What follows belongs to an exercise in optimizing a design on an open flow for small area; a production flow would make more cautious choices.
Function was checked by simulation only, so behaviour that the tests miss may differ from the original.
The series may have gaps, and a smaller design here may also do less where the tests do not look.
Power and IR drop assume default switching activity.

## design/flow/constraint.sdc

```tcl
create_clock -name core_clock -period 20.0 [get_ports {clk}]
set_input_delay 4.0000 -clock core_clock [delete_from_list [all_inputs] [get_ports {clk}]]
set_output_delay 4.0000 -clock core_clock [all_outputs]
set_load 0.01 [all_outputs]
```

## design/flow/config.mk

```make
export PLATFORM = sky130hd
export DESIGN_NAME = top_logic
export DESIGN_NICKNAME = top_logic
export VERILOG_FILES = /design/flow/design.v
export SDC_FILE = /design/flow/constraint.sdc
export NUM_CORES = 4
export LEC_CHECK = 0
export CAP_MARGIN = 20
export CORE_MARGIN = 2
export CORE_UTILIZATION = 40
export SLEW_MARGIN = 20
```

## design/flow/design.v

```verilog
module sq9(input [8:0] r, output [17:0] r2);
    wire s1 = (r[0] & r[7]) ^ (r[1] & r[6]);
    wire s2 = (r[0] & r[7]) & (r[1] & r[6]);
    wire s3 = (r[0] & r[8]) ^ (r[1] & r[7]);
    wire s4 = (r[0] & r[8]) & (r[1] & r[7]);
    wire s5 = (r[1] & r[8]) ^ (r[2] & r[7]) ^ (r[3] & r[6]);
    wire s6 = ((r[1] & r[8]) & (r[2] & r[7])) | ((r[1] & r[8]) & (r[3] & r[6])) | ((r[2] & r[7]) & (r[3] & r[6]));
    wire s7 = (r[0] & r[5]) ^ (r[1] & r[4]);
    wire s8 = (r[0] & r[5]) & (r[1] & r[4]);
    wire s9 = (r[0] & r[6]) ^ (r[1] & r[5]);
    wire s10 = (r[0] & r[6]) & (r[1] & r[5]);
    wire s11 = (r[2] & r[5]) ^ (r[3] & r[4]) ^ r[4];
    wire s12 = ((r[2] & r[5]) & (r[3] & r[4])) | ((r[2] & r[5]) & r[4]) | ((r[3] & r[4]) & r[4]);
    wire s13 = (r[2] & r[6]) ^ (r[3] & r[5]) ^ s3;
    wire s14 = ((r[2] & r[6]) & (r[3] & r[5])) | ((r[2] & r[6]) & s3) | ((r[3] & r[5]) & s3);
    wire s15 = (r[4] & r[5]) ^ r[5] ^ s5;
    wire s16 = ((r[4] & r[5]) & r[5]) | ((r[4] & r[5]) & s5) | (r[5] & s5);
    wire s17 = (r[2] & r[8]) ^ (r[3] & r[7]) ^ (r[4] & r[6]);
    wire s18 = ((r[2] & r[8]) & (r[3] & r[7])) | ((r[2] & r[8]) & (r[4] & r[6])) | ((r[3] & r[7]) & (r[4] & r[6]));
    wire s19 = (r[3] & r[8]) ^ (r[4] & r[7]) ^ (r[5] & r[6]);
    wire s20 = ((r[3] & r[8]) & (r[4] & r[7])) | ((r[3] & r[8]) & (r[5] & r[6])) | ((r[4] & r[7]) & (r[5] & r[6]));
    wire s21 = (r[0] & r[3]) ^ (r[1] & r[2]);
    wire s22 = (r[0] & r[3]) & (r[1] & r[2]);
    wire s23 = (r[0] & r[4]) ^ (r[1] & r[3]);
    wire s24 = (r[0] & r[4]) & (r[1] & r[3]);
    wire s25 = (r[2] & r[3]) ^ r[3] ^ s7;
    wire s26 = ((r[2] & r[3]) & r[3]) | ((r[2] & r[3]) & s7) | (r[3] & s7);
    wire s27 = (r[2] & r[4]) ^ s9 ^ s8;
    wire s28 = ((r[2] & r[4]) & s9) | ((r[2] & r[4]) & s8) | (s9 & s8);
    wire s29 = s1 ^ s11 ^ s10;
    wire s30 = (s1 & s11) | (s1 & s10) | (s11 & s10);
    wire s31 = s2 ^ s13 ^ s12;
    wire s32 = (s2 & s13) | (s2 & s12) | (s13 & s12);
    wire s33 = s4 ^ s15 ^ s14;
    wire s34 = (s4 & s15) | (s4 & s14) | (s15 & s14);
    wire s35 = s6 ^ s17 ^ s16;
    wire s36 = (s6 & s17) | (s6 & s16) | (s17 & s16);
    wire s37 = r[6] ^ s19 ^ s18;
    wire s38 = (r[6] & s19) | (r[6] & s18) | (s19 & s18);
    wire s39 = (r[4] & r[8]) ^ (r[5] & r[7]) ^ s20;
    wire s40 = ((r[4] & r[8]) & (r[5] & r[7])) | ((r[4] & r[8]) & s20) | ((r[5] & r[7]) & s20);
    wire s41 = (r[5] & r[8]) ^ (r[6] & r[7]) ^ r[7];
    wire s42 = ((r[5] & r[8]) & (r[6] & r[7])) | ((r[5] & r[8]) & r[7]) | ((r[6] & r[7]) & r[7]);
    wire s43 = (r[0] & r[1]) ^ r[1];
    wire s44 = (r[0] & r[1]) & r[1];
    wire s45 = (r[0] & r[2]) ^ s44;
    wire s46 = (r[0] & r[2]) & s44;
    wire s47 = r[2] ^ s21 ^ s46;
    wire s48 = (r[2] & s21) | (r[2] & s46) | (s21 & s46);
    wire s49 = s23 ^ s22 ^ s48;
    wire s50 = (s23 & s22) | (s23 & s48) | (s22 & s48);
    wire s51 = s25 ^ s24 ^ s50;
    wire s52 = (s25 & s24) | (s25 & s50) | (s24 & s50);
    wire s53 = s27 ^ s26 ^ s52;
    wire s54 = (s27 & s26) | (s27 & s52) | (s26 & s52);
    wire s55 = s29 ^ s28 ^ s54;
    wire s56 = (s29 & s28) | (s29 & s54) | (s28 & s54);
    wire s57 = s31 ^ s30 ^ s56;
    wire s58 = (s31 & s30) | (s31 & s56) | (s30 & s56);
    wire s59 = s33 ^ s32 ^ s58;
    wire s60 = (s33 & s32) | (s33 & s58) | (s32 & s58);
    wire s61 = s35 ^ s34 ^ s60;
    wire s62 = (s35 & s34) | (s35 & s60) | (s34 & s60);
    wire s63 = s37 ^ s36 ^ s62;
    wire s64 = (s37 & s36) | (s37 & s62) | (s36 & s62);
    wire s65 = s39 ^ s38 ^ s64;
    wire s66 = (s39 & s38) | (s39 & s64) | (s38 & s64);
    wire s67 = s41 ^ s40 ^ s66;
    wire s68 = (s41 & s40) | (s41 & s66) | (s40 & s66);
    wire s69 = (r[6] & r[8]) ^ s42 ^ s68;
    wire s70 = ((r[6] & r[8]) & s42) | ((r[6] & r[8]) & s68) | (s42 & s68);
    wire s71 = (r[7] & r[8]) ^ r[8] ^ s70;
    wire s72 = ((r[7] & r[8]) & r[8]) | ((r[7] & r[8]) & s70) | (r[8] & s70);
    assign r2 = {s72, s71, s69, s67, s65, s63, s61, s59, s57, s55, s53, s51, s49, s47, s45, s43, 1'b0, r[0]};
endmodule
module sq_thr(input [8:0] r, input [17:0] r2, output [17:0] s2);
    wire h1 = r2[4] ^ r[0];
    wire h2 = r2[4] & r[0];
    wire h3 = r2[5] ^ r[1];
    wire h4 = r2[5] & r[1];
    wire h5 = r2[6] ^ r[2];
    wire h6 = r2[6] & r[2];
    wire h7 = r2[7] ^ r[3] ^ r[4];
    wire h8 = (r2[7] & r[3]) | (r2[7] & r[4]) | (r[3] & r[4]);
    wire h9 = r2[8] ^ r[4];
    wire h10 = r2[8] & r[4];
    wire h11 = r2[9] ^ r[5];
    wire h12 = r2[9] & r[5];
    wire h13 = r2[10] ^ r[6];
    wire h14 = r2[10] & r[6];
    wire h15 = r2[11] ^ r[7];
    wire h16 = r2[11] & r[7];
    wire h17 = r[1] ^ 1'b1;
    wire h18 = r[1] & 1'b1;
    wire h19 = r[2] ^ h3 ^ h2;
    wire h20 = (r[2] & h3) | (r[2] & h2) | (h3 & h2);
    wire h21 = r[3] ^ h5 ^ h4;
    wire h22 = (r[3] & h5) | (r[3] & h4) | (h5 & h4);
    wire h23 = 1'b1 ^ h7 ^ h6;
    wire h24 = (1'b1 & h7) | (1'b1 & h6) | (h7 & h6);
    wire h25 = r[5] ^ h9 ^ h8;
    wire h26 = (r[5] & h9) | (r[5] & h8) | (h9 & h8);
    wire h27 = r[6] ^ h11 ^ h10;
    wire h28 = (r[6] & h11) | (r[6] & h10) | (h11 & h10);
    wire h29 = r[7] ^ h13 ^ h12;
    wire h30 = (r[7] & h13) | (r[7] & h12) | (h13 & h12);
    wire h31 = r[8] ^ h15 ^ h14;
    wire h32 = (r[8] & h15) | (r[8] & h14) | (h15 & h14);
    wire h33 = r2[12] ^ r[8] ^ h16;
    wire h34 = (r2[12] & r[8]) | (r2[12] & h16) | (r[8] & h16);
    wire h35 = r2[3] ^ r[0];
    wire h36 = r2[3] & r[0];
    wire h37 = h1 ^ h17 ^ h36;
    wire h38 = (h1 & h17) | (h1 & h36) | (h17 & h36);
    wire h39 = h19 ^ h18 ^ h38;
    wire h40 = (h19 & h18) | (h19 & h38) | (h18 & h38);
    wire h41 = h21 ^ h20 ^ h40;
    wire h42 = (h21 & h20) | (h21 & h40) | (h20 & h40);
    wire h43 = h23 ^ h22 ^ h42;
    wire h44 = (h23 & h22) | (h23 & h42) | (h22 & h42);
    wire h45 = h25 ^ h24 ^ h44;
    wire h46 = (h25 & h24) | (h25 & h44) | (h24 & h44);
    wire h47 = h27 ^ h26 ^ h46;
    wire h48 = (h27 & h26) | (h27 & h46) | (h26 & h46);
    wire h49 = h29 ^ h28 ^ h48;
    wire h50 = (h29 & h28) | (h29 & h48) | (h28 & h48);
    wire h51 = h31 ^ h30 ^ h50;
    wire h52 = (h31 & h30) | (h31 & h50) | (h30 & h50);
    wire h53 = h33 ^ h32 ^ h52;
    wire h54 = (h33 & h32) | (h33 & h52) | (h32 & h52);
    wire h55 = r2[13] ^ h34 ^ h54;
    wire h56 = (r2[13] & h34) | (r2[13] & h54) | (h34 & h54);
    wire h57 = r2[14] ^ h56;
    wire h58 = r2[14] & h56;
    wire h59 = r2[15] ^ h58;
    wire h60 = r2[15] & h58;
    wire h61 = r2[16] ^ h60;
    wire h62 = r2[16] & h60;
    wire h63 = r2[17] ^ h62;
    wire h64 = r2[17] & h62;
    assign s2 = {h63, h61, h59, h57, h55, h53, h51, h49, h47, h45, h43, h41, h39, h37, h35, r2[2], r2[1], r2[0]};
endmodule
module sumsq_lt(input [8:0] a, input [8:0] b, input [17:0] t, output lt);
    wire q1 = (a[0] & a[7]) ^ (a[1] & a[6]) ^ (a[2] & a[5]);
    wire q2 = ((a[0] & a[7]) & (a[1] & a[6])) | ((a[0] & a[7]) & (a[2] & a[5])) | ((a[1] & a[6]) & (a[2] & a[5]));
    wire q3 = (a[0] & a[8]) ^ (a[1] & a[7]);
    wire q4 = (a[0] & a[8]) & (a[1] & a[7]);
    wire q5 = (a[1] & a[8]) ^ (a[2] & a[7]) ^ (a[3] & a[6]);
    wire q6 = ((a[1] & a[8]) & (a[2] & a[7])) | ((a[1] & a[8]) & (a[3] & a[6])) | ((a[2] & a[7]) & (a[3] & a[6]));
    wire q7 = (a[4] & a[5]) ^ a[5];
    wire q8 = (a[4] & a[5]) & a[5];
    wire q9 = (a[0] & a[3]) ^ (a[1] & a[2]);
    wire q10 = (a[0] & a[3]) & (a[1] & a[2]);
    wire q11 = (a[0] & a[5]) ^ (a[1] & a[4]) ^ (a[2] & a[3]);
    wire q12 = ((a[0] & a[5]) & (a[1] & a[4])) | ((a[0] & a[5]) & (a[2] & a[3])) | ((a[1] & a[4]) & (a[2] & a[3]));
    wire q13 = a[3] ^ (b[0] & b[5]);
    wire q14 = a[3] & (b[0] & b[5]);
    wire q15 = (a[0] & a[6]) ^ (a[1] & a[5]) ^ (a[2] & a[4]);
    wire q16 = ((a[0] & a[6]) & (a[1] & a[5])) | ((a[0] & a[6]) & (a[2] & a[4])) | ((a[1] & a[5]) & (a[2] & a[4]));
    wire q17 = (b[0] & b[6]) ^ (b[1] & b[5]);
    wire q18 = (b[0] & b[6]) & (b[1] & b[5]);
    wire q19 = (a[3] & a[4]) ^ a[4] ^ (b[0] & b[7]);
    wire q20 = ((a[3] & a[4]) & a[4]) | ((a[3] & a[4]) & (b[0] & b[7])) | (a[4] & (b[0] & b[7]));
    wire q21 = (b[1] & b[6]) ^ (b[2] & b[5]) ^ (b[3] & b[4]);
    wire q22 = ((b[1] & b[6]) & (b[2] & b[5])) | ((b[1] & b[6]) & (b[3] & b[4])) | ((b[2] & b[5]) & (b[3] & b[4]));
    wire q23 = b[4] ^ ~t[8];
    wire q24 = b[4] & ~t[8];
    wire q25 = (a[2] & a[6]) ^ (a[3] & a[5]) ^ (b[0] & b[8]);
    wire q26 = ((a[2] & a[6]) & (a[3] & a[5])) | ((a[2] & a[6]) & (b[0] & b[8])) | ((a[3] & a[5]) & (b[0] & b[8]));
    wire q27 = (b[1] & b[7]) ^ (b[2] & b[6]) ^ (b[3] & b[5]);
    wire q28 = ((b[1] & b[7]) & (b[2] & b[6])) | ((b[1] & b[7]) & (b[3] & b[5])) | ((b[2] & b[6]) & (b[3] & b[5]));
    wire q29 = ~t[9] ^ q3 ^ q2;
    wire q30 = (~t[9] & q3) | (~t[9] & q2) | (q3 & q2);
    wire q31 = (b[1] & b[8]) ^ (b[2] & b[7]) ^ (b[3] & b[6]);
    wire q32 = ((b[1] & b[8]) & (b[2] & b[7])) | ((b[1] & b[8]) & (b[3] & b[6])) | ((b[2] & b[7]) & (b[3] & b[6]));
    wire q33 = (b[4] & b[5]) ^ b[5] ^ ~t[10];
    wire q34 = ((b[4] & b[5]) & b[5]) | ((b[4] & b[5]) & ~t[10]) | (b[5] & ~t[10]);
    wire q35 = q5 ^ q7 ^ q4;
    wire q36 = (q5 & q7) | (q5 & q4) | (q7 & q4);
    wire q37 = (a[2] & a[8]) ^ (a[3] & a[7]) ^ (a[4] & a[6]);
    wire q38 = ((a[2] & a[8]) & (a[3] & a[7])) | ((a[2] & a[8]) & (a[4] & a[6])) | ((a[3] & a[7]) & (a[4] & a[6]));
    wire q39 = (b[2] & b[8]) ^ (b[3] & b[7]) ^ (b[4] & b[6]);
    wire q40 = ((b[2] & b[8]) & (b[3] & b[7])) | ((b[2] & b[8]) & (b[4] & b[6])) | ((b[3] & b[7]) & (b[4] & b[6]));
    wire q41 = ~t[11] ^ q6 ^ q8;
    wire q42 = (~t[11] & q6) | (~t[11] & q8) | (q6 & q8);
    wire q43 = (a[3] & a[8]) ^ (a[4] & a[7]) ^ (a[5] & a[6]);
    wire q44 = ((a[3] & a[8]) & (a[4] & a[7])) | ((a[3] & a[8]) & (a[5] & a[6])) | ((a[4] & a[7]) & (a[5] & a[6]));
    wire q45 = a[6] ^ (b[3] & b[8]) ^ (b[4] & b[7]);
    wire q46 = (a[6] & (b[3] & b[8])) | (a[6] & (b[4] & b[7])) | ((b[3] & b[8]) & (b[4] & b[7]));
    wire q47 = (b[5] & b[6]) ^ b[6] ^ ~t[12];
    wire q48 = ((b[5] & b[6]) & b[6]) | ((b[5] & b[6]) & ~t[12]) | (b[6] & ~t[12]);
    wire q49 = (a[4] & a[8]) ^ (a[5] & a[7]) ^ (b[4] & b[8]);
    wire q50 = ((a[4] & a[8]) & (a[5] & a[7])) | ((a[4] & a[8]) & (b[4] & b[8])) | ((a[5] & a[7]) & (b[4] & b[8]));
    wire q51 = (a[5] & a[8]) ^ (a[6] & a[7]) ^ a[7];
    wire q52 = ((a[5] & a[8]) & (a[6] & a[7])) | ((a[5] & a[8]) & a[7]) | ((a[6] & a[7]) & a[7]);
    wire q53 = (a[0] & a[1]) ^ a[1];
    wire q54 = (a[0] & a[1]) & a[1];
    wire q55 = a[2] ^ (b[0] & b[3]) ^ (b[1] & b[2]);
    wire q56 = (a[2] & (b[0] & b[3])) | (a[2] & (b[1] & b[2])) | ((b[0] & b[3]) & (b[1] & b[2]));
    wire q57 = (a[0] & a[4]) ^ (a[1] & a[3]) ^ (b[0] & b[4]);
    wire q58 = ((a[0] & a[4]) & (a[1] & a[3])) | ((a[0] & a[4]) & (b[0] & b[4])) | ((a[1] & a[3]) & (b[0] & b[4]));
    wire q59 = (b[1] & b[3]) ^ ~t[5];
    wire q60 = (b[1] & b[3]) & ~t[5];
    wire q61 = (b[1] & b[4]) ^ (b[2] & b[3]) ^ b[3];
    wire q62 = ((b[1] & b[4]) & (b[2] & b[3])) | ((b[1] & b[4]) & b[3]) | ((b[2] & b[3]) & b[3]);
    wire q63 = ~t[6] ^ q11 ^ q13;
    wire q64 = (~t[6] & q11) | (~t[6] & q13) | (q11 & q13);
    wire q65 = (b[2] & b[4]) ^ ~t[7] ^ q15;
    wire q66 = ((b[2] & b[4]) & ~t[7]) | ((b[2] & b[4]) & q15) | (~t[7] & q15);
    wire q67 = q17 ^ q12 ^ q14;
    wire q68 = (q17 & q12) | (q17 & q14) | (q12 & q14);
    wire q69 = q1 ^ q19 ^ q21;
    wire q70 = (q1 & q19) | (q1 & q21) | (q19 & q21);
    wire q71 = q23 ^ q16 ^ q18;
    wire q72 = (q23 & q16) | (q23 & q18) | (q16 & q18);
    wire q73 = q25 ^ q27 ^ q29;
    wire q74 = (q25 & q27) | (q25 & q29) | (q27 & q29);
    wire q75 = q20 ^ q22 ^ q24;
    wire q76 = (q20 & q22) | (q20 & q24) | (q22 & q24);
    wire q77 = q31 ^ q33 ^ q35;
    wire q78 = (q31 & q33) | (q31 & q35) | (q33 & q35);
    wire q79 = q26 ^ q28 ^ q30;
    wire q80 = (q26 & q28) | (q26 & q30) | (q28 & q30);
    wire q81 = q37 ^ q39 ^ q41;
    wire q82 = (q37 & q39) | (q37 & q41) | (q39 & q41);
    wire q83 = q32 ^ q34 ^ q36;
    wire q84 = (q32 & q34) | (q32 & q36) | (q34 & q36);
    wire q85 = q43 ^ q45 ^ q47;
    wire q86 = (q43 & q45) | (q43 & q47) | (q45 & q47);
    wire q87 = q38 ^ q40 ^ q42;
    wire q88 = (q38 & q40) | (q38 & q42) | (q40 & q42);
    wire q89 = (b[5] & b[7]) ^ ~t[13] ^ q49;
    wire q90 = ((b[5] & b[7]) & ~t[13]) | ((b[5] & b[7]) & q49) | (~t[13] & q49);
    wire q91 = q44 ^ q46 ^ q48;
    wire q92 = (q44 & q46) | (q44 & q48) | (q46 & q48);
    wire q93 = (b[5] & b[8]) ^ (b[6] & b[7]) ^ b[7];
    wire q94 = ((b[5] & b[8]) & (b[6] & b[7])) | ((b[5] & b[8]) & b[7]) | ((b[6] & b[7]) & b[7]);
    wire q95 = ~t[14] ^ q51 ^ q50;
    wire q96 = (~t[14] & q51) | (~t[14] & q50) | (q51 & q50);
    wire q97 = (a[6] & a[8]) ^ (b[6] & b[8]) ^ ~t[15];
    wire q98 = ((a[6] & a[8]) & (b[6] & b[8])) | ((a[6] & a[8]) & ~t[15]) | ((b[6] & b[8]) & ~t[15]);
    wire q99 = (a[7] & a[8]) ^ a[8] ^ (b[7] & b[8]);
    wire q100 = ((a[7] & a[8]) & a[8]) | ((a[7] & a[8]) & (b[7] & b[8])) | (a[8] & (b[7] & b[8]));
    wire q101 = a[0] ^ b[0];
    wire q102 = a[0] & b[0];
    wire q103 = (b[0] & b[1]) ^ b[1];
    wire q104 = (b[0] & b[1]) & b[1];
    wire q105 = (a[0] & a[2]) ^ (b[0] & b[2]) ^ ~t[3];
    wire q106 = ((a[0] & a[2]) & (b[0] & b[2])) | ((a[0] & a[2]) & ~t[3]) | ((b[0] & b[2]) & ~t[3]);
    wire q107 = b[2] ^ ~t[4] ^ q9;
    wire q108 = (b[2] & ~t[4]) | (b[2] & q9) | (~t[4] & q9);
    wire q109 = q10 ^ q57 ^ q59;
    wire q110 = (q10 & q57) | (q10 & q59) | (q57 & q59);
    wire q111 = q61 ^ q63 ^ q58;
    wire q112 = (q61 & q63) | (q61 & q58) | (q63 & q58);
    wire q113 = q65 ^ q67 ^ q62;
    wire q114 = (q65 & q67) | (q65 & q62) | (q67 & q62);
    wire q115 = q69 ^ q71 ^ q66;
    wire q116 = (q69 & q71) | (q69 & q66) | (q71 & q66);
    wire q117 = q73 ^ q75 ^ q70;
    wire q118 = (q73 & q75) | (q73 & q70) | (q75 & q70);
    wire q119 = q77 ^ q79 ^ q74;
    wire q120 = (q77 & q79) | (q77 & q74) | (q79 & q74);
    wire q121 = q81 ^ q83 ^ q78;
    wire q122 = (q81 & q83) | (q81 & q78) | (q83 & q78);
    wire q123 = q85 ^ q87 ^ q82;
    wire q124 = (q85 & q87) | (q85 & q82) | (q87 & q82);
    wire q125 = q89 ^ q91 ^ q86;
    wire q126 = (q89 & q91) | (q89 & q86) | (q91 & q86);
    wire q127 = q93 ^ q95 ^ q90;
    wire q128 = (q93 & q95) | (q93 & q90) | (q95 & q90);
    wire q129 = q52 ^ q97 ^ q94;
    wire q130 = (q52 & q97) | (q52 & q94) | (q97 & q94);
    wire q131 = b[8] ^ ~t[16] ^ q99;
    wire q132 = (b[8] & ~t[16]) | (b[8] & q99) | (~t[16] & q99);
    wire q133 = ~t[0] ^ 1'b1;
    wire q134 = ~t[0] & 1'b1;
    wire q135 = ~t[1] ^ q102;
    wire q136 = ~t[1] & q102;
    wire q137 = ~t[2] ^ q53 ^ q103;
    wire q138 = (~t[2] & q53) | (~t[2] & q103) | (q53 & q103);
    wire q139 = q54 ^ q105 ^ q104;
    wire q140 = (q54 & q105) | (q54 & q104) | (q105 & q104);
    wire q141 = q55 ^ q107 ^ q106;
    wire q142 = (q55 & q107) | (q55 & q106) | (q107 & q106);
    wire q143 = q56 ^ q109 ^ q108;
    wire q144 = (q56 & q109) | (q56 & q108) | (q109 & q108);
    wire q145 = q60 ^ q111 ^ q110;
    wire q146 = (q60 & q111) | (q60 & q110) | (q111 & q110);
    wire q147 = q64 ^ q113 ^ q112;
    wire q148 = (q64 & q113) | (q64 & q112) | (q113 & q112);
    wire q149 = q68 ^ q115 ^ q114;
    wire q150 = (q68 & q115) | (q68 & q114) | (q115 & q114);
    wire q151 = q72 ^ q117 ^ q116;
    wire q152 = (q72 & q117) | (q72 & q116) | (q117 & q116);
    wire q153 = q76 ^ q119 ^ q118;
    wire q154 = (q76 & q119) | (q76 & q118) | (q119 & q118);
    wire q155 = q80 ^ q121 ^ q120;
    wire q156 = (q80 & q121) | (q80 & q120) | (q121 & q120);
    wire q157 = q84 ^ q123 ^ q122;
    wire q158 = (q84 & q123) | (q84 & q122) | (q123 & q122);
    wire q159 = q88 ^ q125 ^ q124;
    wire q160 = (q88 & q125) | (q88 & q124) | (q125 & q124);
    wire q161 = q92 ^ q127 ^ q126;
    wire q162 = (q92 & q127) | (q92 & q126) | (q127 & q126);
    wire q163 = q96 ^ q129 ^ q128;
    wire q164 = (q96 & q129) | (q96 & q128) | (q129 & q128);
    wire q165 = q98 ^ q131 ^ q130;
    wire q166 = (q98 & q131) | (q98 & q130) | (q131 & q130);
    wire q167 = ~t[17] ^ q100 ^ q132;
    wire q168 = (~t[17] & q100) | (~t[17] & q132) | (q100 & q132);
    wire q169 = q101 & q133;
    wire q170 = (q135 & q134) | (q135 & q169) | (q134 & q169);
    wire q171 = (q137 & q136) | (q137 & q170) | (q136 & q170);
    wire q172 = (q139 & q138) | (q139 & q171) | (q138 & q171);
    wire q173 = (q141 & q140) | (q141 & q172) | (q140 & q172);
    wire q174 = (q143 & q142) | (q143 & q173) | (q142 & q173);
    wire q175 = (q145 & q144) | (q145 & q174) | (q144 & q174);
    wire q176 = (q147 & q146) | (q147 & q175) | (q146 & q175);
    wire q177 = (q149 & q148) | (q149 & q176) | (q148 & q176);
    wire q178 = (q151 & q150) | (q151 & q177) | (q150 & q177);
    wire q179 = (q153 & q152) | (q153 & q178) | (q152 & q178);
    wire q180 = (q155 & q154) | (q155 & q179) | (q154 & q179);
    wire q181 = (q157 & q156) | (q157 & q180) | (q156 & q180);
    wire q182 = (q159 & q158) | (q159 & q181) | (q158 & q181);
    wire q183 = (q161 & q160) | (q161 & q182) | (q160 & q182);
    wire q184 = (q163 & q162) | (q163 & q183) | (q162 & q183);
    wire q185 = (q165 & q164) | (q165 & q184) | (q164 & q184);
    wire q186 = (q167 & q166) | (q167 & q185) | (q166 & q185);
    wire q187 = (1'b1 & q168) | (1'b1 & q186) | (q168 & q186);
    assign lt = ~q187;
endmodule
module sumsq(input [8:0] a, input [8:0] b, output [18:0] s);
    wire u1 = (a[0] & a[7]) ^ (a[1] & a[6]);
    wire u2 = (a[0] & a[7]) & (a[1] & a[6]);
    wire u3 = (a[1] & a[8]) ^ (a[2] & a[7]);
    wire u4 = (a[1] & a[8]) & (a[2] & a[7]);
    wire u5 = (a[0] & a[5]) ^ (a[1] & a[4]) ^ (a[2] & a[3]);
    wire u6 = ((a[0] & a[5]) & (a[1] & a[4])) | ((a[0] & a[5]) & (a[2] & a[3])) | ((a[1] & a[4]) & (a[2] & a[3]));
    wire u7 = (a[0] & a[6]) ^ (a[1] & a[5]);
    wire u8 = (a[0] & a[6]) & (a[1] & a[5]);
    wire u9 = (a[2] & a[5]) ^ (a[3] & a[4]) ^ a[4];
    wire u10 = ((a[2] & a[5]) & (a[3] & a[4])) | ((a[2] & a[5]) & a[4]) | ((a[3] & a[4]) & a[4]);
    wire u11 = (b[0] & b[7]) ^ (b[1] & b[6]) ^ (b[2] & b[5]);
    wire u12 = ((b[0] & b[7]) & (b[1] & b[6])) | ((b[0] & b[7]) & (b[2] & b[5])) | ((b[1] & b[6]) & (b[2] & b[5]));
    wire u13 = (a[0] & a[8]) ^ (a[1] & a[7]) ^ (a[2] & a[6]);
    wire u14 = ((a[0] & a[8]) & (a[1] & a[7])) | ((a[0] & a[8]) & (a[2] & a[6])) | ((a[1] & a[7]) & (a[2] & a[6]));
    wire u15 = (a[3] & a[5]) ^ (b[0] & b[8]) ^ (b[1] & b[7]);
    wire u16 = ((a[3] & a[5]) & (b[0] & b[8])) | ((a[3] & a[5]) & (b[1] & b[7])) | ((b[0] & b[8]) & (b[1] & b[7]));
    wire u17 = (b[2] & b[6]) ^ (b[3] & b[5]);
    wire u18 = (b[2] & b[6]) & (b[3] & b[5]);
    wire u19 = (a[3] & a[6]) ^ (a[4] & a[5]) ^ a[5];
    wire u20 = ((a[3] & a[6]) & (a[4] & a[5])) | ((a[3] & a[6]) & a[5]) | ((a[4] & a[5]) & a[5]);
    wire u21 = (b[1] & b[8]) ^ (b[2] & b[7]) ^ (b[3] & b[6]);
    wire u22 = ((b[1] & b[8]) & (b[2] & b[7])) | ((b[1] & b[8]) & (b[3] & b[6])) | ((b[2] & b[7]) & (b[3] & b[6]));
    wire u23 = (b[4] & b[5]) ^ b[5] ^ u3;
    wire u24 = ((b[4] & b[5]) & b[5]) | ((b[4] & b[5]) & u3) | (b[5] & u3);
    wire u25 = (a[2] & a[8]) ^ (a[3] & a[7]) ^ (a[4] & a[6]);
    wire u26 = ((a[2] & a[8]) & (a[3] & a[7])) | ((a[2] & a[8]) & (a[4] & a[6])) | ((a[3] & a[7]) & (a[4] & a[6]));
    wire u27 = (b[2] & b[8]) ^ (b[3] & b[7]) ^ (b[4] & b[6]);
    wire u28 = ((b[2] & b[8]) & (b[3] & b[7])) | ((b[2] & b[8]) & (b[4] & b[6])) | ((b[3] & b[7]) & (b[4] & b[6]));
    wire u29 = (a[3] & a[8]) ^ (a[4] & a[7]) ^ (a[5] & a[6]);
    wire u30 = ((a[3] & a[8]) & (a[4] & a[7])) | ((a[3] & a[8]) & (a[5] & a[6])) | ((a[4] & a[7]) & (a[5] & a[6]));
    wire u31 = a[6] ^ (b[3] & b[8]) ^ (b[4] & b[7]);
    wire u32 = (a[6] & (b[3] & b[8])) | (a[6] & (b[4] & b[7])) | ((b[3] & b[8]) & (b[4] & b[7]));
    wire u33 = (a[0] & a[3]) ^ (a[1] & a[2]) ^ a[2];
    wire u34 = ((a[0] & a[3]) & (a[1] & a[2])) | ((a[0] & a[3]) & a[2]) | ((a[1] & a[2]) & a[2]);
    wire u35 = (a[0] & a[4]) ^ (a[1] & a[3]);
    wire u36 = (a[0] & a[4]) & (a[1] & a[3]);
    wire u37 = a[3] ^ (b[0] & b[5]) ^ (b[1] & b[4]);
    wire u38 = (a[3] & (b[0] & b[5])) | (a[3] & (b[1] & b[4])) | ((b[0] & b[5]) & (b[1] & b[4]));
    wire u39 = (b[2] & b[3]) ^ b[3];
    wire u40 = (b[2] & b[3]) & b[3];
    wire u41 = (a[2] & a[4]) ^ (b[0] & b[6]) ^ (b[1] & b[5]);
    wire u42 = ((a[2] & a[4]) & (b[0] & b[6])) | ((a[2] & a[4]) & (b[1] & b[5])) | ((b[0] & b[6]) & (b[1] & b[5]));
    wire u43 = (b[2] & b[4]) ^ u7 ^ u6;
    wire u44 = ((b[2] & b[4]) & u7) | ((b[2] & b[4]) & u6) | (u7 & u6);
    wire u45 = (b[3] & b[4]) ^ b[4] ^ u1;
    wire u46 = ((b[3] & b[4]) & b[4]) | ((b[3] & b[4]) & u1) | (b[4] & u1);
    wire u47 = u9 ^ u11 ^ u8;
    wire u48 = (u9 & u11) | (u9 & u8) | (u11 & u8);
    wire u49 = u2 ^ u13 ^ u15;
    wire u50 = (u2 & u13) | (u2 & u15) | (u13 & u15);
    wire u51 = u17 ^ u10 ^ u12;
    wire u52 = (u17 & u10) | (u17 & u12) | (u10 & u12);
    wire u53 = u19 ^ u21 ^ u23;
    wire u54 = (u19 & u21) | (u19 & u23) | (u21 & u23);
    wire u55 = u14 ^ u16 ^ u18;
    wire u56 = (u14 & u16) | (u14 & u18) | (u16 & u18);
    wire u57 = u4 ^ u25 ^ u27;
    wire u58 = (u4 & u25) | (u4 & u27) | (u25 & u27);
    wire u59 = u20 ^ u22 ^ u24;
    wire u60 = (u20 & u22) | (u20 & u24) | (u22 & u24);
    wire u61 = (b[5] & b[6]) ^ b[6] ^ u29;
    wire u62 = ((b[5] & b[6]) & b[6]) | ((b[5] & b[6]) & u29) | (b[6] & u29);
    wire u63 = u31 ^ u26 ^ u28;
    wire u64 = (u31 & u26) | (u31 & u28) | (u26 & u28);
    wire u65 = (a[4] & a[8]) ^ (a[5] & a[7]) ^ (b[4] & b[8]);
    wire u66 = ((a[4] & a[8]) & (a[5] & a[7])) | ((a[4] & a[8]) & (b[4] & b[8])) | ((a[5] & a[7]) & (b[4] & b[8]));
    wire u67 = (b[5] & b[7]) ^ u30 ^ u32;
    wire u68 = ((b[5] & b[7]) & u30) | ((b[5] & b[7]) & u32) | (u30 & u32);
    wire u69 = (a[5] & a[8]) ^ (a[6] & a[7]) ^ a[7];
    wire u70 = ((a[5] & a[8]) & (a[6] & a[7])) | ((a[5] & a[8]) & a[7]) | ((a[6] & a[7]) & a[7]);
    wire u71 = (b[5] & b[8]) ^ (b[6] & b[7]) ^ b[7];
    wire u72 = ((b[5] & b[8]) & (b[6] & b[7])) | ((b[5] & b[8]) & b[7]) | ((b[6] & b[7]) & b[7]);
    wire u73 = (a[0] & a[1]) ^ a[1];
    wire u74 = (a[0] & a[1]) & a[1];
    wire u75 = (b[0] & b[3]) ^ (b[1] & b[2]);
    wire u76 = (b[0] & b[3]) & (b[1] & b[2]);
    wire u77 = (b[0] & b[4]) ^ (b[1] & b[3]) ^ u35;
    wire u78 = ((b[0] & b[4]) & (b[1] & b[3])) | ((b[0] & b[4]) & u35) | ((b[1] & b[3]) & u35);
    wire u79 = u5 ^ u37 ^ u39;
    wire u80 = (u5 & u37) | (u5 & u39) | (u37 & u39);
    wire u81 = u41 ^ u43 ^ u38;
    wire u82 = (u41 & u43) | (u41 & u38) | (u43 & u38);
    wire u83 = u45 ^ u47 ^ u42;
    wire u84 = (u45 & u47) | (u45 & u42) | (u47 & u42);
    wire u85 = u49 ^ u51 ^ u46;
    wire u86 = (u49 & u51) | (u49 & u46) | (u51 & u46);
    wire u87 = u53 ^ u55 ^ u50;
    wire u88 = (u53 & u55) | (u53 & u50) | (u55 & u50);
    wire u89 = u57 ^ u59 ^ u54;
    wire u90 = (u57 & u59) | (u57 & u54) | (u59 & u54);
    wire u91 = u61 ^ u63 ^ u58;
    wire u92 = (u61 & u63) | (u61 & u58) | (u63 & u58);
    wire u93 = u65 ^ u67 ^ u62;
    wire u94 = (u65 & u67) | (u65 & u62) | (u67 & u62);
    wire u95 = u69 ^ u71 ^ u66;
    wire u96 = (u69 & u71) | (u69 & u66) | (u71 & u66);
    wire u97 = (a[6] & a[8]) ^ (b[6] & b[8]) ^ u70;
    wire u98 = ((a[6] & a[8]) & (b[6] & b[8])) | ((a[6] & a[8]) & u70) | ((b[6] & b[8]) & u70);
    wire u99 = (a[7] & a[8]) ^ a[8] ^ (b[7] & b[8]);
    wire u100 = ((a[7] & a[8]) & a[8]) | ((a[7] & a[8]) & (b[7] & b[8])) | (a[8] & (b[7] & b[8]));
    wire u101 = (b[0] & b[1]) ^ b[1];
    wire u102 = (b[0] & b[1]) & b[1];
    wire u103 = (a[0] & a[2]) ^ (b[0] & b[2]) ^ u74;
    wire u104 = ((a[0] & a[2]) & (b[0] & b[2])) | ((a[0] & a[2]) & u74) | ((b[0] & b[2]) & u74);
    wire u105 = b[2] ^ u33 ^ u75;
    wire u106 = (b[2] & u33) | (b[2] & u75) | (u33 & u75);
    wire u107 = u34 ^ u77 ^ u76;
    wire u108 = (u34 & u77) | (u34 & u76) | (u77 & u76);
    wire u109 = u36 ^ u79 ^ u78;
    wire u110 = (u36 & u79) | (u36 & u78) | (u79 & u78);
    wire u111 = u40 ^ u81 ^ u80;
    wire u112 = (u40 & u81) | (u40 & u80) | (u81 & u80);
    wire u113 = u44 ^ u83 ^ u82;
    wire u114 = (u44 & u83) | (u44 & u82) | (u83 & u82);
    wire u115 = u48 ^ u85 ^ u84;
    wire u116 = (u48 & u85) | (u48 & u84) | (u85 & u84);
    wire u117 = u52 ^ u87 ^ u86;
    wire u118 = (u52 & u87) | (u52 & u86) | (u87 & u86);
    wire u119 = u56 ^ u89 ^ u88;
    wire u120 = (u56 & u89) | (u56 & u88) | (u89 & u88);
    wire u121 = u60 ^ u91 ^ u90;
    wire u122 = (u60 & u91) | (u60 & u90) | (u91 & u90);
    wire u123 = u64 ^ u93 ^ u92;
    wire u124 = (u64 & u93) | (u64 & u92) | (u93 & u92);
    wire u125 = u68 ^ u95 ^ u94;
    wire u126 = (u68 & u95) | (u68 & u94) | (u95 & u94);
    wire u127 = u72 ^ u97 ^ u96;
    wire u128 = (u72 & u97) | (u72 & u96) | (u97 & u96);
    wire u129 = b[8] ^ u99 ^ u98;
    wire u130 = (b[8] & u99) | (b[8] & u98) | (u99 & u98);
    wire u131 = a[0] ^ b[0];
    wire u132 = a[0] & b[0];
    wire u133 = u73 ^ u101;
    wire u134 = u73 & u101;
    wire u135 = u103 ^ u102 ^ u134;
    wire u136 = (u103 & u102) | (u103 & u134) | (u102 & u134);
    wire u137 = u105 ^ u104 ^ u136;
    wire u138 = (u105 & u104) | (u105 & u136) | (u104 & u136);
    wire u139 = u107 ^ u106 ^ u138;
    wire u140 = (u107 & u106) | (u107 & u138) | (u106 & u138);
    wire u141 = u109 ^ u108 ^ u140;
    wire u142 = (u109 & u108) | (u109 & u140) | (u108 & u140);
    wire u143 = u111 ^ u110 ^ u142;
    wire u144 = (u111 & u110) | (u111 & u142) | (u110 & u142);
    wire u145 = u113 ^ u112 ^ u144;
    wire u146 = (u113 & u112) | (u113 & u144) | (u112 & u144);
    wire u147 = u115 ^ u114 ^ u146;
    wire u148 = (u115 & u114) | (u115 & u146) | (u114 & u146);
    wire u149 = u117 ^ u116 ^ u148;
    wire u150 = (u117 & u116) | (u117 & u148) | (u116 & u148);
    wire u151 = u119 ^ u118 ^ u150;
    wire u152 = (u119 & u118) | (u119 & u150) | (u118 & u150);
    wire u153 = u121 ^ u120 ^ u152;
    wire u154 = (u121 & u120) | (u121 & u152) | (u120 & u152);
    wire u155 = u123 ^ u122 ^ u154;
    wire u156 = (u123 & u122) | (u123 & u154) | (u122 & u154);
    wire u157 = u125 ^ u124 ^ u156;
    wire u158 = (u125 & u124) | (u125 & u156) | (u124 & u156);
    wire u159 = u127 ^ u126 ^ u158;
    wire u160 = (u127 & u126) | (u127 & u158) | (u126 & u158);
    wire u161 = u129 ^ u128 ^ u160;
    wire u162 = (u129 & u128) | (u129 & u160) | (u128 & u160);
    wire u163 = u100 ^ u130 ^ u162;
    wire u164 = (u100 & u130) | (u100 & u162) | (u130 & u162);
    assign s = {u164, u163, u161, u159, u157, u155, u153, u151, u149, u147, u145, u143, u141, u139, u137, u135, u133, u132, u131};
endmodule
module rca #(parameter W = 8) (input [W-1:0] a, input [W-1:0] b, input ci,
                               output [W-1:0] s, output co);
    wire [W:0] c;
    assign c[0] = ci;
    genvar i;
    generate for (i = 0; i < W; i = i + 1) begin : g
        assign s[i] = a[i] ^ b[i] ^ c[i];
        assign c[i+1] = (a[i] & b[i]) | (a[i] & c[i]) | (b[i] & c[i]);
    end endgenerate
    assign co = c[W];
endmodule
module rinc #(parameter W = 8) (input [W-1:0] a, input ci, output [W-1:0] s, output co);
    wire [W:0] c;
    assign c[0] = ci;
    genvar i;
    generate for (i = 0; i < W; i = i + 1) begin : g
        assign s[i] = a[i] ^ c[i];
        assign c[i+1] = a[i] & c[i];
    end endgenerate
    assign co = c[W];
endmodule
module rlt #(parameter W = 8) (input [W-1:0] a, input [W-1:0] b, output lt);
    wire [W:0] c;
    assign c[0] = 1'b1;
    genvar i;
    generate for (i = 0; i < W; i = i + 1) begin : g
        assign c[i+1] = (a[i] & ~b[i]) | (a[i] & c[i]) | (~b[i] & c[i]);
    end endgenerate
    assign lt = ~c[W];
endmodule
module absdiff_n #(parameter W = 8) (input [W-1:0] a, input [W-1:0] nb, output [W-1:0] d);
    wire [W-1:0] s;
    wire ge;                          
    rca #(W) u_sub(.a(a), .b(nb), .ci(1'b1), .s(s), .co(ge));
    wire co_unused;
    rinc #(W) u_neg(.a(s ^ {W{~ge}}), .ci(~ge), .s(d), .co(co_unused));
endmodule
module absdiff #(parameter W = 8) (input [W-1:0] a, input [W-1:0] b, output [W-1:0] d);
    wire [W-1:0] s;
    wire nb;                          
    rca #(W) u_sub(.a(a), .b(~b), .ci(1'b1), .s(s), .co(nb));
    wire co_unused;
    rinc #(W) u_neg(.a(s ^ {W{~nb}}), .ci(~nb), .s(d), .co(co_unused));
endmodule
module top_logic(
    input clk,
    input rst,
    input frz,
    input [4:0] level,
    input Dout,
    output vsync,
    output hsync,
    output [3:0] VGA_R,
    output [3:0] VGA_G,
    output [3:0] VGA_B,
    input BTNU,
    input BTND,
    input BTNL,
    input BTNR,
    output [7:0] seven_seg,
    output [7:0] sel,
    input pattern_select,
    input I_spi_miso,
    output O_spi_sck,
    output O_spi_cs,
    output O_spi_mosi
);
    reg [10:0] hcount;
    reg [9:0]  vcount;
    reg [9:0]  counter;
    reg        frame;
    wire hreset = (hcount == 11'd1039);
    wire vs = !(vcount >= 10'd637 && vcount <= 10'd642);      
    wire hs = !(hcount >= 11'd856 && hcount <= 11'd975);
    wire [10:0] hcount_inc;
    wire [9:0]  vcount_inc, counter_inc;
    wire hco, vco, cco;
    rinc #(11) u_hinc(.a(hcount), .ci(1'b1), .s(hcount_inc), .co(hco));
    rinc #(10) u_vinc(.a(vcount), .ci(hreset), .s(vcount_inc), .co(vco));
    rinc #(10) u_cinc(.a(counter), .ci(!vs), .s(counter_inc), .co(cco));
    always @(posedge clk) begin
        if (rst) begin
            hcount  <= 0;
            vcount  <= 0;
            counter <= 0;
            frame   <= 0;
        end else begin
            hcount <= hreset ? 11'd0 : hcount_inc;
            vcount <= (hreset && vcount == 10'd665) ? 10'd0 : vcount_inc;
            if (counter == 10'd30 && frz) begin
                counter <= 0;
                frame   <= 1;
            end else begin
                counter <= counter_inc;
                frame <= 0;
            end
        end
    end
    assign vsync = ~vs;
    assign hsync = ~hs;
    wire paused = ~frz;
    reg [9:0]  nb1xh;
    reg [8:0]  nb1yh;
    reg        b1sx, b1sy;
    reg [15:0] score;
    reg        over;
    wire [9:0]  nb1xh_n;       
    wire [8:0]  nb1yh_n;
    wire [15:0] score_inc;
    wire [3:0]  d1_inc, d2_inc, d3_inc;
    wire u0, u1, u2, u3, u4, u5;
    wire b1mv = frame && !over;
    rca  #(10) u_b1x(.a(nb1xh), .b({{9{b1mv & b1sx}}, b1mv}), .ci(1'b0), .s(nb1xh_n), .co(u0));
    rca  #(9)  u_b1y(.a(nb1yh), .b({{8{b1mv & b1sy}}, b1mv}), .ci(1'b0), .s(nb1yh_n), .co(u1));
    assign score_inc[15:4] = score[15:4];
    rinc #(4)  u_sc(.a(score[3:0]), .ci(1'b1), .s(score_inc[3:0]), .co(u2));
    rinc #(4)  u_d1(.a(score[7:4]), .ci(1'b1), .s(d1_inc), .co(u3));
    rinc #(4)  u_d2(.a(score[11:8]), .ci(1'b1), .s(d2_inc), .co(u4));
    rinc #(4)  u_d3(.a(score[15:12]), .ci(1'b1), .s(d3_inc), .co(u5));
    always @(posedge clk) begin
        if (rst) begin
            nb1xh <= ~10'd250;
            nb1yh <= ~9'd250;
        end else begin
            nb1xh <= nb1xh_n;
            nb1yh <= nb1yh_n;
        end
    end
    always @(posedge clk) begin
        if (rst) begin
            b1sx <= 0;
            b1sy <= 0;
            score <= 0;
        end else if (b1mv) begin
            if (nb1xh == ~10'd1) begin b1sx <= 1; score <= score_inc; end
            else if (nb1xh == ~10'd381) begin b1sx <= 0; score <= score_inc; end
            if (nb1yh == ~9'd18) begin b1sy <= 1; score <= score_inc; end
            else if (nb1yh == ~9'd281) begin b1sy <= 0; score <= score_inc; end
            if (score[3:0] == 10) begin score[3:0] <= 0; score[7:4] <= d1_inc; end
            if (score[7:4] == 10) begin score[7:4] <= 0; score[11:8] <= d2_inc; end
            if (score[11:8] == 10) begin score[11:8] <= 0; score[15:12] <= d3_inc; end
            if (score[15:12] == 10) begin score[11:8] <= 0; end
        end
    end
    reg [9:0]  nb2xh;
    reg [9:0]  nb2y;
    reg        b2sx, b2sy;
    wire [9:0]  nb2xh_n, nb2y_n;
    wire u6, u7;
    rca #(10) u_b2x(.a(nb2xh), .b({{9{frame & b2sx}}, frame}), .ci(1'b0), .s(nb2xh_n), .co(u6));
    rca #(10) u_b2y(.a(nb2y), .b({{8{frame & b2sy}}, frame & ~b2sy, frame}), .ci(1'b0), .s(nb2y_n), .co(u7));
    always @(posedge clk) begin
        if (rst) begin
            b2sx <= 0;
            b2sy <= 0;
        end else begin
            if (nb2xh >= ~10'd1) b2sx <= 1;
            else if (nb2xh <= ~10'd381) b2sx <= 0;
            if (nb2y >= ~10'd36) b2sy <= 1;
            else if (nb2y <= ~10'd562) b2sy <= 0;
        end
    end
    always @(posedge clk) begin
        if (rst) begin
            nb2xh <= ~10'd100;
            nb2y <= ~10'd500;
        end else begin
            nb2xh <= nb2xh_n;
            nb2y <= nb2y_n;
        end
    end
    reg [7:0] spi_i;           
    reg [5:0] state;           
    reg       cs_r, sck_r, mosi_r;
    reg [3:0] dout;
    reg [2:0] spi_xd, spi_yd;   
    wire sel0f = (spi_i != 8'd0) && (spi_i <= 8'd100);    
    reg [2:0] dstep;
    always @(*) begin
        case (dout)
            4'd1, 4'd2:   dstep = 3'b111;
            4'd3, 4'd4:   dstep = 3'b110;
            4'd13, 4'd14: dstep = 3'b001;
            4'd11, 4'd12: dstep = 3'b010;
            default:      dstep = 3'b000;
        endcase
    end
    wire [7:0] spi_i_inc;
    wire [5:0] state_inc;
    wire u8, u9;
    rinc #(8) u_iinc(.a(spi_i), .ci(1'b1), .s(spi_i_inc), .co(u8));
    rinc #(6) u_sinc(.a(state), .ci(1'b1), .s(state_inc), .co(u9));
    always @(posedge clk) begin
        if (rst) begin
            spi_i <= 0;
            spi_xd <= 0;
            spi_yd <= 0;
        end else begin
            spi_i <= (spi_i == 8'd199) ? 8'd0 : spi_i_inc;
            if (spi_i == 8'd99)  spi_yd <= -dstep;
            if (spi_i == 8'd199) spi_xd <= dstep;
        end
    end
    reg mosi_bit;
    always @(*) begin
        case (state[4:1])
            4'd4, 4'd6, 4'd7, 4'd15: mosi_bit = 1'b1;
            4'd11: mosi_bit = ~sel0f;
            4'd12, 4'd13, 4'd14: mosi_bit = sel0f;
            default: mosi_bit = 1'b0;
        endcase
    end
    always @(posedge clk) begin
        if (rst) begin
            state <= 0;
            cs_r <= 1;
            sck_r <= 0;
            mosi_r <= 0;
            dout <= 0;
        end else begin
            state <= (state == 6'd50) ? 6'd0 : state_inc;
            cs_r <= (state == 6'd49);
            if (state != 6'd50) sck_r <= state[0];
            if (state <= 6'd30 && !state[0]) mosi_r <= mosi_bit;
            if (state == 6'd43) dout[3] <= I_spi_miso;
            if (state == 6'd45) dout[2] <= I_spi_miso;
            if (state == 6'd47) dout[1] <= I_spi_miso;
            if (state == 6'd49) dout[0] <= I_spi_miso;
        end
    end
    assign O_spi_cs = cs_r;
    assign O_spi_sck = sck_r;
    assign O_spi_mosi = mosi_r;
    reg [10:0] px;
    reg [9:0]  py;
    reg [2:0]  pdx, pdy;       
    always @(*) begin
        if (!frame) begin
            pdx = 3'b000;
            pdy = 3'b000;
        end else if (!pattern_select) begin
            pdx = BTNR ? 3'b001 : BTNL ? 3'b111 : 3'b000;
            pdy = BTND ? 3'b001 : BTNU ? 3'b111 : 3'b000;
        end else begin
            pdx = spi_xd;
            pdy = spi_yd;
        end
    end
    wire [10:0] px_n;
    wire [9:0]  py_n;
    wire u10, u11;
    rca #(11) u_px(.a(px), .b({{8{pdx[2]}}, pdx}), .ci(1'b0), .s(px_n), .co(u10));
    rca #(10) u_py(.a(py), .b({{7{pdy[2]}}, pdy}), .ci(1'b0), .s(py_n), .co(u11));
    always @(posedge clk) begin
        if (rst) begin
            px <= 11'd500;
            py <= 10'd200;
        end else begin
            px <= px_n;
            py <= py_n;
        end
    end
    reg [8:0]  R;              
    reg [18:0] cnt;            
    reg        c19, c20;       
    reg [11:0] colorD;         
    reg [1:0]  cop;            
    reg [17:0] D1, D2;
    reg far1, far2;
    wire [10:0] nub_x = frame ? {nb1xh_n, 1'b1} : {nb2xh, 1'b1};
    wire [9:0]  nub_y = frame ? {nb1yh_n, 1'b1} : nb2y;
    wire [10:0] uax;
    wire [9:0]  uay;
    absdiff_n #(11) u_uax(.a(px_n), .nb(nub_x), .d(uax));
    absdiff_n #(10) u_uay(.a(py_n), .nb(nub_y), .d(uay));
    wire [18:0] uD;
    sumsq u_sq(.a(uax[8:0]), .b(uay[8:0]), .s(uD));
    wire ufar = (uax[10:9] != 2'b0) || uay[9] || uD[18];
    always @(posedge clk) begin
        if (rst) begin
            D1 <= 18'd90000;       
            far1 <= 0;
        end else if (frame) begin
            D1 <= uD[17:0];
            far1 <= ufar;
        end
    end
    always @(posedge clk) begin
        D2 <= uD[17:0];
        far2 <= ufar;
    end
    wire [17:0] D2x = frame ? D2 : uD[17:0];
    wire far2x = frame ? far2 : ufar;
    wire [17:0] R2, S2;
    sq9    u_r2(.r(R), .r2(R2));
    sq_thr u_s2(.r(R), .r2(R2), .s2(S2));
    wire lt1, lt2;
    rlt #(18) u_lt1(.a(D1), .b(S2), .lt(lt1));
    rlt #(18) u_lt2(.a(D2x), .b(S2), .lt(lt2));
    wire hit1 = !far1 && lt1;
    wire hit2 = !far2x && lt2;
    wire [11:0] xpR;
    wire [10:0] ypR, ymR;
    wire [9:0]  Rp2;
    wire u12, ymR_nneg, c1;
    assign Rp2[0] = R[0];
    rinc #(8)  u_rp2(.a(R[8:1]), .ci(1'b1), .s(Rp2[8:1]), .co(Rp2[9]));
    rlt  #(11) u_c1(.a(px), .b({1'b0, Rp2}), .lt(c1));
    rca  #(11) u_xpr(.a(px), .b({2'b0, R}), .ci(1'b0), .s(xpR[10:0]), .co(xpR[11]));
    rca  #(10) u_ypr(.a(py), .b({1'b0, R}), .ci(1'b0), .s(ypR[9:0]), .co(ypR[10]));
    rca  #(10) u_ymr(.a(py), .b(~{1'b0, R}), .ci(1'b1), .s(ymR[9:0]), .co(ymR_nneg));
    wire wall = c1 || (xpR > 12'd762) || (ymR_nneg && ymR[9:0] < 10'd36) || (ypR > 11'd562);
    wire collide = wall || hit1 || hit2;
    wire shrink = c20 && !Dout && (R[8:3] != 6'd0);
    wire [8:0]  R_n;
    wire [18:0] cnt_inc;
    wire [11:0] color_n;
    wire cnt_co, u16;
    rca  #(9)  u_rn(.a(R), .b({{7{shrink & !c19}}, shrink & !c19, c19}), .ci(1'b0), .s(R_n), .co(u12));
    rinc #(19) u_cnt(.a(cnt), .ci(!paused), .s(cnt_inc), .co(cnt_co));
    rca  #(12) u_col(.a(colorD), .b(12'h333), .ci(1'b0), .s(color_n), .co(u16));
    wire [11:0] color = cop[1] ? 12'h6C3 : cop[0] ? color_n : colorD;
    always @(posedge clk) begin
        if (rst) begin
            R <= 9'd10;
            cnt <= 0;
            c19 <= 0;
            c20 <= 0;
            over <= 0;
        end else begin
            cnt <= cnt_inc;
            c19 <= cnt_co;
            if (shrink) c20 <= 0;
            if (c19) begin
                c19 <= 0;
                c20 <= ~c20;
            end
            R <= collide ? 9'd400 : R_n;
            over <= collide;
        end
    end
    always @(posedge clk) begin
        colorD <= color;
        cop <= rst ? 2'd2 : shrink ? 2'd1 : paused ? 2'd2 : 2'd0;
    end
    wire [11:0] h12;
    wire [10:0] v12;
    rca #(11) u_h12(.a(hcount), .b(11'd12), .ci(1'b0), .s(h12[10:0]), .co(h12[11]));
    rca #(10) u_v12(.a(vcount), .b(10'd12), .ci(1'b0), .s(v12[9:0]), .co(v12[10]));
    wire [11:0] ex1, ex2;
    wire [10:0] ey1, ey2;
    wire u20, u21, u22, u23;
    rca #(12) u_ex1(.a(h12), .b({1'b1, nb1xh, 1'b1}), .ci(1'b1), .s(ex1), .co(u20));
    rca #(11) u_ey1(.a(v12), .b({1'b1, nb1yh, 1'b1}), .ci(1'b1), .s(ey1), .co(u21));
    rca #(12) u_ex2(.a(h12), .b({1'b1, nb2xh, 1'b1}), .ci(1'b1), .s(ex2), .co(u22));
    rca #(11) u_ey2(.a(v12), .b({1'b1, nb2y}), .ci(1'b1), .s(ey2), .co(u23));
    wire in_b1 = (ex1[11:5] == 7'd0) && (ey1[10:5] == 6'd0) && disc12(ex1[4:0], ey1[4:0]);
    wire in_b2 = (ex2[11:5] == 7'd0) && (ey2[10:5] == 6'd0) && disc12(ex2[4:0], ey2[4:0]);
    wire in_bd = (hcount == 11'd0) || (vcount == 10'd30) || (hcount == 11'd768) || (vcount == 10'd568);
    wire [10:0] ahxp;
    wire [9:0]  avyp;
    absdiff #(11) u_ahp(.a(hcount), .b(px), .d(ahxp));
    absdiff #(10) u_avp(.a(vcount), .b(py), .d(avyp));
    wire ltp;
    sumsq_lt u_p(.a(ahxp[8:0]), .b(avyp[8:0]), .t(R2), .lt(ltp));
    wire in_p = (ahxp[10:9] == 2'b0) && !avyp[9] && ltp;
    reg wd, pd;                
    always @(posedge clk) begin
        wd <= in_b1 || in_b2 || in_bd;
        pd <= in_p;
    end
    wire [11:0] s1 = wd ? 12'hFFF : (pd ? colorD : 12'h000);
    localparam WIDTH = 10, HEIGHT = 40;
    localparam [7:0] x = 120;
    localparam [7:0] y = 245;
    wire text =
        ((hcount >= (x + 5*WIDTH + 3*HEIGHT) && hcount < (x + 6*WIDTH + 3*HEIGHT)) && (vcount >= y && vcount < (y + 2*WIDTH + HEIGHT))) ||
        ((hcount >= (x + 5*WIDTH + 3*HEIGHT) && hcount < (x + 6*WIDTH + 3*HEIGHT)) && (vcount >= (y + 2*WIDTH + HEIGHT) && vcount < (y + 2*WIDTH + 2*HEIGHT))) ||
        ((hcount >= (x + 5*WIDTH + 3*HEIGHT) && hcount < (x + 7*WIDTH + 4*HEIGHT)) && (vcount >= (y + 2*WIDTH + 2*HEIGHT) && vcount < (y + 3*WIDTH + 2*HEIGHT))) ||
        ((hcount >= (x + 8*WIDTH + 4*HEIGHT) && hcount < (x + 10*WIDTH + 5*HEIGHT)) && (vcount >= y && vcount < (y + WIDTH))) ||
        ((hcount >= (x + 8*WIDTH + 4*HEIGHT) && hcount < (x + 9*WIDTH + 4*HEIGHT)) && (vcount >= (y + WIDTH) && vcount < (y + 2*WIDTH + HEIGHT))) ||
        ((hcount >= (x + 8*WIDTH + 4*HEIGHT) && hcount < (x + 9*WIDTH + 4*HEIGHT)) && (vcount >= (y + 2*WIDTH + HEIGHT) && vcount < (y + 2*WIDTH + 2*HEIGHT))) ||
        ((hcount >= (x + 8*WIDTH + 4*HEIGHT) && hcount < (x + 10*WIDTH + 5*HEIGHT)) && (vcount >= (y + 2*WIDTH + 2*HEIGHT) && vcount < (y + 3*WIDTH + 2*HEIGHT))) ||
        ((hcount >= (x + 9*WIDTH + 5*HEIGHT) && hcount < (x + 10*WIDTH + 5*HEIGHT)) && (vcount >= (y + WIDTH) && vcount < (y + 2*WIDTH + HEIGHT))) ||
        ((hcount >= (x + 9*WIDTH + 5*HEIGHT) && hcount < (x + 10*WIDTH + 5*HEIGHT)) && (vcount >= (y + 2*WIDTH + HEIGHT) && vcount < (y + 2*WIDTH + 2*HEIGHT))) ||
        ((hcount >= (x + 11*WIDTH + 5*HEIGHT) && hcount < (x + 13*WIDTH + 6*HEIGHT)) && (vcount >= y && vcount < (y + WIDTH))) ||
        ((hcount >= (x + 11*WIDTH + 5*HEIGHT) && hcount < (x + 12*WIDTH + 5*HEIGHT)) && (vcount >= (y + WIDTH) && vcount < (y + WIDTH + HEIGHT))) ||
        ((hcount >= (x + 11*WIDTH + 5*HEIGHT) && hcount < (x + 13*WIDTH + 6*HEIGHT)) && (vcount >= (y + WIDTH + HEIGHT) && vcount < (y + 2*WIDTH + HEIGHT))) ||
        ((hcount >= (x + 12*WIDTH + 6*HEIGHT) && hcount < (x + 13*WIDTH + 6*HEIGHT)) && (vcount >= (y + 2*WIDTH + HEIGHT) && vcount < (y + 2*WIDTH + 2*HEIGHT))) ||
        ((hcount >= (x + 11*WIDTH + 5*HEIGHT) && hcount < (x + 13*WIDTH + 6*HEIGHT)) && (vcount >= (y + 2*WIDTH + 2*HEIGHT) && vcount < (y + 3*WIDTH + 2*HEIGHT))) ||
        ((hcount >= (x + 14*WIDTH + 6*HEIGHT) && hcount < (x + 16*WIDTH + 7*HEIGHT)) && (vcount >= y && vcount < (y + WIDTH))) ||
        ((hcount >= (x + 14*WIDTH + 6*HEIGHT + HEIGHT/2) && hcount < (x + 15*WIDTH + 6*HEIGHT + HEIGHT/2)) && (vcount >= y && vcount < (y + 2*WIDTH + HEIGHT))) ||
        ((hcount >= (x + 14*WIDTH + 6*HEIGHT + HEIGHT/2) && hcount < (x + 15*WIDTH + 6*HEIGHT + HEIGHT/2)) && (vcount >= (y + 2*WIDTH + HEIGHT) && vcount < (y + 3*WIDTH + 2*HEIGHT)));
    reg        txt;            
    reg [11:0] final_pixel;
    always @(posedge clk) begin
        if (rst) begin
            final_pixel <= 0;
            txt <= 0;
        end else if (!over) begin
            final_pixel <= s1;
        end else begin
            txt <= text;
            final_pixel <= {4'h0, {8{txt}}};
        end
    end
    assign VGA_R = final_pixel[11:8];
    assign VGA_G = final_pixel[7:4];
    assign VGA_B = final_pixel[3:0];
    reg [18:0] scnt;
    wire [18:0] scnt_inc;
    wire u30;
    rinc #(19) u_scnt(.a(scnt), .ci(1'b1), .s(scnt_inc), .co(u30));
    always @(posedge clk) begin
        if (rst) scnt <= 0;
        else scnt <= (scnt == 19'd500000) ? 19'd1 : scnt_inc;
    end
    reg [3:0] digit;
    always @(*) begin
        case (scnt[13:11])
            3'd0: digit = score[3:0];
            3'd1: digit = score[7:4];
            3'd2: digit = score[11:8];
            3'd3: digit = score[15:12];
            default: digit = 4'hF;
        endcase
    end
    reg [7:0] seg;
    always @(*) begin
        case (digit)
            4'h0: seg = 8'hc0;
            4'h1: seg = 8'hf9;
            4'h2: seg = 8'ha4;
            4'h3: seg = 8'hb0;
            4'h4: seg = 8'h99;
            4'h5: seg = 8'h92;
            4'h6: seg = 8'h82;
            4'h7: seg = 8'hf8;
            4'h8: seg = 8'h80;
            4'h9: seg = 8'h90;
            default: seg = 8'hff;
        endcase
    end
    assign seven_seg = seg;
    assign sel = ~(8'd1 << scnt[13:11]);
    function disc12(input [4:0] e, input [4:0] f);
        reg [3:0] a, b, w;
        begin
            a = (e >= 5'd12) ? e[3:0] - 4'd12 : 4'd12 - e[3:0];
            b = (f >= 5'd12) ? f[3:0] - 4'd12 : 4'd12 - f[3:0];
            case (b)
                4'd0: w = 4'd12;
                4'd1, 4'd2, 4'd3, 4'd4: w = 4'd11;
                4'd5, 4'd6: w = 4'd10;
                4'd7: w = 4'd9;
                4'd8: w = 4'd8;
                4'd9: w = 4'd7;
                4'd10: w = 4'd6;
                4'd11: w = 4'd4;
                4'd12: w = 4'd0;
                default: w = 4'd0;
            endcase
            disc12 = (e <= 5'd24) && (f <= 5'd24) && (a <= w);
        end
    endfunction
endmodule
```

## design/flow/run.sh

```bash
#!/bin/bash
# synth_recipe.tcl (not shown) runs the flow's synth.tcl, then flattens the netlist and writes it again
# the make line also repeats each setting of config.mk as NAME=value (left out here)
make -C /OpenROAD-flow-scripts/flow DESIGN_CONFIG=/design/flow/config.mk WORK_HOME=/design/flow/orfs CLKGATE_MAP_FILE= SYNTH_SCRIPT=/design/flow/synth_recipe.tcl finish
```

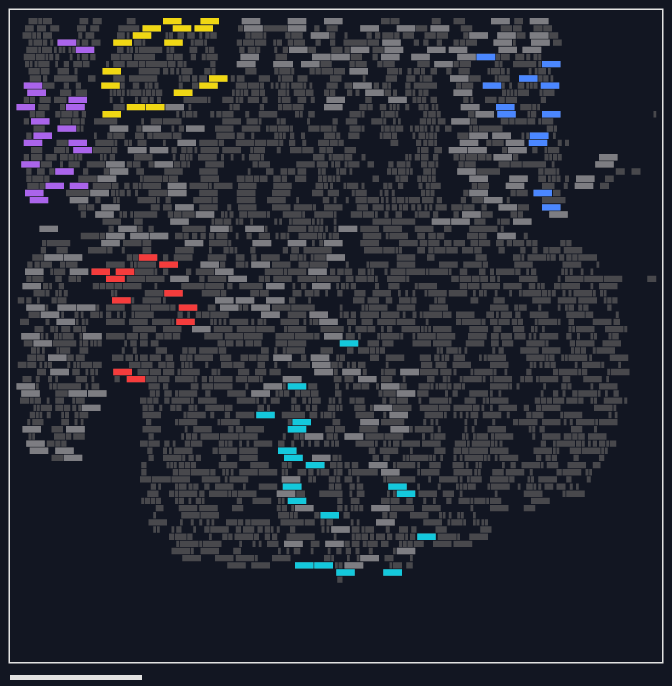
Run 1: where the registers sit
Bar = 50 µm. Other sequential cells in the stronger grey, the rest of the logic in the fainter grey.
Red shows px, sequential cells 11, where west. Yellow shows score, sequential cells 16, where north-west. Purple shows scnt, sequential cells 19, where north-west. Blue shows colorD, sequential cells 12, where north-east. Cyan shows D1, sequential cells 18, where south.

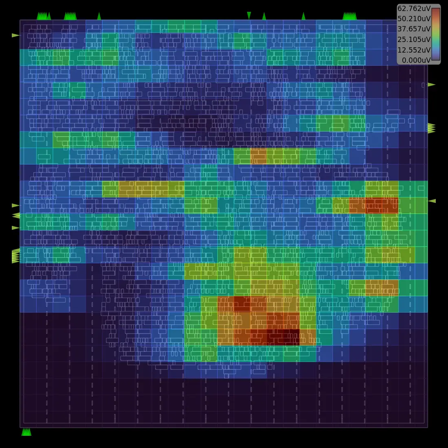
Run 1: supply voltage drop heat map
power density over the cells: 84.6 mW/mm²
Net Switching: 859 µW
total power after layout: 2.20 mW
internal cell power: 1.34 mW

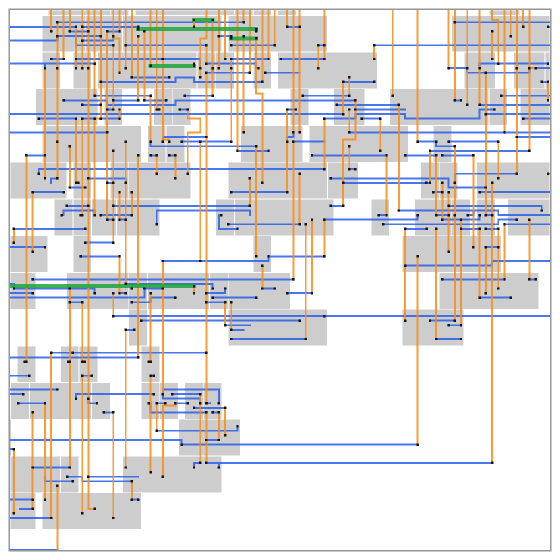
Run 1: layout detail
Window x 166 to 206, y 42 to 82 µm. Cells in grey, sequential cells in the stronger grey; small squares are vias.
Orange shows M2. Blue shows M1. Green shows M3.
Sequential cells in the window: 0. 78 logic cells have their middle in the window. Most frequent: inv_1 (22), fa_1 (18), nor2_1 (11).

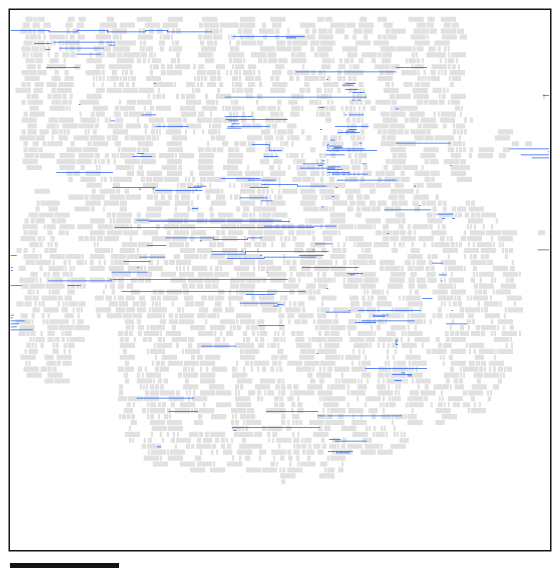
Run 1: met3 routing
Bar = 50 µm. Cells faint in the background.
The layer carries 2,110 µm of wire. The wires run mostly horizontal. The longest straight run is 91.3 µm. The layer holds 4.0% of the routed length.

run 1: final cells by class:
type / count / share of cell area
Tap cell: 773 / 0.0372
Clock buffer: 45 / 0.0338
Timing Repair Buffer: 47 / 0.0174
Inverter: 372 / 0.0538
Sequential cell: 256 / 0.197
Clock inverter: 9 / 0.00708
Multi-Input combinational cell: 1771 / 0.653
run 1: state kept, by name (all words and copies together) (netlist names), 8 cells and up:
register,flops
nb2xh,10
py,10
D2,18
counter,10
D1,18
score,16
nb1xh,10
colorD,12
R,9
vcount,10
cnt,19
px,11
spi_i,8
nb1yh,9
nb2y,10
hcount,11
scnt,19
final_pixel,12
run 1: critical path, delay by kind of cell:
kind | cells | cell delay [ns]
compound gates | 6 | 1.13
buf+inv | 4 | 0.98
fa+ha+maj | 32 | 12.15
xor+xnor | 1 | 0.15
simple gates | 3 | 0.66
run 1: metal layers:
metal | routed length (µm) | up-vias | global-route usage | part of all wire
li1 | - | 7995 | - | -
met1 | 24700 | 8115 | 0.244 | 0.47
met2 | 25000 | 281 | 0.302 | 0.47
met3 | 2110 | 68 | 0.0252 | 0.040
met4 | 1240 | 0 | 0.0458 | 0.023
met5 | 0 | - | 0 | 0
==> results.rst, run 1 <==
.. list-table::
   :header-rows: 1

   * - Metric
     - Value
   * - Status
     - finished clean
   * - Largest fanout on the critical path
     - 10
   * - Leading cell type in the layout, fill and taps excluded
     - sky130_fd_sc_hd__inv_1
   * - Minimum setup slack in the final design
     - 1.37 ns
   * - Worst rel slew slack
     - 0.371
   * - Average cell area after synthesis
     - 9.62 µm²
   * - Ports placed on the boundary
     - 48
   * - Avg WL per Cell
     - 16.2 µm
   * - Final Hold Viols
     - 0
   * - Clock period minus final worst setup slack
     - 18.63 ns
   * - Die H
     - 248 µm
   * - Worst-case clock buffer depth
     - 3
   * - Clock slew at the register clock pins of the worst setup and hold paths
     - 0.06 ns
   * - Max Clock Skew
     - 0.0178 ns
   * - Sequential cell power
     - 558 µW
   * - Ranking of synthesized cells by instance count
     - sky130_fd_sc_hd__inv_1 (367), sky130_fd_sc_hd__fa_1 (318), sky130_fd_sc_hd__ha_1 (259)
   * - Detailed Route WL
     - 53.1 mm
   * - Biggest consumer
     - combinational logic
   * - Die width
     - 248 µm
   * - Critical R2R Capture
     - R[1]
   * - Reg-to-reg setup timing slack
     - 4.49 ns
   * - Setup TNS Final
     - 0 ns
   * - Net count after synthesis
     - 3,061
   * - Clock-net power
     - 583 µW
   * - Global-route wire length before repair
     - 89.0 mm
   * - Number of antenna violations at the first check in global routing
     - 0
   * - Slew of the pin with the lowest slew margin
     - 0.940 ns
   * - Synthesized-area fraction occupied by ao, oa, aoi and oai cells
     - 0.0773
   * - Max-slew violation count
     - 0
   * - Dominant combinational cell family by area after synthesis
     - adder cells
   * - Starting utilization of the core area
     - 0.403
   * - Flip-flop cell with the highest count after synthesis
     - sky130_fd_sc_hd__dfxtp_1
   * - Utilization after layout
     - 0.441
   * - Total setup violations reported at the end of the flow
     - 0
   * - CP Launch Point
     - pattern_select
   * - Post-route DRC violation count
     - 0
   * - Worst-case vdd ir drop
     - 0.0000699 V
   * - Count of clock tree sinks
     - 256
   * - Post-detailed-placement half-perimeter wirelength
     - 42.7 mm
   * - Leakage power figure
     - 11.6 nW
   * - CP Data Required Time
     - 20.46 ns
   * - End point of the critical path
     - R[1]
   * - Storage element area
     - 0.00513 mm²
   * - CP startpoint kind
     - primary input
   * - Number of DRC markers after the initial detailed-route iteration
     - 910
   * - Area of the multi-input gates
     - 0.0170 mm²
   * - Final hold slack
     - 0.473 ns
   * - Total congestion overflow
     - 0
   * - Share of cells above drive strength 1
     - 0.0412
   * - Number of global-route vias before repair
     - 17,300
   * - First drt pass iteration count
     - 5
   * - Start point of the worst min-delay path
     - colorD[5]
   * - Area share of and/or/nand/nor cells after synthesis
     - 0.166
   * - Max-cap violation count
     - 0
   * - Placer congestion estimate
     - 0.853
   * - Hold worst-path end
     - final_pixel[5]
   * - Maximum number of pins on one net before global-route repair
     - 81
   * - Number of hold buffers added after cts
     - 0
   * - Top achievable clock speed
     - 53.7 MHz
   * - Number of cells after detailed placement
     - 3,219
   * - R2R depth
     - 47
   * - Most frequent cells in the layout
     - sky130_fd_sc_hd__inv_1 (367), sky130_fd_sc_hd__fa_1 (318), sky130_fd_sc_hd__ha_1 (259)
   * - Share of synthesized area spent on multiplexers
     - 0.0270
   * - Highest-delay cell along the critical path
     - sky130_fd_sc_hd__clkdlybuf4s50_1
   * - Core ar.
     - 0.0589 mm²
   * - Clock root buffer
     - sky130_fd_sc_hd__clkbuf_16
   * - Fraction of the cycle the final worst path needs
     - 0.932
   * - Fraction of synthesis flops using an asynchronous set or reset pin
     - 0
   * - TritonCTS buffer count
     - 30
   * - Area share of the largest cell type after synthesis
     - 0.268
   * - Instance count of the mapped netlist
     - 2,469
   * - Cell with the most instances after synthesis
     - sky130_fd_sc_hd__inv_1
   * - H-tree depth
     - 1
   * - Critical path start-end classification
     - primary input to register
   * - Post-synthesis to final-layout area growth
     - 9.33%
   * - Count of standard-cell rows
     - 89
   * - Max stage delay on crit path
     - 0.60 ns
   * - Worst hold path cell count
     - 2
   * - Synth top area cells
     - sky130_fd_sc_hd__fa_1 (27%), sky130_fd_sc_hd__dfxtp_1 (22%), sky130_fd_sc_hd__ha_1 (14%)
   * - Non-filler cells in the finished layout
     - 3,273
   * - Number of enable flip-flop cells after synthesis
     - 0
   * - Count of fill cells added during filler insertion
     - 5,519
   * - Cell occurring most often along the worst timing path
     - sky130_fd_sc_hd__fa_1
   * - Part of the power in the clock network
     - 0.265
   * - CP Capture Type
     - register
   * - Yosys warnings
     - 1
   * - Number of vias per cell after detailed routing
     - 5.03
   * - Net total in the final layout
     - 3,070
   * - Seq/Total Area, Yosys
     - 0.216
   * - Via total after detailed routing
     - 16,500
   * - Portion of total power attributed to combinational logic
     - 0.481
   * - Area of the mapped netlist
     - 0.0238 mm²
   * - Antenna-violating nets left
     - 0
   * - Area after DPL
     - 0.0249 mm²
   * - Flop pwr share
     - 0.254
   * - Layout Cell Area excl Fill
     - 0.0260 mm²
   * - Clock tree from TritonCTS
     - done
   * - Combinational power
     - 1.06 mW
   * - Post-CTS repair timing setup buffer count
     - 0
   * - Setup slack at placement
     - 0.835 ns
   * - Clk latency of the worst-skew pair
     - 0.58 ns
   * - Xor-xnor portion of the synthesized cell area
     - 0.0358
   * - DIE AREA
     - 0.0613 mm²
   * - Worst min-delay path class
     - register to register
   * - Yosys reg bits
     - 256
   * - Leading area contributor after synthesis
     - sky130_fd_sc_hd__fa_1
   * - Quantity of gates resized following cts
     - 0
   * - Overall fraction of global-route tracks in use
     - 0.180
   * - Antenna diodes
     - 0
   * - R2r startpoint
     - over
   * - RSZ-0062 raised after global routing
     - no
   * - Arrival time at the worst endpoint
     - 19.10 ns
   * - I/O Buffers
     - 41
   * - Yosys cell types
     - 74
   * - Switching part of the total power
     - 0.391
   * - Post-Synth Adder-Cell Area
     - 0.408
## Run 2: what changed since run 1
--- a/design/flow/config.mk
+++ b/design/flow/config.mk
@@ -8,4 +8,6 @@
 export CAP_MARGIN = 20
 export CORE_MARGIN = 2
 export CORE_UTILIZATION = 40
+export CTS_CLUSTER_DIAMETER = 120
+export CTS_CLUSTER_SIZE = 30
 export SLEW_MARGIN = 20
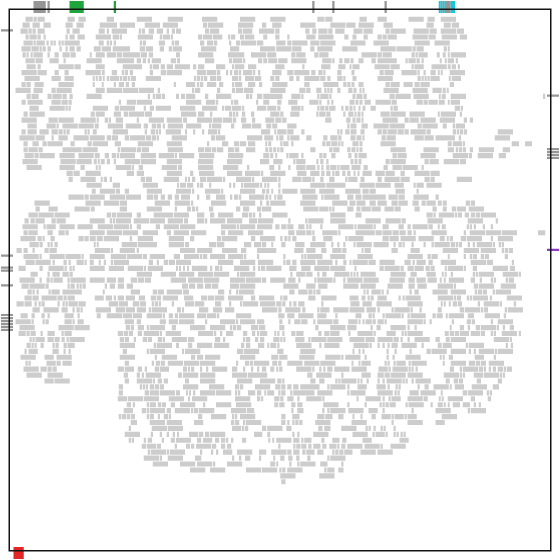
Run 2: pin placement
Pins as bars across the die edge, other pins in grey.
Green shows sel, pins 8, direction output, edge north. Red shows level, pins 5, direction input, edge south. Purple shows Dout, pins 1, direction input, edge east. Cyan shows VGA_B, pins 4, direction output, edge north.

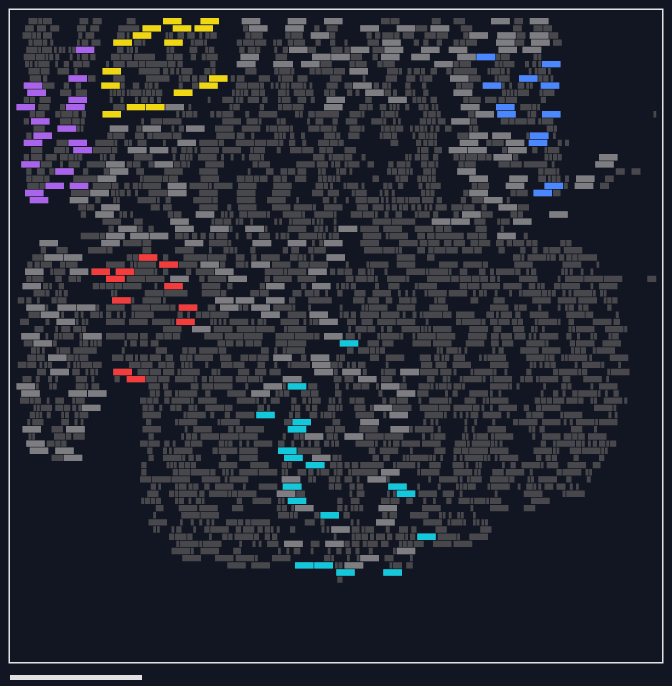
Run 2: where the registers sit
Bar = 50 µm. Other sequential cells in the stronger grey, the rest of the logic in the fainter grey.
Purple shows scnt, sequential cells 19, where north-west. Cyan shows D1, sequential cells 18, where south. Red shows px, sequential cells 11, where west. Yellow shows score, sequential cells 16, where north-west. Blue shows colorD, sequential cells 12, where north-east.
Another 180 sequential cells are not coloured.

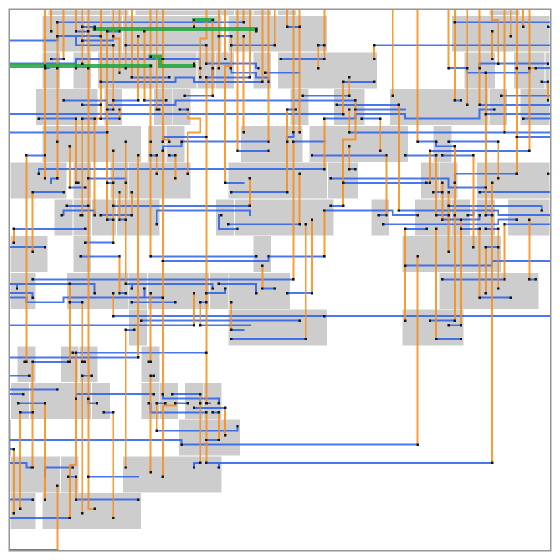
Run 2: layout detail
Window x 166 to 206, y 42 to 82 µm. Cells in grey, sequential cells in the stronger grey; small squares are vias.
Orange shows M2. Green shows M3. Blue shows M1.
Most frequent: inv_1 (22), fa_1 (18), nor2_1 (11). Sequential cells in the window: 0. 78 logic cells have their middle in the window.

==> run 2 against run 1 <==
Compared with the run above: via count is 0.78% lower; synthesized cell count did not move; cell area decreased by 2.6%; worst hold slack better by 0.0086 ns; final cell count is 1.1% lower; clock skew up 0.014 ns; area after synthesis stayed put; count of clock-buffer cells in the layout shrank 32; clock power shrank 48%; power shrank 13%; non-clock buffer count unchanged.
==> results.rst, run 2 <==
.. list-table::
   :header-rows: 1

   * - Metric
     - Value
   * - Flop pwr share
     - 0.291 (+0.037)
   * - Seq/Total Area, Yosys
     - 0.216 (unchanged)
   * - CP startpoint kind
     - primary input
   * - CLK BUF
     - 13 (-71%)
   * - CP Launch Point
     - pattern_select
   * - Post-route DRC violation count
     - 0 (unchanged)
   * - Post-CTS repair timing setup buffer count
     - 0 (unchanged)
   * - Final Hold Viols
     - 0 (unchanged)
   * - Power density over the cells
     - 75.8 mW/mm² (-10%)
   * - Via total after detailed routing
     - 16,300 (-0.78%)
   * - Seq cells
     - 256 (unchanged)
   * - Leading area contributor after synthesis
     - sky130_fd_sc_hd__fa_1
   * - Number of hold buffers added after cts
     - 0 (unchanged)
   * - Internal cell power
     - 1.10 mW (-18%)
   * - Count of clock tree sinks
     - 256 (unchanged)
   * - Fraction of the cycle the final worst path needs
     - 0.933 (+0.00114)
   * - Top achievable clock speed
     - 53.6 MHz (-0.12%)
   * - Overall fraction of global-route tracks in use
     - 0.178 (-0.00148)
   * - Yosys cell types
     - 74 (unchanged)
   * - Worst-case clock buffer depth
     - 3 (unchanged)
   * - Clock tree from TritonCTS
     - done
   * - End point of the critical path
     - R[1]
   * - Critical R2R Capture
     - R[1]
   * - Antenna diodes
     - 0 (unchanged)
   * - Max-cap violation count
     - 0 (unchanged)
   * - Starting utilization of the core area
     - 0.403 (unchanged)
   * - Post-detailed-placement half-perimeter wirelength
     - 42.7 mm (unchanged)
   * - Number of global-route vias before repair
     - 17,100 (-1.5%)
   * - Number of antenna violations at the first check in global routing
     - 0 (unchanged)
   * - Core ar.
     - 0.0589 mm² (unchanged)
   * - Ranking of synthesized cells by instance count
     - sky130_fd_sc_hd__inv_1 (367), sky130_fd_sc_hd__fa_1 (318), sky130_fd_sc_hd__ha_1 (259)
   * - Placer congestion estimate
     - 0.853 (unchanged)
   * - R2R depth
     - 47 (unchanged)
   * - Combinational power
     - 1.06 mW (about the same)
   * - Total congestion overflow
     - 0 (unchanged)
   * - Biggest registers after layout
     - cnt x19, scnt x19
   * - Sequential cell power
     - 558 µW (about the same)
   * - Leading cell type in the layout, fill and taps excluded
     - sky130_fd_sc_hd__inv_1
   * - Post-synthesis to final-layout area growth
     - 6.46%
   * - Multi-input gate share of total cell area
     - 0.671 (+0.0176)
   * - Worst rel slew slack
     - 0.364 (-0.00752)
   * - Largest fanout on the critical path
     - 10 (unchanged)
   * - Clock period minus final worst setup slack
     - 18.66 ns (+0.0229 ns)
   * - DIE AREA
     - 0.0613 mm² (unchanged)
   * - Clock slew at the register clock pins of the worst setup and hold paths
     - 0.12 ns (+0.06 ns)
   * - R2r startpoint
     - over
   * - Part of the power in the clock network
     - 0.158 (-0.107)
   * - Number of vias per cell after detailed routing
     - 5.05 (+0.36%)
   * - Net Switching
     - 821 µW (-4.4%)
   * - Synth top area cells
     - sky130_fd_sc_hd__fa_1 (27%), sky130_fd_sc_hd__dfxtp_1 (22%), sky130_fd_sc_hd__ha_1 (14%)
   * - Max Clock Skew
     - 0.0319 ns (+0.0141 ns)
   * - # Taps
     - 773 (unchanged)
   * - Status
     - finished clean
   * - Average cell area after synthesis
     - 9.62 µm² (unchanged)
   * - Seq area share
     - 0.203 (+0.00533)
   * - Arrival time at the worst endpoint
     - 19.08 ns (-0.02 ns)
   * - Largest area class, layout
     - multi-input combinational cells
   * - Inverter count
     - 372 (unchanged)
   * - CP Capture Type
     - register
   * - Biggest consumer
     - combinational logic
   * - Global-route wire length before repair
     - 88.1 mm (-0.95%)
   * - Switching part of the total power
     - 0.428 (+0.0372)
   * - Instance count of the mapped netlist
     - 2,469 (unchanged)
   * - Count of fill cells added during filler insertion
     - 5,588 (+1.3%)
   * - Fraction of synthesis flops using an asynchronous set or reset pin
     - 0 (unchanged)
   * - Cell with the most instances after synthesis
     - sky130_fd_sc_hd__inv_1
   * - Ports placed on the boundary
     - 48 (unchanged)
   * - Comb_multi_in
     - 1,771 (unchanged)
   * - Clock-net power
     - 303 µW (-48%)
   * - First drt pass iteration count
     - 6 (+1)
   * - Worst-case vdd ir drop
     - 0.0000698 V (about the same)
   * - Area of the mapped netlist
     - 0.0238 mm² (unchanged)
   * - Cell occurring most often along the worst timing path
     - sky130_fd_sc_hd__fa_1
   * - Maximum number of pins on one net before global-route repair
     - 81 (unchanged)
   * - Net total in the final layout
     - 3,053 (-0.55%)
   * - Setup TNS Final
     - 0 ns (unchanged)
   * - Relative area of clock buffers and inverters in the final design
     - 0.0149 (-0.0259)
   * - Quantity of gates resized following cts
     - 0 (unchanged)
   * - Worst hold path cell count
     - 1 (-1)
   * - Yosys reg bits
     - 256 (unchanged)
   * - Utilization after layout
     - 0.429 (-0.0116)
   * - RSZ-0062 raised after global routing
     - no
   * - Clk latency of the worst-skew pair
     - 0.52 ns (-0.06 ns)
[run 2: critical path, delay by kind of cell]
family / cells / cell delay [ns]
fa+ha+maj: 32 / 12.15
xor+xnor: 1 / 0.15
simple gates: 3 / 0.67
compound gates: 6 / 1.13
buf+inv: 4 / 0.97
[run 2: metal layers]
layer,part of all wire,GRT usage
met1,0.47,0.244
met2,0.47,0.301
met3,0.034,0.0229
met4,0.019,0.0384
met5,0,0
[run 2: per-stage QoR]
step           hold slack [ns]  power, mW  cell area [µm²]  setup slack [ns]  cells
2_1_floorplan            0.436       1.35            23800              1.75   2469
3_3_place_gp             0.454       1.61            24900             0.975   3219
3_5_place_dp             0.460       1.63            24900             0.835   3219
4_1_cts                  0.482       1.95            25300              1.36   3236
5_1_grt                  0.508       2.11            25300             0.751   3236
6_report                 0.481       1.92            25300              1.34   3236
[run 2: cells by family (layout without fill, tap and decap cells)]
group,count (synthesis),in the layout,synth area share
other cells,1,1,0.000158
fa+ha+maj,585,585,0.408
simple gates,747,747,0.166
flops,256,256,0.216
compound gates,283,283,0.0773
xor+xnor,97,97,0.0358
buf+inv,442,436,0.0702
mux,58,58,0.0270
## Run 3: what changed since run 2
--- a/design/flow/design.v
+++ b/design/flow/design.v
@@ -541,6 +541,24 @@
     wire co_unused;
     rinc #(W) u_neg(.a(s ^ {W{~nb}}), .ci(~nb), .s(d), .co(co_unused));
 endmodule
+module absdiff9 #(parameter W = 11) (input [W-1:0] a, input [W-1:0] b, output [8:0] d, output big);
+    wire [W-1:0] s, m;
+    wire ge;                          
+    rca #(W) u_sub(.a(a), .b(~b), .ci(1'b1), .s(s), .co(ge));
+    assign m = s ^ {W{~ge}};
+    wire co;
+    rinc #(9) u_neg(.a(m[8:0]), .ci(~ge), .s(d), .co(co));
+    assign big = co || (m[W-1:9] != 0);
+endmodule
+module absdiff9_n #(parameter W = 11) (input [W-1:0] a, input [W-1:0] nb, output [8:0] d, output big);
+    wire [W-1:0] s, m;
+    wire ge;
+    rca #(W) u_sub(.a(a), .b(nb), .ci(1'b1), .s(s), .co(ge));
+    assign m = s ^ {W{~ge}};
+    wire co;
+    rinc #(9) u_neg(.a(m[8:0]), .ci(~ge), .s(d), .co(co));
+    assign big = co || (m[W-1:9] != 0);
+endmodule
 module top_logic(
     input clk,
     input rst,
@@ -768,13 +786,13 @@
     reg far1, far2;
     wire [10:0] nub_x = frame ? {nb1xh_n, 1'b1} : {nb2xh, 1'b1};
     wire [9:0]  nub_y = frame ? {nb1yh_n, 1'b1} : nb2y;
-    wire [10:0] uax;
-    wire [9:0]  uay;
-    absdiff_n #(11) u_uax(.a(px_n), .nb(nub_x), .d(uax));
-    absdiff_n #(10) u_uay(.a(py_n), .nb(nub_y), .d(uay));
+    wire [8:0] uax, uay;
+    wire uxbig, uybig;
+    absdiff9_n #(11) u_uax(.a(px_n), .nb(nub_x), .d(uax), .big(uxbig));
+    absdiff9_n #(10) u_uay(.a(py_n), .nb(nub_y), .d(uay), .big(uybig));
     wire [18:0] uD;
-    sumsq u_sq(.a(uax[8:0]), .b(uay[8:0]), .s(uD));
-    wire ufar = (uax[10:9] != 2'b0) || uay[9] || uD[18];
+    sumsq u_sq(.a(uax), .b(uay), .s(uD));
+    wire ufar = uxbig || uybig || uD[18];
     always @(posedge clk) begin
         if (rst) begin
             D1 <= 18'd90000;       
@@ -842,27 +860,25 @@
         colorD <= color;
         cop <= rst ? 2'd2 : shrink ? 2'd1 : paused ? 2'd2 : 2'd0;
     end
-    wire [11:0] h12;
-    wire [10:0] v12;
-    rca #(11) u_h12(.a(hcount), .b(11'd12), .ci(1'b0), .s(h12[10:0]), .co(h12[11]));
-    rca #(10) u_v12(.a(vcount), .b(10'd12), .ci(1'b0), .s(v12[9:0]), .co(v12[10]));
-    wire [11:0] ex1, ex2;
-    wire [10:0] ey1, ey2;
+    wire [11:0] dx1, dx2;
+    wire [10:0] dy1, dy2;
     wire u20, u21, u22, u23;
-    rca #(12) u_ex1(.a(h12), .b({1'b1, nb1xh, 1'b1}), .ci(1'b1), .s(ex1), .co(u20));
-    rca #(11) u_ey1(.a(v12), .b({1'b1, nb1yh, 1'b1}), .ci(1'b1), .s(ey1), .co(u21));
-    rca #(12) u_ex2(.a(h12), .b({1'b1, nb2xh, 1'b1}), .ci(1'b1), .s(ex2), .co(u22));
-    rca #(11) u_ey2(.a(v12), .b({1'b1, nb2y}), .ci(1'b1), .s(ey2), .co(u23));
-    wire in_b1 = (ex1[11:5] == 7'd0) && (ey1[10:5] == 6'd0) && disc12(ex1[4:0], ey1[4:0]);
-    wire in_b2 = (ex2[11:5] == 7'd0) && (ey2[10:5] == 6'd0) && disc12(ex2[4:0], ey2[4:0]);
+    rca #(12) u_dx1(.a({1'b0, hcount}), .b({1'b1, nb1xh, 1'b1}), .ci(1'b1), .s(dx1), .co(u20));
+    rca #(11) u_dy1(.a({1'b0, vcount}), .b({1'b1, nb1yh, 1'b1}), .ci(1'b1), .s(dy1), .co(u21));
+    rca #(12) u_dx2(.a({1'b0, hcount}), .b({1'b1, nb2xh, 1'b1}), .ci(1'b1), .s(dx2), .co(u22));
+    rca #(11) u_dy2(.a({1'b0, vcount}), .b({1'b1, nb2y}), .ci(1'b1), .s(dy2), .co(u23));
+    wire in_b1 = disc12(dx1[11], (dx1[11:4] == {8{dx1[11]}}), dx1[3:0],
+                        dy1[10], (dy1[10:4] == {7{dy1[10]}}), dy1[3:0]);
+    wire in_b2 = disc12(dx2[11], (dx2[11:4] == {8{dx2[11]}}), dx2[3:0],
+                        dy2[10], (dy2[10:4] == {7{dy2[10]}}), dy2[3:0]);
     wire in_bd = (hcount == 11'd0) || (vcount == 10'd30) || (hcount == 11'd768) || (vcount == 10'd568);
-    wire [10:0] ahxp;
-    wire [9:0]  avyp;
-    absdiff #(11) u_ahp(.a(hcount), .b(px), .d(ahxp));
-    absdiff #(10) u_avp(.a(vcount), .b(py), .d(avyp));
+    wire [8:0] ahxp, avyp;
+    wire hxbig, vybig;
+    absdiff9 #(11) u_ahp(.a(hcount), .b(px), .d(ahxp), .big(hxbig));
+    absdiff9 #(10) u_avp(.a(vcount), .b(py), .d(avyp), .big(vybig));
     wire ltp;
-    sumsq_lt u_p(.a(ahxp[8:0]), .b(avyp[8:0]), .t(R2), .lt(ltp));
-    wire in_p = (ahxp[10:9] == 2'b0) && !avyp[9] && ltp;
+    sumsq_lt u_p(.a(ahxp), .b(avyp), .t(R2), .lt(ltp));
+    wire in_p = !hxbig && !vybig && ltp;
     reg wd, pd;                
     always @(posedge clk) begin
         wd <= in_b1 || in_b2 || in_bd;
@@ -890,18 +906,17 @@
         ((hcount >= (x + 14*WIDTH + 6*HEIGHT) && hcount < (x + 16*WIDTH + 7*HEIGHT)) && (vcount >= y && vcount < (y + WIDTH))) ||
         ((hcount >= (x + 14*WIDTH + 6*HEIGHT + HEIGHT/2) && hcount < (x + 15*WIDTH + 6*HEIGHT + HEIGHT/2)) && (vcount >= y && vcount < (y + 2*WIDTH + HEIGHT))) ||
         ((hcount >= (x + 14*WIDTH + 6*HEIGHT + HEIGHT/2) && hcount < (x + 15*WIDTH + 6*HEIGHT + HEIGHT/2)) && (vcount >= (y + 2*WIDTH + HEIGHT) && vcount < (y + 3*WIDTH + 2*HEIGHT)));
-    reg        txt;            
+    reg        txt;
     reg [11:0] final_pixel;
+    always @(posedge clk)
+        txt <= over && text;
     always @(posedge clk) begin
-        if (rst) begin
+        if (rst)
             final_pixel <= 0;
-            txt <= 0;
-        end else if (!over) begin
+        else if (!over)
             final_pixel <= s1;
-        end else begin
-            txt <= text;
+        else
             final_pixel <= {4'h0, {8{txt}}};
-        end
     end
     assign VGA_R = final_pixel[11:8];
     assign VGA_G = final_pixel[7:4];
@@ -942,24 +957,26 @@
     end
     assign seven_seg = seg;
     assign sel = ~(8'd1 << scnt[13:11]);
-    function disc12(input [4:0] e, input [4:0] f);
-        reg [3:0] a, b, w;
+    function disc12(input sx, input hx, input [3:0] lx, input sy, input hy, input [3:0] ly);
+        reg [3:0] mx, my, w;
+        reg rx, ry;
         begin
-            a = (e >= 5'd12) ? e[3:0] - 4'd12 : 4'd12 - e[3:0];
-            b = (f >= 5'd12) ? f[3:0] - 4'd12 : 4'd12 - f[3:0];
-            case (b)
-                4'd0: w = 4'd12;
-                4'd1, 4'd2, 4'd3, 4'd4: w = 4'd11;
-                4'd5, 4'd6: w = 4'd10;
-                4'd7: w = 4'd9;
-                4'd8: w = 4'd8;
-                4'd9: w = 4'd7;
-                4'd10: w = 4'd6;
-                4'd11: w = 4'd4;
-                4'd12: w = 4'd0;
-                default: w = 4'd0;
+            mx = lx ^ {4{sx}};             
+            my = ly ^ {4{sy}};             
+            rx = hx && (sx ? (mx <= 4'd11) : (mx <= 4'd12));    
+            ry = hy && (sy ? (my <= 4'd11) : (my <= 4'd12));
+            case ({sy, my})                
+                5'd0:  w = 4'd12;                                         
+                5'd1, 5'd2, 5'd3, 5'd4, 5'd16, 5'd17, 5'd18, 5'd19: w = 4'd11;    
+                5'd5, 5'd6, 5'd20, 5'd21: w = 4'd10;                      
+                5'd7, 5'd22: w = 4'd9;
+                5'd8, 5'd23: w = 4'd8;
+                5'd9, 5'd24: w = 4'd7;
+                5'd10, 5'd25: w = 4'd6;
+                5'd11, 5'd26: w = 4'd4;
+                default: w = 4'd0;                                        
             endcase
-            disc12 = (e <= 5'd24) && (f <= 5'd24) && (a <= w);
+            disc12 = rx && ry && (sx ? (mx < w) : (mx <= w));
         end
     endfunction
 endmodule
--- a/design/flow/config.mk
+++ b/design/flow/config.mk
@@ -8,6 +8,6 @@
 export CAP_MARGIN = 20
 export CORE_MARGIN = 2
 export CORE_UTILIZATION = 40
-export CTS_CLUSTER_DIAMETER = 120
-export CTS_CLUSTER_SIZE = 30
+export CTS_CLUSTER_DIAMETER = 110
+export CTS_CLUSTER_SIZE = 25
 export SLEW_MARGIN = 20
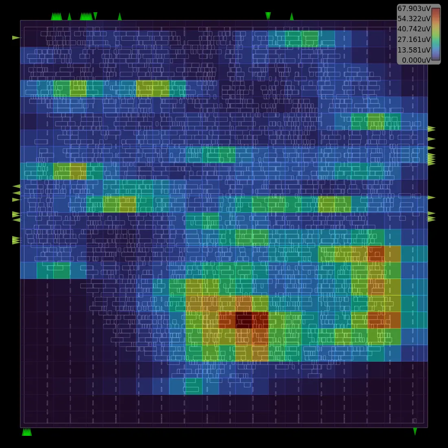
Run 3: supply voltage drop heat map
total power after layout: 1.97 mW
internal cell power: 1.13 mW
power density over the cells: 78.6 mW/mm²
Net Switching: 838 µW

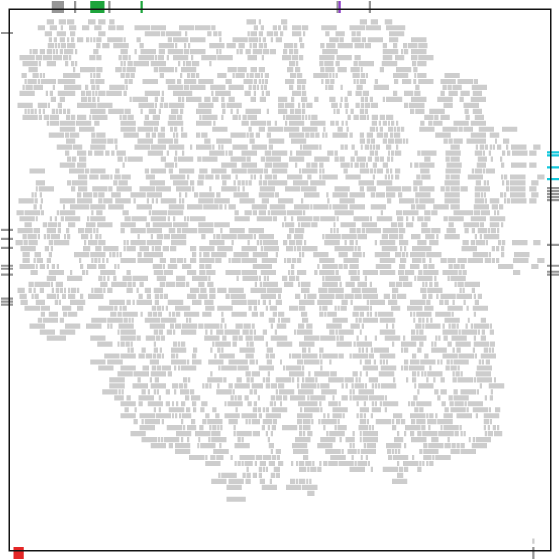
Run 3: pin placement
Pins as bars across the die edge, other pins in grey.
Red shows level, pins 5, direction input, edge south. Purple shows Dout, pins 1, direction input, edge north. Green shows sel, pins 8, direction output, edge north. Cyan shows VGA_B, pins 4, direction output, edge east.

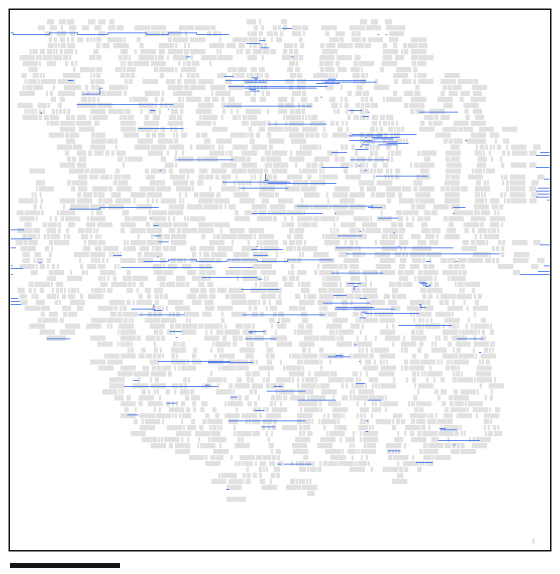
Run 3: met3 routing
Bar = 50 µm. Cells faint in the background.
123 nets have wire on it. The longest straight run is 70.2 µm. The layer carries 1,960 µm of wire.

==> run 3 against run 2 <==
Compared with the run above: global-route usage rose by 0.26 points; highest routed layer unchanged; setup slack got worse by 0.13 ns; via count did not move; clock power rose by 19%; utilization rose by 0.40 points; die area fell by 1.3%; critical path depth fell by 1; sequential share of layout area rose by 0.19 points; non-clock buffer count rose by 2.
==> results.rst, run 3 <==
.. list-table::
   :header-rows: 1

   * - Metric
     - Value
   * - Total congestion overflow
     - 0 (unchanged)
   * - Post-synthesis to final-layout area growth
     - 6.83%
   * - Setup slack at placement
     - 0.686 ns (-0.148 ns)
   * - Area share of the largest cell type after synthesis
     - 0.272
   * - Count of clock tree sinks
     - 256 (unchanged)
   * - Post-detailed-placement half-perimeter wirelength
     - 42.6 mm (-0.31%)
   * - Top achievable clock speed
     - 53.2 MHz (-0.67%)
   * - Antenna diodes
     - 0 (unchanged)
   * - RSZ-0062 raised after global routing
     - no
   * - Multi-input gate share of total cell area
     - 0.666 (-0.00470)
   * - Inverter count
     - 347 (-6.7%)
   * - Die H
     - 246 µm
   * - Placer congestion estimate
     - 0.869 (+1.9%)
   * - Largest area class, layout
     - multi-input combinational cells
   * - Global-route wire length before repair
     - 88.2 mm (about the same)
   * - Layer carrying the most global-route usage
     - met2
   * - Seq cells
     - 256 (unchanged)
   * - Layout Cell Area excl Fill
     - 0.0250 mm² (-0.95%)
   * - Post-CTS repair timing setup buffer count
     - 0 (unchanged)
   * - Biggest registers after layout
     - cnt x19, scnt x19
   * - Post-route DRC violation count
     - 0 (unchanged)
   * - Count of standard-cell rows
     - 88
   * - Synth top area cells
     - sky130_fd_sc_hd__fa_1 (27%), sky130_fd_sc_hd__dfxtp_1 (22%), sky130_fd_sc_hd__ha_1 (12%)
   * - Comb_multi_in
     - 1,761 (-0.56%)
   * - Leading area contributor after synthesis
     - sky130_fd_sc_hd__fa_1
   * - Clock tree from TritonCTS
     - done
   * - CP Capture Type
     - register
   * - CP startpoint kind
     - primary input
   * - Worst-case clock buffer depth
     - 3 (unchanged)
   * - Via total after detailed routing
     - 16,300 (unchanged)
   * - Setup TNS Final
     - 0 ns (unchanged)
   * - Final hold slack
     - 0.478 ns (-0.00356 ns)
   * - Yosys reg bits
     - 256 (unchanged)
   * - Largest fanout on the critical path
     - 10 (unchanged)
   * - Switching part of the total power
     - 0.426 (-0.00227)
   * - Final Hold Viols
     - 0 (unchanged)
   * - Max Clock Skew
     - 0.0319 ns (-0.0000130 ns)
   * - Non-filler cells in the finished layout
     - 3,200 (-1.1%)
   * - Seq/Total Area, Yosys
     - 0.219 (+0.00283)
   * - I/O Buffers
     - 41
   * - Utilization after layout
     - 0.433 (+0.00403)
   * - Met3 track demand over resource
     - 0.0196 (-0.00332)
   * - Status
     - finished clean
   * - Number of global-route vias before repair
     - 17,100 (-0.0059%)
   * - # Taps
     - 765 (-1.0%)
   * - Worst rel slew slack
     - 0.370 (+0.00644)
   * - CLK BUF
     - 17 (+4)
   * - Net total in the final layout
     - 2,992 (-2.0%)
   * - Storage element area
     - 0.00513 mm²
   * - Average cell area after synthesis
     - 9.59 µm² (-0.29%)
   * - Worst-case vdd ir drop
     - 0.0000620 V (-11%)
   * - Area of the multi-input gates
     - 0.0167 mm²
   * - Yosys cell types
     - 92 (+24%)
   * - CP delay by family, top
     - adder cells
   * - Buf/Inv on CP
     - 4 (unchanged)
   * - Fraction of synthesis flops using an asynchronous set or reset pin
     - 0 (unchanged)
   * - DIE AREA
     - 0.0606 mm² (-1.3%)
   * - Clk latency of the worst-skew pair
     - 0.54 ns (+0.02 ns)
   * - Ranking of synthesized cells by instance count
     - sky130_fd_sc_hd__inv_1 (341), sky130_fd_sc_hd__fa_1 (318), sky130_fd_sc_hd__dfxtp_1 (256)
   * - Core ar.
     - 0.0578 mm² (-1.9%)
   * - Clock slew at the register clock pins of the worst setup and hold paths
     - 0.10 ns (-0.02 ns)
   * - Instance count of the mapped netlist
     - 2,444 (-1.0%)
   * - Seq area share
     - 0.205 (+0.00194)
   * - Fraction of met2 tracks used by global routing
     - 0.309 (+0.00805)
   * - Quantity of gates resized following cts
     - 0 (unchanged)
   * - Maximum number of pins on one net before global-route repair
     - 80 (-1.2%)
   * - First drt pass iteration count
     - 5 (-1)
   * - Area after DPL
     - 0.0245 mm² (-1.5%)
   * - Clock period minus final worst setup slack
     - 18.78 ns (+0.126 ns)
   * - Flop pwr share
     - 0.282 (-0.009)
   * - Number of cells after detailed placement
     - 3,178 (-1.3%)
   * - Overall fraction of global-route tracks in use
     - 0.181 (+0.00263)
   * - Fraction of the cycle the final worst path needs
     - 0.939 (+0.00629)
   * - Area of the mapped netlist
     - 0.0234 mm² (-1.3%)
   * - Ports placed on the boundary
     - 48 (unchanged)
   * - Starting utilization of the core area
     - 0.406 (+0.00236)
   * - Part of the power in the clock network
     - 0.183 (+0.025)
   * - Cell with the most instances after synthesis
     - sky130_fd_sc_hd__inv_1
   * - Max-cap violation count
     - 0 (unchanged)
   * - Number of DRC markers after the initial detailed-route iteration
     - 780
   * - Arrival time at the worst endpoint
     - 19.16 ns (+0.08 ns)
   * - Number of vias per cell after detailed routing
     - 5.10 (+1.1%)
   * - Number of hold buffers added after cts
     - 0 (unchanged)
   * - GR met1 Demand/Resource
     - 0.241 (-0.00256)
[run 3: path summary, 6_finish.rpt]
kind / cells past startpoint / from / end / slack [ns]
worst max-delay path: 45 / pattern_select / R[3] / 1.22
worst min-delay path: 2 / sck_r / sck_r / 0.48
worst max register to register: 48 / over / R[3] / 3.99
worst min register to register: 2 / sck_r / sck_r / 0.48
[run 3: metal layers]
layer | part of all wire | wire, µm | vias to the layer above
met3 | 0.037 | 1960 | 77
met2 | 0.48 | 25200 | 279
li1 | - | - | 7894
met5 | 0 | 0 | -
met1 | 0.46 | 24000 | 8081
met4 | 0.030 | 1580 | 0
[run 3: power groups by stage]
stage               combinational (mW)  clock [mW]  sequential (mW)
CTS                               1.07       0.378            0.555
floorplan                        0.792           0            0.558
global route                      1.22       0.393            0.558
detailed placement                1.06           0            0.566
finish                            1.05       0.361            0.554
global placement                  1.02           0            0.566
[run 3: cells by family (layout without fill, tap and decap cells)]
group,Yosys count,in the layout,synth area share
fa+ha+maj,554,554,0.397
mux,47,47,0.0228
buf+inv,427,418,0.0696
simple gates,778,778,0.174
other cells,1,1,0.000160
compound gates,282,282,0.0805
flops,256,256,0.219
xor+xnor,99,99,0.0370
## Run 4: what changed since run 3
--- a/design/flow/config.mk
+++ b/design/flow/config.mk
@@ -8,6 +8,6 @@
 export CAP_MARGIN = 20
 export CORE_MARGIN = 2
 export CORE_UTILIZATION = 40
-export CTS_CLUSTER_DIAMETER = 110
-export CTS_CLUSTER_SIZE = 25
+export CTS_CLUSTER_DIAMETER = 100
+export CTS_CLUSTER_SIZE = 20
 export SLEW_MARGIN = 20
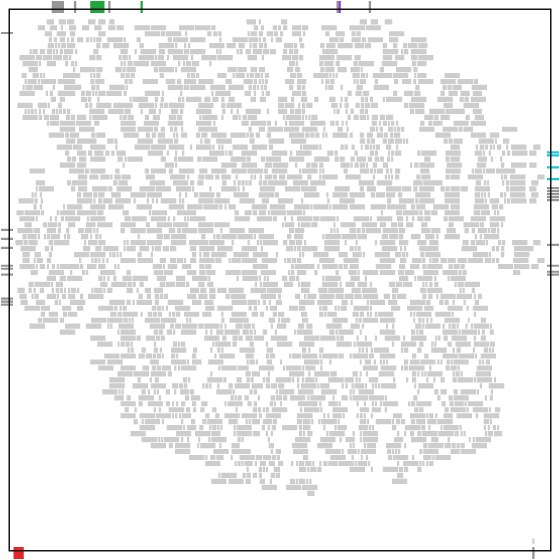
Run 4: pin placement
Pins as bars across the die edge, other pins in grey.
Purple shows Dout, pins 1, direction input, edge north. Green shows sel, pins 8, direction output, edge north. Cyan shows VGA_B, pins 4, direction output, edge east. Red shows level, pins 5, direction input, edge south.
All pins by edge: 19 north, 13 east, 10 west, 6 south.

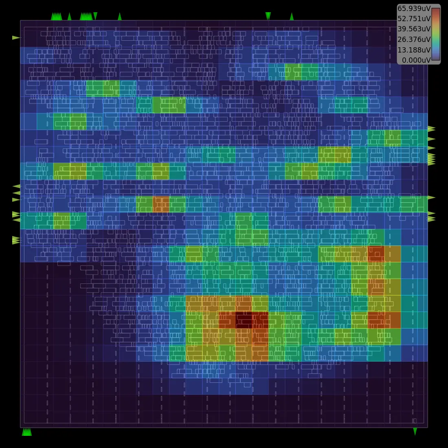
Run 4: supply voltage drop heat map
internal cell power: 1.15 mW
power density over the cells: 79.6 mW/mm²
Net Switching: 848 µW
total power after layout: 2.00 mW

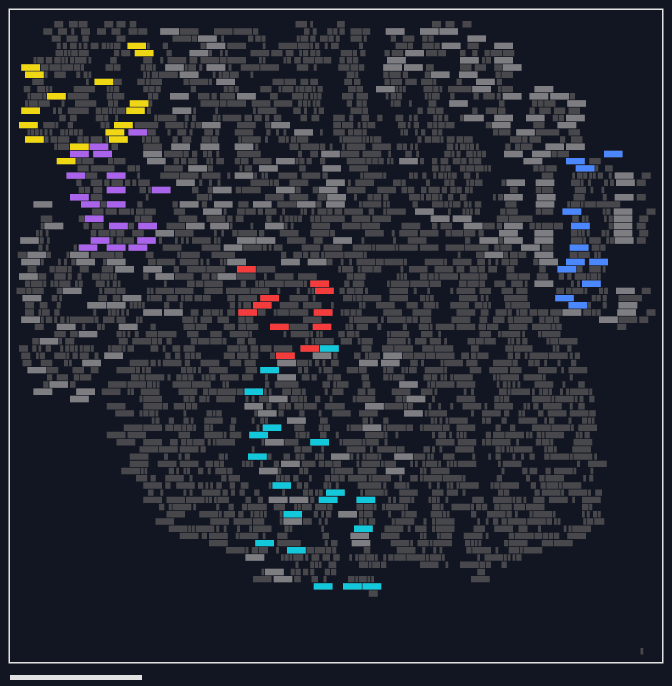
Run 4: where the registers sit
Bar = 50 µm. Other sequential cells in the stronger grey, the rest of the logic in the fainter grey.
Blue shows colorD, sequential cells 12. Purple shows scnt, sequential cells 19. Cyan shows D1, sequential cells 18. Red shows px, sequential cells 11, where centre. Yellow shows score, sequential cells 16, where north-west.
Another 180 sequential cells are not coloured.

==> run 4 against run 3 <==
Compared with the run above: global-route usage hardly changed; setup slack worse by 0.0022 ns; power is 1.7% higher; critical path type unchanged; critical endpoint unchanged; highest routed layer unchanged.
==> results.rst, run 4 <==
.. list-table::
   :header-rows: 1

   * - Metric
     - Value
   * - Number of hold buffers added after cts
     - 0 (unchanged)
   * - Number of vias per cell after detailed routing
     - 5.12 (+0.25%)
   * - Largest area class, layout
     - multi-input combinational cells
   * - Inverter count
     - 347 (unchanged)
   * - Xor-xnor portion of the synthesized cell area
     - 0.0370 (unchanged)
   * - Count of standard-cell rows
     - 88 (unchanged)
   * - Number of enable flip-flop cells after synthesis
     - 0
   * - Layer carrying the most global-route usage
     - met2
   * - Net count after synthesis
     - 3,005
   * - Met3 wire len
     - 1.96 mm (+0.31%)
   * - Cell occurring most often along the worst timing path
     - sky130_fd_sc_hd__fa_1
   * - Slew of the pin with the lowest slew margin
     - 0.955 ns
   * - RSZ-0062 raised after global routing
     - no
   * - Multi-input gate share of total cell area
     - 0.664 (-0.00202)
   * - Quantity of gates resized following cts
     - 0 (unchanged)
   * - Area of the mapped netlist
     - 0.0234 mm² (unchanged)
   * - Fraction of synthesis flops using an asynchronous set or reset pin
     - 0 (unchanged)
   * - Number of DRC markers after the initial detailed-route iteration
     - 667 (-14%)
   * - Final hold slack
     - 0.474 ns (-0.00336 ns)
   * - CP Capture Type
     - register
   * - Post-detailed-placement half-perimeter wirelength
     - 42.6 mm (unchanged)
   * - Seq area share
     - 0.204 (-0.000622)
   * - Fraction of met2 tracks used by global routing
     - 0.306 (-0.00289)
   * - Clock tree from TritonCTS
     - done
   * - Number of antenna violations at the first check in global routing
     - 1
   * - Worst-case clock buffer depth
     - 3 (unchanged)
   * - Area share of the largest cell type after synthesis
     - 0.272 (unchanged)
   * - Area of the multi-input gates
     - 0.0167 mm² (unchanged)
   * - Clk latency of the worst-skew pair
     - 0.54 ns (about the same)
   * - Setup TNS Final
     - 0 ns (unchanged)
   * - Detailed Route WL
     - 52.9 mm
   * - Total setup violations reported at the end of the flow
     - 0
   * - Number of global-route vias before repair
     - 17,100 (+0.36%)
   * - Clock period minus final worst setup slack
     - 18.78 ns (+0.00224 ns)
   * - I/O Buffers
     - 41 (unchanged)
   * - Net total in the final layout
     - 2,995 (+0.10%)
   * - Placer congestion estimate
     - 0.869 (unchanged)
   * - Core ar.
     - 0.0578 mm² (unchanged)
   * - Non-filler cells in the finished layout
     - 3,207 (+0.22%)
   * - Share of synthesized area spent on multiplexers
     - 0.0228 (unchanged)
   * - Yosys cell types
     - 92 (unchanged)
   * - Buf/Inv on CP
     - 4 (unchanged)
   * - Post-CTS repair timing setup buffer count
     - 0 (unchanged)
   * - Worst rel slew slack
     - 0.361 (-0.00879)
   * - Seq cells
     - 256 (unchanged)
   * - Global-route wire length before repair
     - 88.2 mm (about the same)
   * - Post-Synth Adder-Cell Area
     - 0.397 (unchanged)
   * - TritonCTS buffer count
     - 19
   * - Ranking of synthesized cells by instance count
     - sky130_fd_sc_hd__inv_1 (341), sky130_fd_sc_hd__fa_1 (318), sky130_fd_sc_hd__dfxtp_1 (256)
   * - Fraction of the cycle the final worst path needs
     - 0.939 (about the same)
   * - Leading cell type in the layout, fill and taps excluded
     - sky130_fd_sc_hd__inv_1
   * - Most frequent cells in the layout
     - sky130_fd_sc_hd__inv_1 (340), sky130_fd_sc_hd__fa_1 (318), sky130_fd_sc_hd__dfxtp_1 (255)
   * - Instance count of the mapped netlist
     - 2,444 (unchanged)
   * - # Taps
     - 765 (unchanged)
   * - Avg WL per Cell
     - 16.5 µm
   * - Worst-case vdd ir drop
     - 0.0000622 V (+0.31%)
   * - DR top layer
     - met4
   * - Status
     - finished clean
   * - Met3 track demand over resource
     - 0.0209 (+0.00131)
   * - Yosys reg bits
     - 256 (unchanged)
   * - Number of cells after detailed placement
     - 3,178 (unchanged)
   * - CP startpoint kind
     - primary input
   * - Max Clock Skew
     - 0.0238 ns (-0.00811 ns)
   * - Final Hold Viols
     - 0 (unchanged)
   * - Antenna diodes
     - 0 (unchanged)
   * - Share of cells above drive strength 1
     - 0.0356
   * - Post-route DRC violation count
     - 0 (unchanged)
   * - Average cell area after synthesis
     - 9.59 µm² (unchanged)
   * - Largest fanout on the critical path
     - 10 (unchanged)
   * - Count of clock tree sinks
     - 256 (unchanged)
   * - DIE AREA
     - 0.0606 mm² (unchanged)
   * - Critical path start-end classification
     - primary input to register
   * - Storage element area
     - 0.00513 mm² (unchanged)
   * - Post-route met1 wirelength
     - 24.3 mm (+1.0%)
   * - Synthesized-area fraction occupied by ao, oa, aoi and oai cells
     - 0.0805 (unchanged)
   * - Comb_multi_in
     - 1,761 (unchanged)
   * - Routed wire length on met2
     - 25.1 mm (-0.58%)
   * - Die H
     - 246 µm (unchanged)
   * - Total congestion overflow
     - 0 (unchanged)
   * - GR met1 Demand/Resource
     - 0.242 (+0.000539)
   * - Post-synthesis to final-layout area growth
     - 7.16%
   * - Synth top area cells
     - sky130_fd_sc_hd__fa_1 (27%), sky130_fd_sc_hd__dfxtp_1 (22%), sky130_fd_sc_hd__ha_1 (12%)
   * - Clock slew at the register clock pins of the worst setup and hold paths
     - 0.09 ns (about the same)
   * - Arrival time at the worst endpoint
     - 19.17 ns (about the same)
   * - Leading area contributor after synthesis
     - sky130_fd_sc_hd__fa_1
   * - Starting utilization of the core area
     - 0.406 (unchanged)
   * - Seq/Total Area, Yosys
     - 0.219 (unchanged)
   * - Relative area of clock buffers and inverters in the final design
     - 0.0231
   * - Flip-flop cell with the highest count after synthesis
     - sky130_fd_sc_hd__dfxtp_1
   * - Via total after detailed routing
     - 16,400 (+0.47%)
   * - Overall fraction of global-route tracks in use
     - 0.181 (+0.000372)
   * - Max-cap violation count
     - 0 (unchanged)
   * - Area share of and/or/nand/nor cells after synthesis
     - 0.174 (unchanged)
   * - First drt pass iteration count
     - 5 (unchanged)
   * - Antenna-violating nets left
     - 0
   * - Cell with the most instances after synthesis
     - sky130_fd_sc_hd__inv_1
   * - Max stage delay on crit path
     - 0.60 ns
   * - CLK BUF
     - 22 (+5)
   * - Ports placed on the boundary
     - 48 (unchanged)
   * - CP delay by family, top
     - adder cells
   * - Dominant combinational cell family by area after synthesis
     - adder cells
   * - Top achievable clock speed
     - 53.2 MHz (about the same)
   * - Maximum number of pins on one net before global-route repair
     - 80 (unchanged)
   * - Biggest registers after layout
     - cnt x19, scnt x19
   * - Setup slack at placement
     - 0.686 ns (unchanged)
-- run 4: cell counts after synthesis --
Identical to the previous run, type by type.
-- run 4: power by group --
| group | internal (mW) | leakage (nW) | switching, mW |
|---|---|---|---|
| registers | 0.525 | 2.07 | 0.0287 |
| logic | 0.441 | 8.84 | 0.611 |
| clock network | 0.186 | 0.286 | 0.208 |
| total | 1.15 | 11.2 | 0.848 |
-- run 4: stage by stage --
stage | total power [mW] | instance area, µm² | util
after floorplan | 1.35 | 23400 | -
after global placement | 1.59 | 24500 | 0.425
after detailed placement | 1.63 | 24500 | 0.425
after CTS | 2.03 | 25100 | 0.435
after global routing | 2.20 | 25100 | 0.435
final | 2.00 | 25100 | 0.435
-- run 4: path summary, 6_finish.rpt --
check | startpoint | to | slack (ns) | cells past startpoint
setup reg to reg | over | R[3] | 3.97 | 48
hold reg to reg | sck_r | sck_r | 0.47 | 2
hold / removal | sck_r | sck_r | 0.47 | 2
setup / recovery | pattern_select | R[3] | 1.22 | 45
-- run 4: worst min-delay path: stages, from the launching register on --
cell and delay [ns]:
sky130_fd_sc_hd__dfxtp_1 0.32, sky130_fd_sc_hd__nand3_1 0.06, sky130_fd_sc_hd__a21oi_1 0.05
## Run 5: what changed since run 4
==> design/flow/flow/run.sh (new file) <==
#!/bin/bash
# Own layout flow: the standard flow (standard.sh) with one netlist step
# between synthesis and floorplan. polfix.py chooses the polarity of every full
# adder cell (a full adder is self-dual) so that fewer inverters are needed
# around the adder trees; registers and all other cells are left as they are.
# Each step writes its full output to its own log file in this folder.
set -euo pipefail
R=orfs/results/${FLOW_PLATFORM}/top_logic/base
bash standard.sh synth > log_1_synth.txt 2>&1
cp "$R/1_2_yosys.v" "$R/1_2_yosys_std.v"
python3 flow/polfix.py "$R/1_2_yosys_std.v" "$R/1_2_yosys.v" > log_2_polfix.txt 2>&1
rm -f "$R/1_synth.odb" "$R/1_synth.sdc"
bash standard.sh finish > log_3_finish.txt 2>&1
==> design/flow/flow/polfix.py (new file) <==
#!/usr/bin/env python3
"""Remove inverters around sky130 full-adder cells in a mapped netlist.

A full adder is self-dual: FA(~a, ~b, ~c) = (~sum, ~cout).  Synthesis often
leaves inverters on full-adder inputs or outputs that a different choice of
polarity per full adder would make unnecessary.  This pass chooses a polarity
("flip") for every fa cell by local search so that the number of inverters
needed is as small as possible, and rewrites the netlist accordingly.  The
function of every net that the rest of the design sees is unchanged; flops,
ports and all other cells are untouched.

usage: polfix.py IN.v OUT.v
"""
import re, sys, collections

INV = "sky130_fd_sc_hd__inv_1"
FA_PREFIX = "sky130_fd_sc_hd__fa_"
OUT_PINS = {"X", "Y", "Q", "Q_N", "SUM", "COUT", "HI", "LO"}


def main(src, dst):
    text = open(src).read()
    m = re.search(r"\bmodule\b", text)
    inst_re = re.compile(r"^(\s*)(sky130_fd_sc_hd__\w+)\s+(\S+)\s*\((.*?)\);\n", re.S | re.M)
    pin_re = re.compile(r"\.(\w+)\(\s*((?:\\\S+\s)|[^()\s]+)\s*\)")
    cells = []
    for mm in inst_re.finditer(text):
        pins = [(p, n.strip()) for p, n in pin_re.findall(mm.group(4))]
        cells.append(dict(type=mm.group(2), name=mm.group(3), pins=pins, span=mm.span()))
    ports = set()
    for kind in ("input", "output"):
        for mm in re.finditer(r"^\s*%s\s+(?:\[(\d+):(\d+)\]\s+)?(\S+);" % kind, text, re.M):
            if mm.group(1) is not None:
                hi, lo = int(mm.group(1)), int(mm.group(2))
                for i in range(min(hi, lo), max(hi, lo) + 1):
                    ports.add("%s[%d]" % (mm.group(3), i))
            ports.add(mm.group(3))

    drv = {}
    for c in cells:
        for p, n in c["pins"]:
            if p in OUT_PINS:
                drv[n] = c
    # inverters that may be removed/recreated: both nets internal
    def is_free_inv(c):
        if c["type"] != INV:
            return False
        a = dict(c["pins"])["A"]; y = dict(c["pins"])["Y"]
        return a not in ports and y not in ports
    free_inv = [c for c in cells if is_free_inv(c)]
    free_names = set(c["name"] for c in free_inv)

    # base(n): follow free inverters back; returns (base_net, parity)
    def base(n):
        q = 0
        seen = 0
        while n in drv and drv[n]["name"] in free_names and seen < 50:
            n = dict(drv[n]["pins"])["A"]; q ^= 1; seen += 1
        return n, q

    fas = [c for c in cells if c["type"].startswith(FA_PREFIX)]
    fa_idx = {c["name"]: i for i, c in enumerate(fas)}
    # output base nets of each fa
    # consumers: every input pin of a non-free-inverter cell, and every port net that is
    # driven through free inverters (output ports keep their own driver; we require those
    # inverters to stay by not treating them as free).
    need = collections.defaultdict(list)   # base net -> list of (fa index or -1, parity)
    consumers = []                          # (cell, pin, base, parity)
    for c in cells:
        if c["name"] in free_names:
            continue
        fi = fa_idx.get(c["name"], -1)
        for p, n in c["pins"]:
            if p in OUT_PINS:
                continue
            b, q = base(n)
            consumers.append((c, p, b, q, fi))
            need[b].append((fi, q))
    drv_fa = {}
    for i, c in enumerate(fas):
        for p, n in c["pins"]:
            if p in ("SUM", "COUT"):
                drv_fa[n] = i
    pinned = set()
    for n in ports:
        if n in drv_fa:
            pinned.add(drv_fa[n])
    flip = [0] * len(fas)

    def net_cost(b):
        f = flip[drv_fa[b]] if b in drv_fa else 0
        for fi, q in need[b]:
            if (q ^ (flip[fi] if fi >= 0 else 0) ^ f):
                return 1
        return 0

    touch = collections.defaultdict(set)
    for b, lst in need.items():
        for fi, q in lst:
            if fi >= 0:
                touch[fi].add(b)
        if b in drv_fa:
            touch[drv_fa[b]].add(b)
    before = sum(net_cost(b) for b in need)
    improved = True
    passes = 0
    while improved and passes < 50:
        improved = False
        passes += 1
        for i in range(len(fas)):
            if i in pinned:
                continue
            nets = touch[i]
            c0 = sum(net_cost(b) for b in nets)
            flip[i] ^= 1
            c1 = sum(net_cost(b) for b in nets)
            if c1 < c0:
                improved = True
            else:
                flip[i] ^= 1
    after = sum(net_cost(b) for b in need)

    # rebuild: physical net for (base, wanted parity)
    phys_pol = lambda b: flip[drv_fa[b]] if b in drv_fa else 0
    inv_net = {}
    new_invs = []
    counter = [0]

    def phys(b, q):
        if q ^ phys_pol(b) == 0:
            return b
        if b not in inv_net:
            counter[0] += 1
            nn = "_pol%d_" % counter[0]
            inv_net[b] = nn
            new_invs.append((b, nn))
        return inv_net[b]

    newpins = {}
    for c, p, b, q, fi in consumers:
        want = q ^ (flip[fi] if fi >= 0 else 0)
        newpins[(c["name"], p)] = phys(b, want)

    out = []
    last = 0
    wires = []
    for c in cells:
        s, e = c["span"]
        out.append(text[last:s])
        last = e
        if c["name"] in free_names:
            continue
        pins = []
        for p, n in c["pins"]:
            if p in OUT_PINS:
                pins.append((p, n))
            else:
                pins.append((p, newpins[(c["name"], p)]))
        out.append("  %s %s (\n%s\n  );\n" % (c["type"], c["name"],
                   ",\n".join("    .%s(%s)" % (p, n if not n.startswith("\\") else n + " ") for p, n in pins)))
    for b, nn in new_invs:
        out.append("  %s %s_i (\n    .A(%s),\n    .Y(%s)\n  );\n" % (INV, nn, b if not b.startswith("\\") else b + " ", nn))
        wires.append(nn)
    out.append(text[last:])
    res = "".join(out)
    # declare new wires after the module port list
    decl = "".join("  wire %s;\n" % w for w in wires)
    k = res.index(";\n", res.index("module")) + 2
    res = res[:k] + decl + res[k:]
    open(dst, "w").write(res)
    sys.stderr.write("polfix: %d fa cells, %d flipped; inverters %d -> %d (free before %d)\n"
                     % (len(fas), sum(flip), before, len(new_invs), len(free_inv)))


if __name__ == "__main__":
    main(sys.argv[1], sys.argv[2])
==> design/flow/standard.sh (new file) <==
#!/bin/bash
# synth_recipe.tcl (not shown) runs the flow's synth.tcl, then flattens the netlist and writes it again
# the make line also repeats each setting of config.mk as NAME=value (left out here)
make -C /OpenROAD-flow-scripts/flow DESIGN_CONFIG=/design/flow/config.mk WORK_HOME=/design/flow/orfs CLKGATE_MAP_FILE= SYNTH_SCRIPT=/design/flow/synth_recipe.tcl "${@:-finish}"
removed: design/flow/run.sh
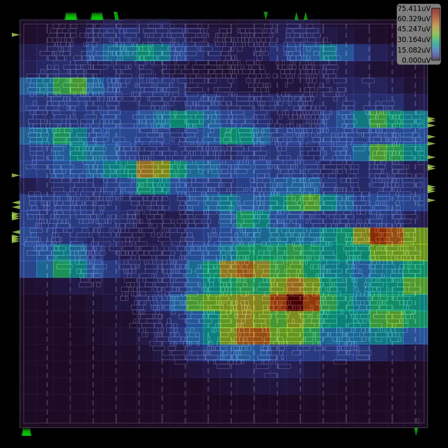
Run 5: supply voltage drop heat map
power density over the cells: 79.5 mW/mm²
internal cell power: 1.16 mW

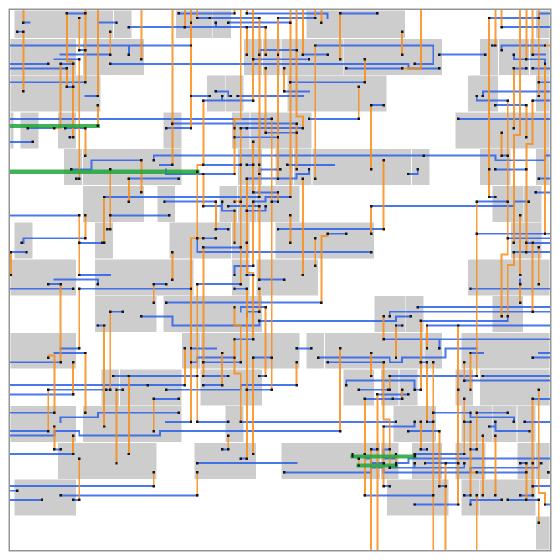
Run 5: layout detail
Window x 163 to 203, y 41 to 81 µm. Cells in grey, sequential cells in the stronger grey; small squares are vias.
Blue shows M1. Green shows M3. Orange shows M2.
Sequential cells in the window: 0. 89 logic cells have their middle in the window. Most frequent: fa_1 (23), inv_1 (17), ha_1 (12).

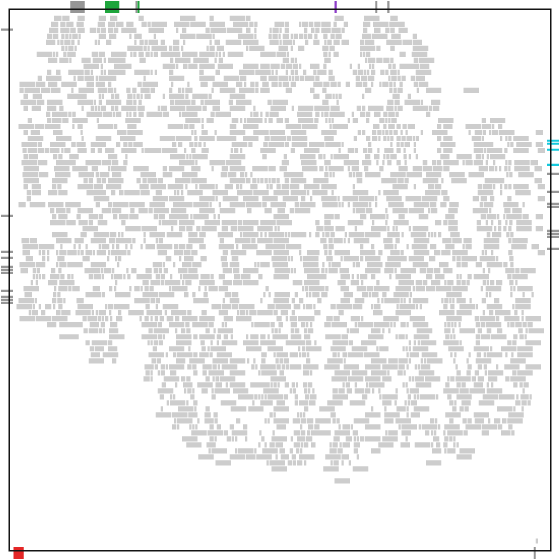
Run 5: pin placement
Pins as bars across the die edge, other pins in grey.
Purple shows Dout, pins 1, direction input, edge north. Red shows level, pins 5, direction input, edge south. Cyan shows VGA_B, pins 4, direction output, edge east. Green shows sel, pins 8, direction output, edge north.
All pins by edge: 19 north, 12 east, 11 west, 6 south.

==> run 5 against run 4 <==
Compared with the run above: still clean; count of clock-buffer cells in the layout down 4; setup slack worse by 0.13 ns; final cell count down 2.7%; synthesized cell count down 3.4%; first-iteration DRC count up 25%; cell area down 1.3%; routed wire length down 2.1%; critical path type unchanged; critical endpoint unchanged; largest cell class unchanged; largest power group unchanged.
==> results.rst, run 5 <==
.. list-table::
   :header-rows: 1

   * - Metric
     - Value
   * - Status
     - finished clean
   * - RSZ-0062 raised after global routing
     - no
   * - Top achievable clock speed
     - 52.9 MHz (-0.66%)
   * - Relative area of clock buffers and inverters in the final design
     - 0.0221 (-0.000947)
   * - Overall fraction of global-route tracks in use
     - 0.181 (-0.000674)
   * - Quantity of gates resized following cts
     - 0 (unchanged)
   * - Seq area share
     - 0.207 (+0.00279)
   * - Seq cells
     - 256 (unchanged)
   * - Instance count of the mapped netlist
     - 2,362 (-3.4%)
   * - Storage element area
     - 0.00513 mm² (unchanged)
   * - Clock tree from TritonCTS
     - done
   * - Post-detailed-placement half-perimeter wirelength
     - 41.5 mm (-2.5%)
   * - Number of antenna violations at the first check in global routing
     - 1 (unchanged)
   * - Global-route wire length before repair
     - 87.5 mm (-0.82%)
   * - Post-route met1 wirelength
     - 24.1 mm (-0.87%)
   * - I/O Buffers
     - 41 (unchanged)
   * - Critical path start-end classification
     - primary input to register
   * - Clk latency of the worst-skew pair
     - 0.55 ns (about the same)
   * - Via total after detailed routing
     - 16,000 (-2.7%)
   * - Max Clock Skew
     - 0.0369 ns (+0.0131 ns)
   * - Total congestion overflow
     - 0 (unchanged)
   * - Net count after synthesis
     - 2,923 (-2.7%)
   * - Post-synthesis to final-layout area growth
     - 7.12% (about the same)
   * - Worst hold path cell count
     - 2 (unchanged)
   * - TritonCTS buffer count
     - 18 (-1)
   * - Total setup violations reported at the end of the flow
     - 0 (unchanged)
   * - Area of the multi-input gates
     - 0.0167 mm² (unchanged)
   * - GR met1 Demand/Resource
     - 0.247 (+0.00486)
   * - Layer carrying the most global-route usage
     - met2
   * - Average cell area after synthesis
     - 9.80 µm² (+2.1%)
   * - Clock slew at the register clock pins of the worst setup and hold paths
     - 0.08 ns (about the same)
   * - Final Hold Viols
     - 0 (unchanged)
   * - R2R depth
     - 46 (-4.2%)
   * - Inverter count
     - 265 (-24%)
   * - Largest area class, layout
     - multi-input combinational cells
   * - Starting utilization of the core area
     - 0.403 (-0.00302)
   * - Maximum number of pins on one net before global-route repair
     - 78 (-2.5%)
-- run 5: cell types whose count changed in the layout (fill, tap and decap cells not counted), sizes merged --
| cell | delta |
|---|---|
| bufinv | +1 |
| clkbuf | -4 |
| clkinv | +2 |
| inv | -85 |
-- run 5: stage by stage --
step / utilization / setup slack [ns] / hold WS (ns) / instances / cell area (µm²)
global placement: 0.422 / 0.844 / 0.457 / 3096 / 24200
CTS: 0.431 / 1.06 / 0.483 / 3121 / 24800
finish: 0.431 / 1.09 / 0.477 / 3121 / 24800
global route: 0.431 / 0.432 / 0.502 / 3121 / 24800
floorplan: - / 1.92 / 0.440 / 2362 / 23100
detailed placement: 0.422 / 0.544 / 0.466 / 3096 / 24200
-- run 5: path summary, 6_finish.rpt --
kind	start	end	slack, ns
min reg2reg	sck_r	sck_r	0.48
max reg2reg	over	R[3]	4.01
max	pattern_select	R[3]	1.09
min	sck_r	sck_r	0.48
-- run 5: power breakdown --
group          leakage [nW]  internal, mW  switching [mW]
combinational          8.64         0.451           0.592
clock                 0.269         0.181           0.194
sequential             2.07         0.525          0.0275
total                  11.0          1.16           0.813

static timing again, ports no longer ideal:
How much do the figures lean on ideal ports? The routed layouts below were timed once more, with nothing changed but the port constraints.
Step 1, drivers: a clkbuf_16 drives clk and a buf_2 each remaining input, both assumed.
Step 2 times the ports against the registers' clock, not the clock port: input delays grow and output delays shrink by t, the midpoint of the rising clock arrivals with the driver on.
Slacks: ideal ports / drivers / drivers and shift; pairs: ideal ports / drivers.
run | t, ns | setup slack, ns | worst setup path after step 2 | slew at the worst register clock pin (ns)
run 1 | 0.626 | 1.366 / 1.401 / 0.775 | input to register | 0.06 / 0.06
run 2 | 0.563 | 1.343 / 1.382 / 0.819 | input to register | 0.12 / 0.12
run 3 | 0.580 | 1.218 / 1.256 / 0.676 | input to register | 0.11 / 0.11
run 4 | 0.590 | 1.216 / 1.256 / 0.666 | input to register | 0.09 / 0.09
run 5 | 0.585 | 1.090 / 1.111 / 0.525 | input to register | 0.09 / 0.09
After both steps every run listed still meets setup and hold. For run 1, which loses most, drivers alone change the setup slack by +0.035 ns; drivers and shift together by -0.591 ns.
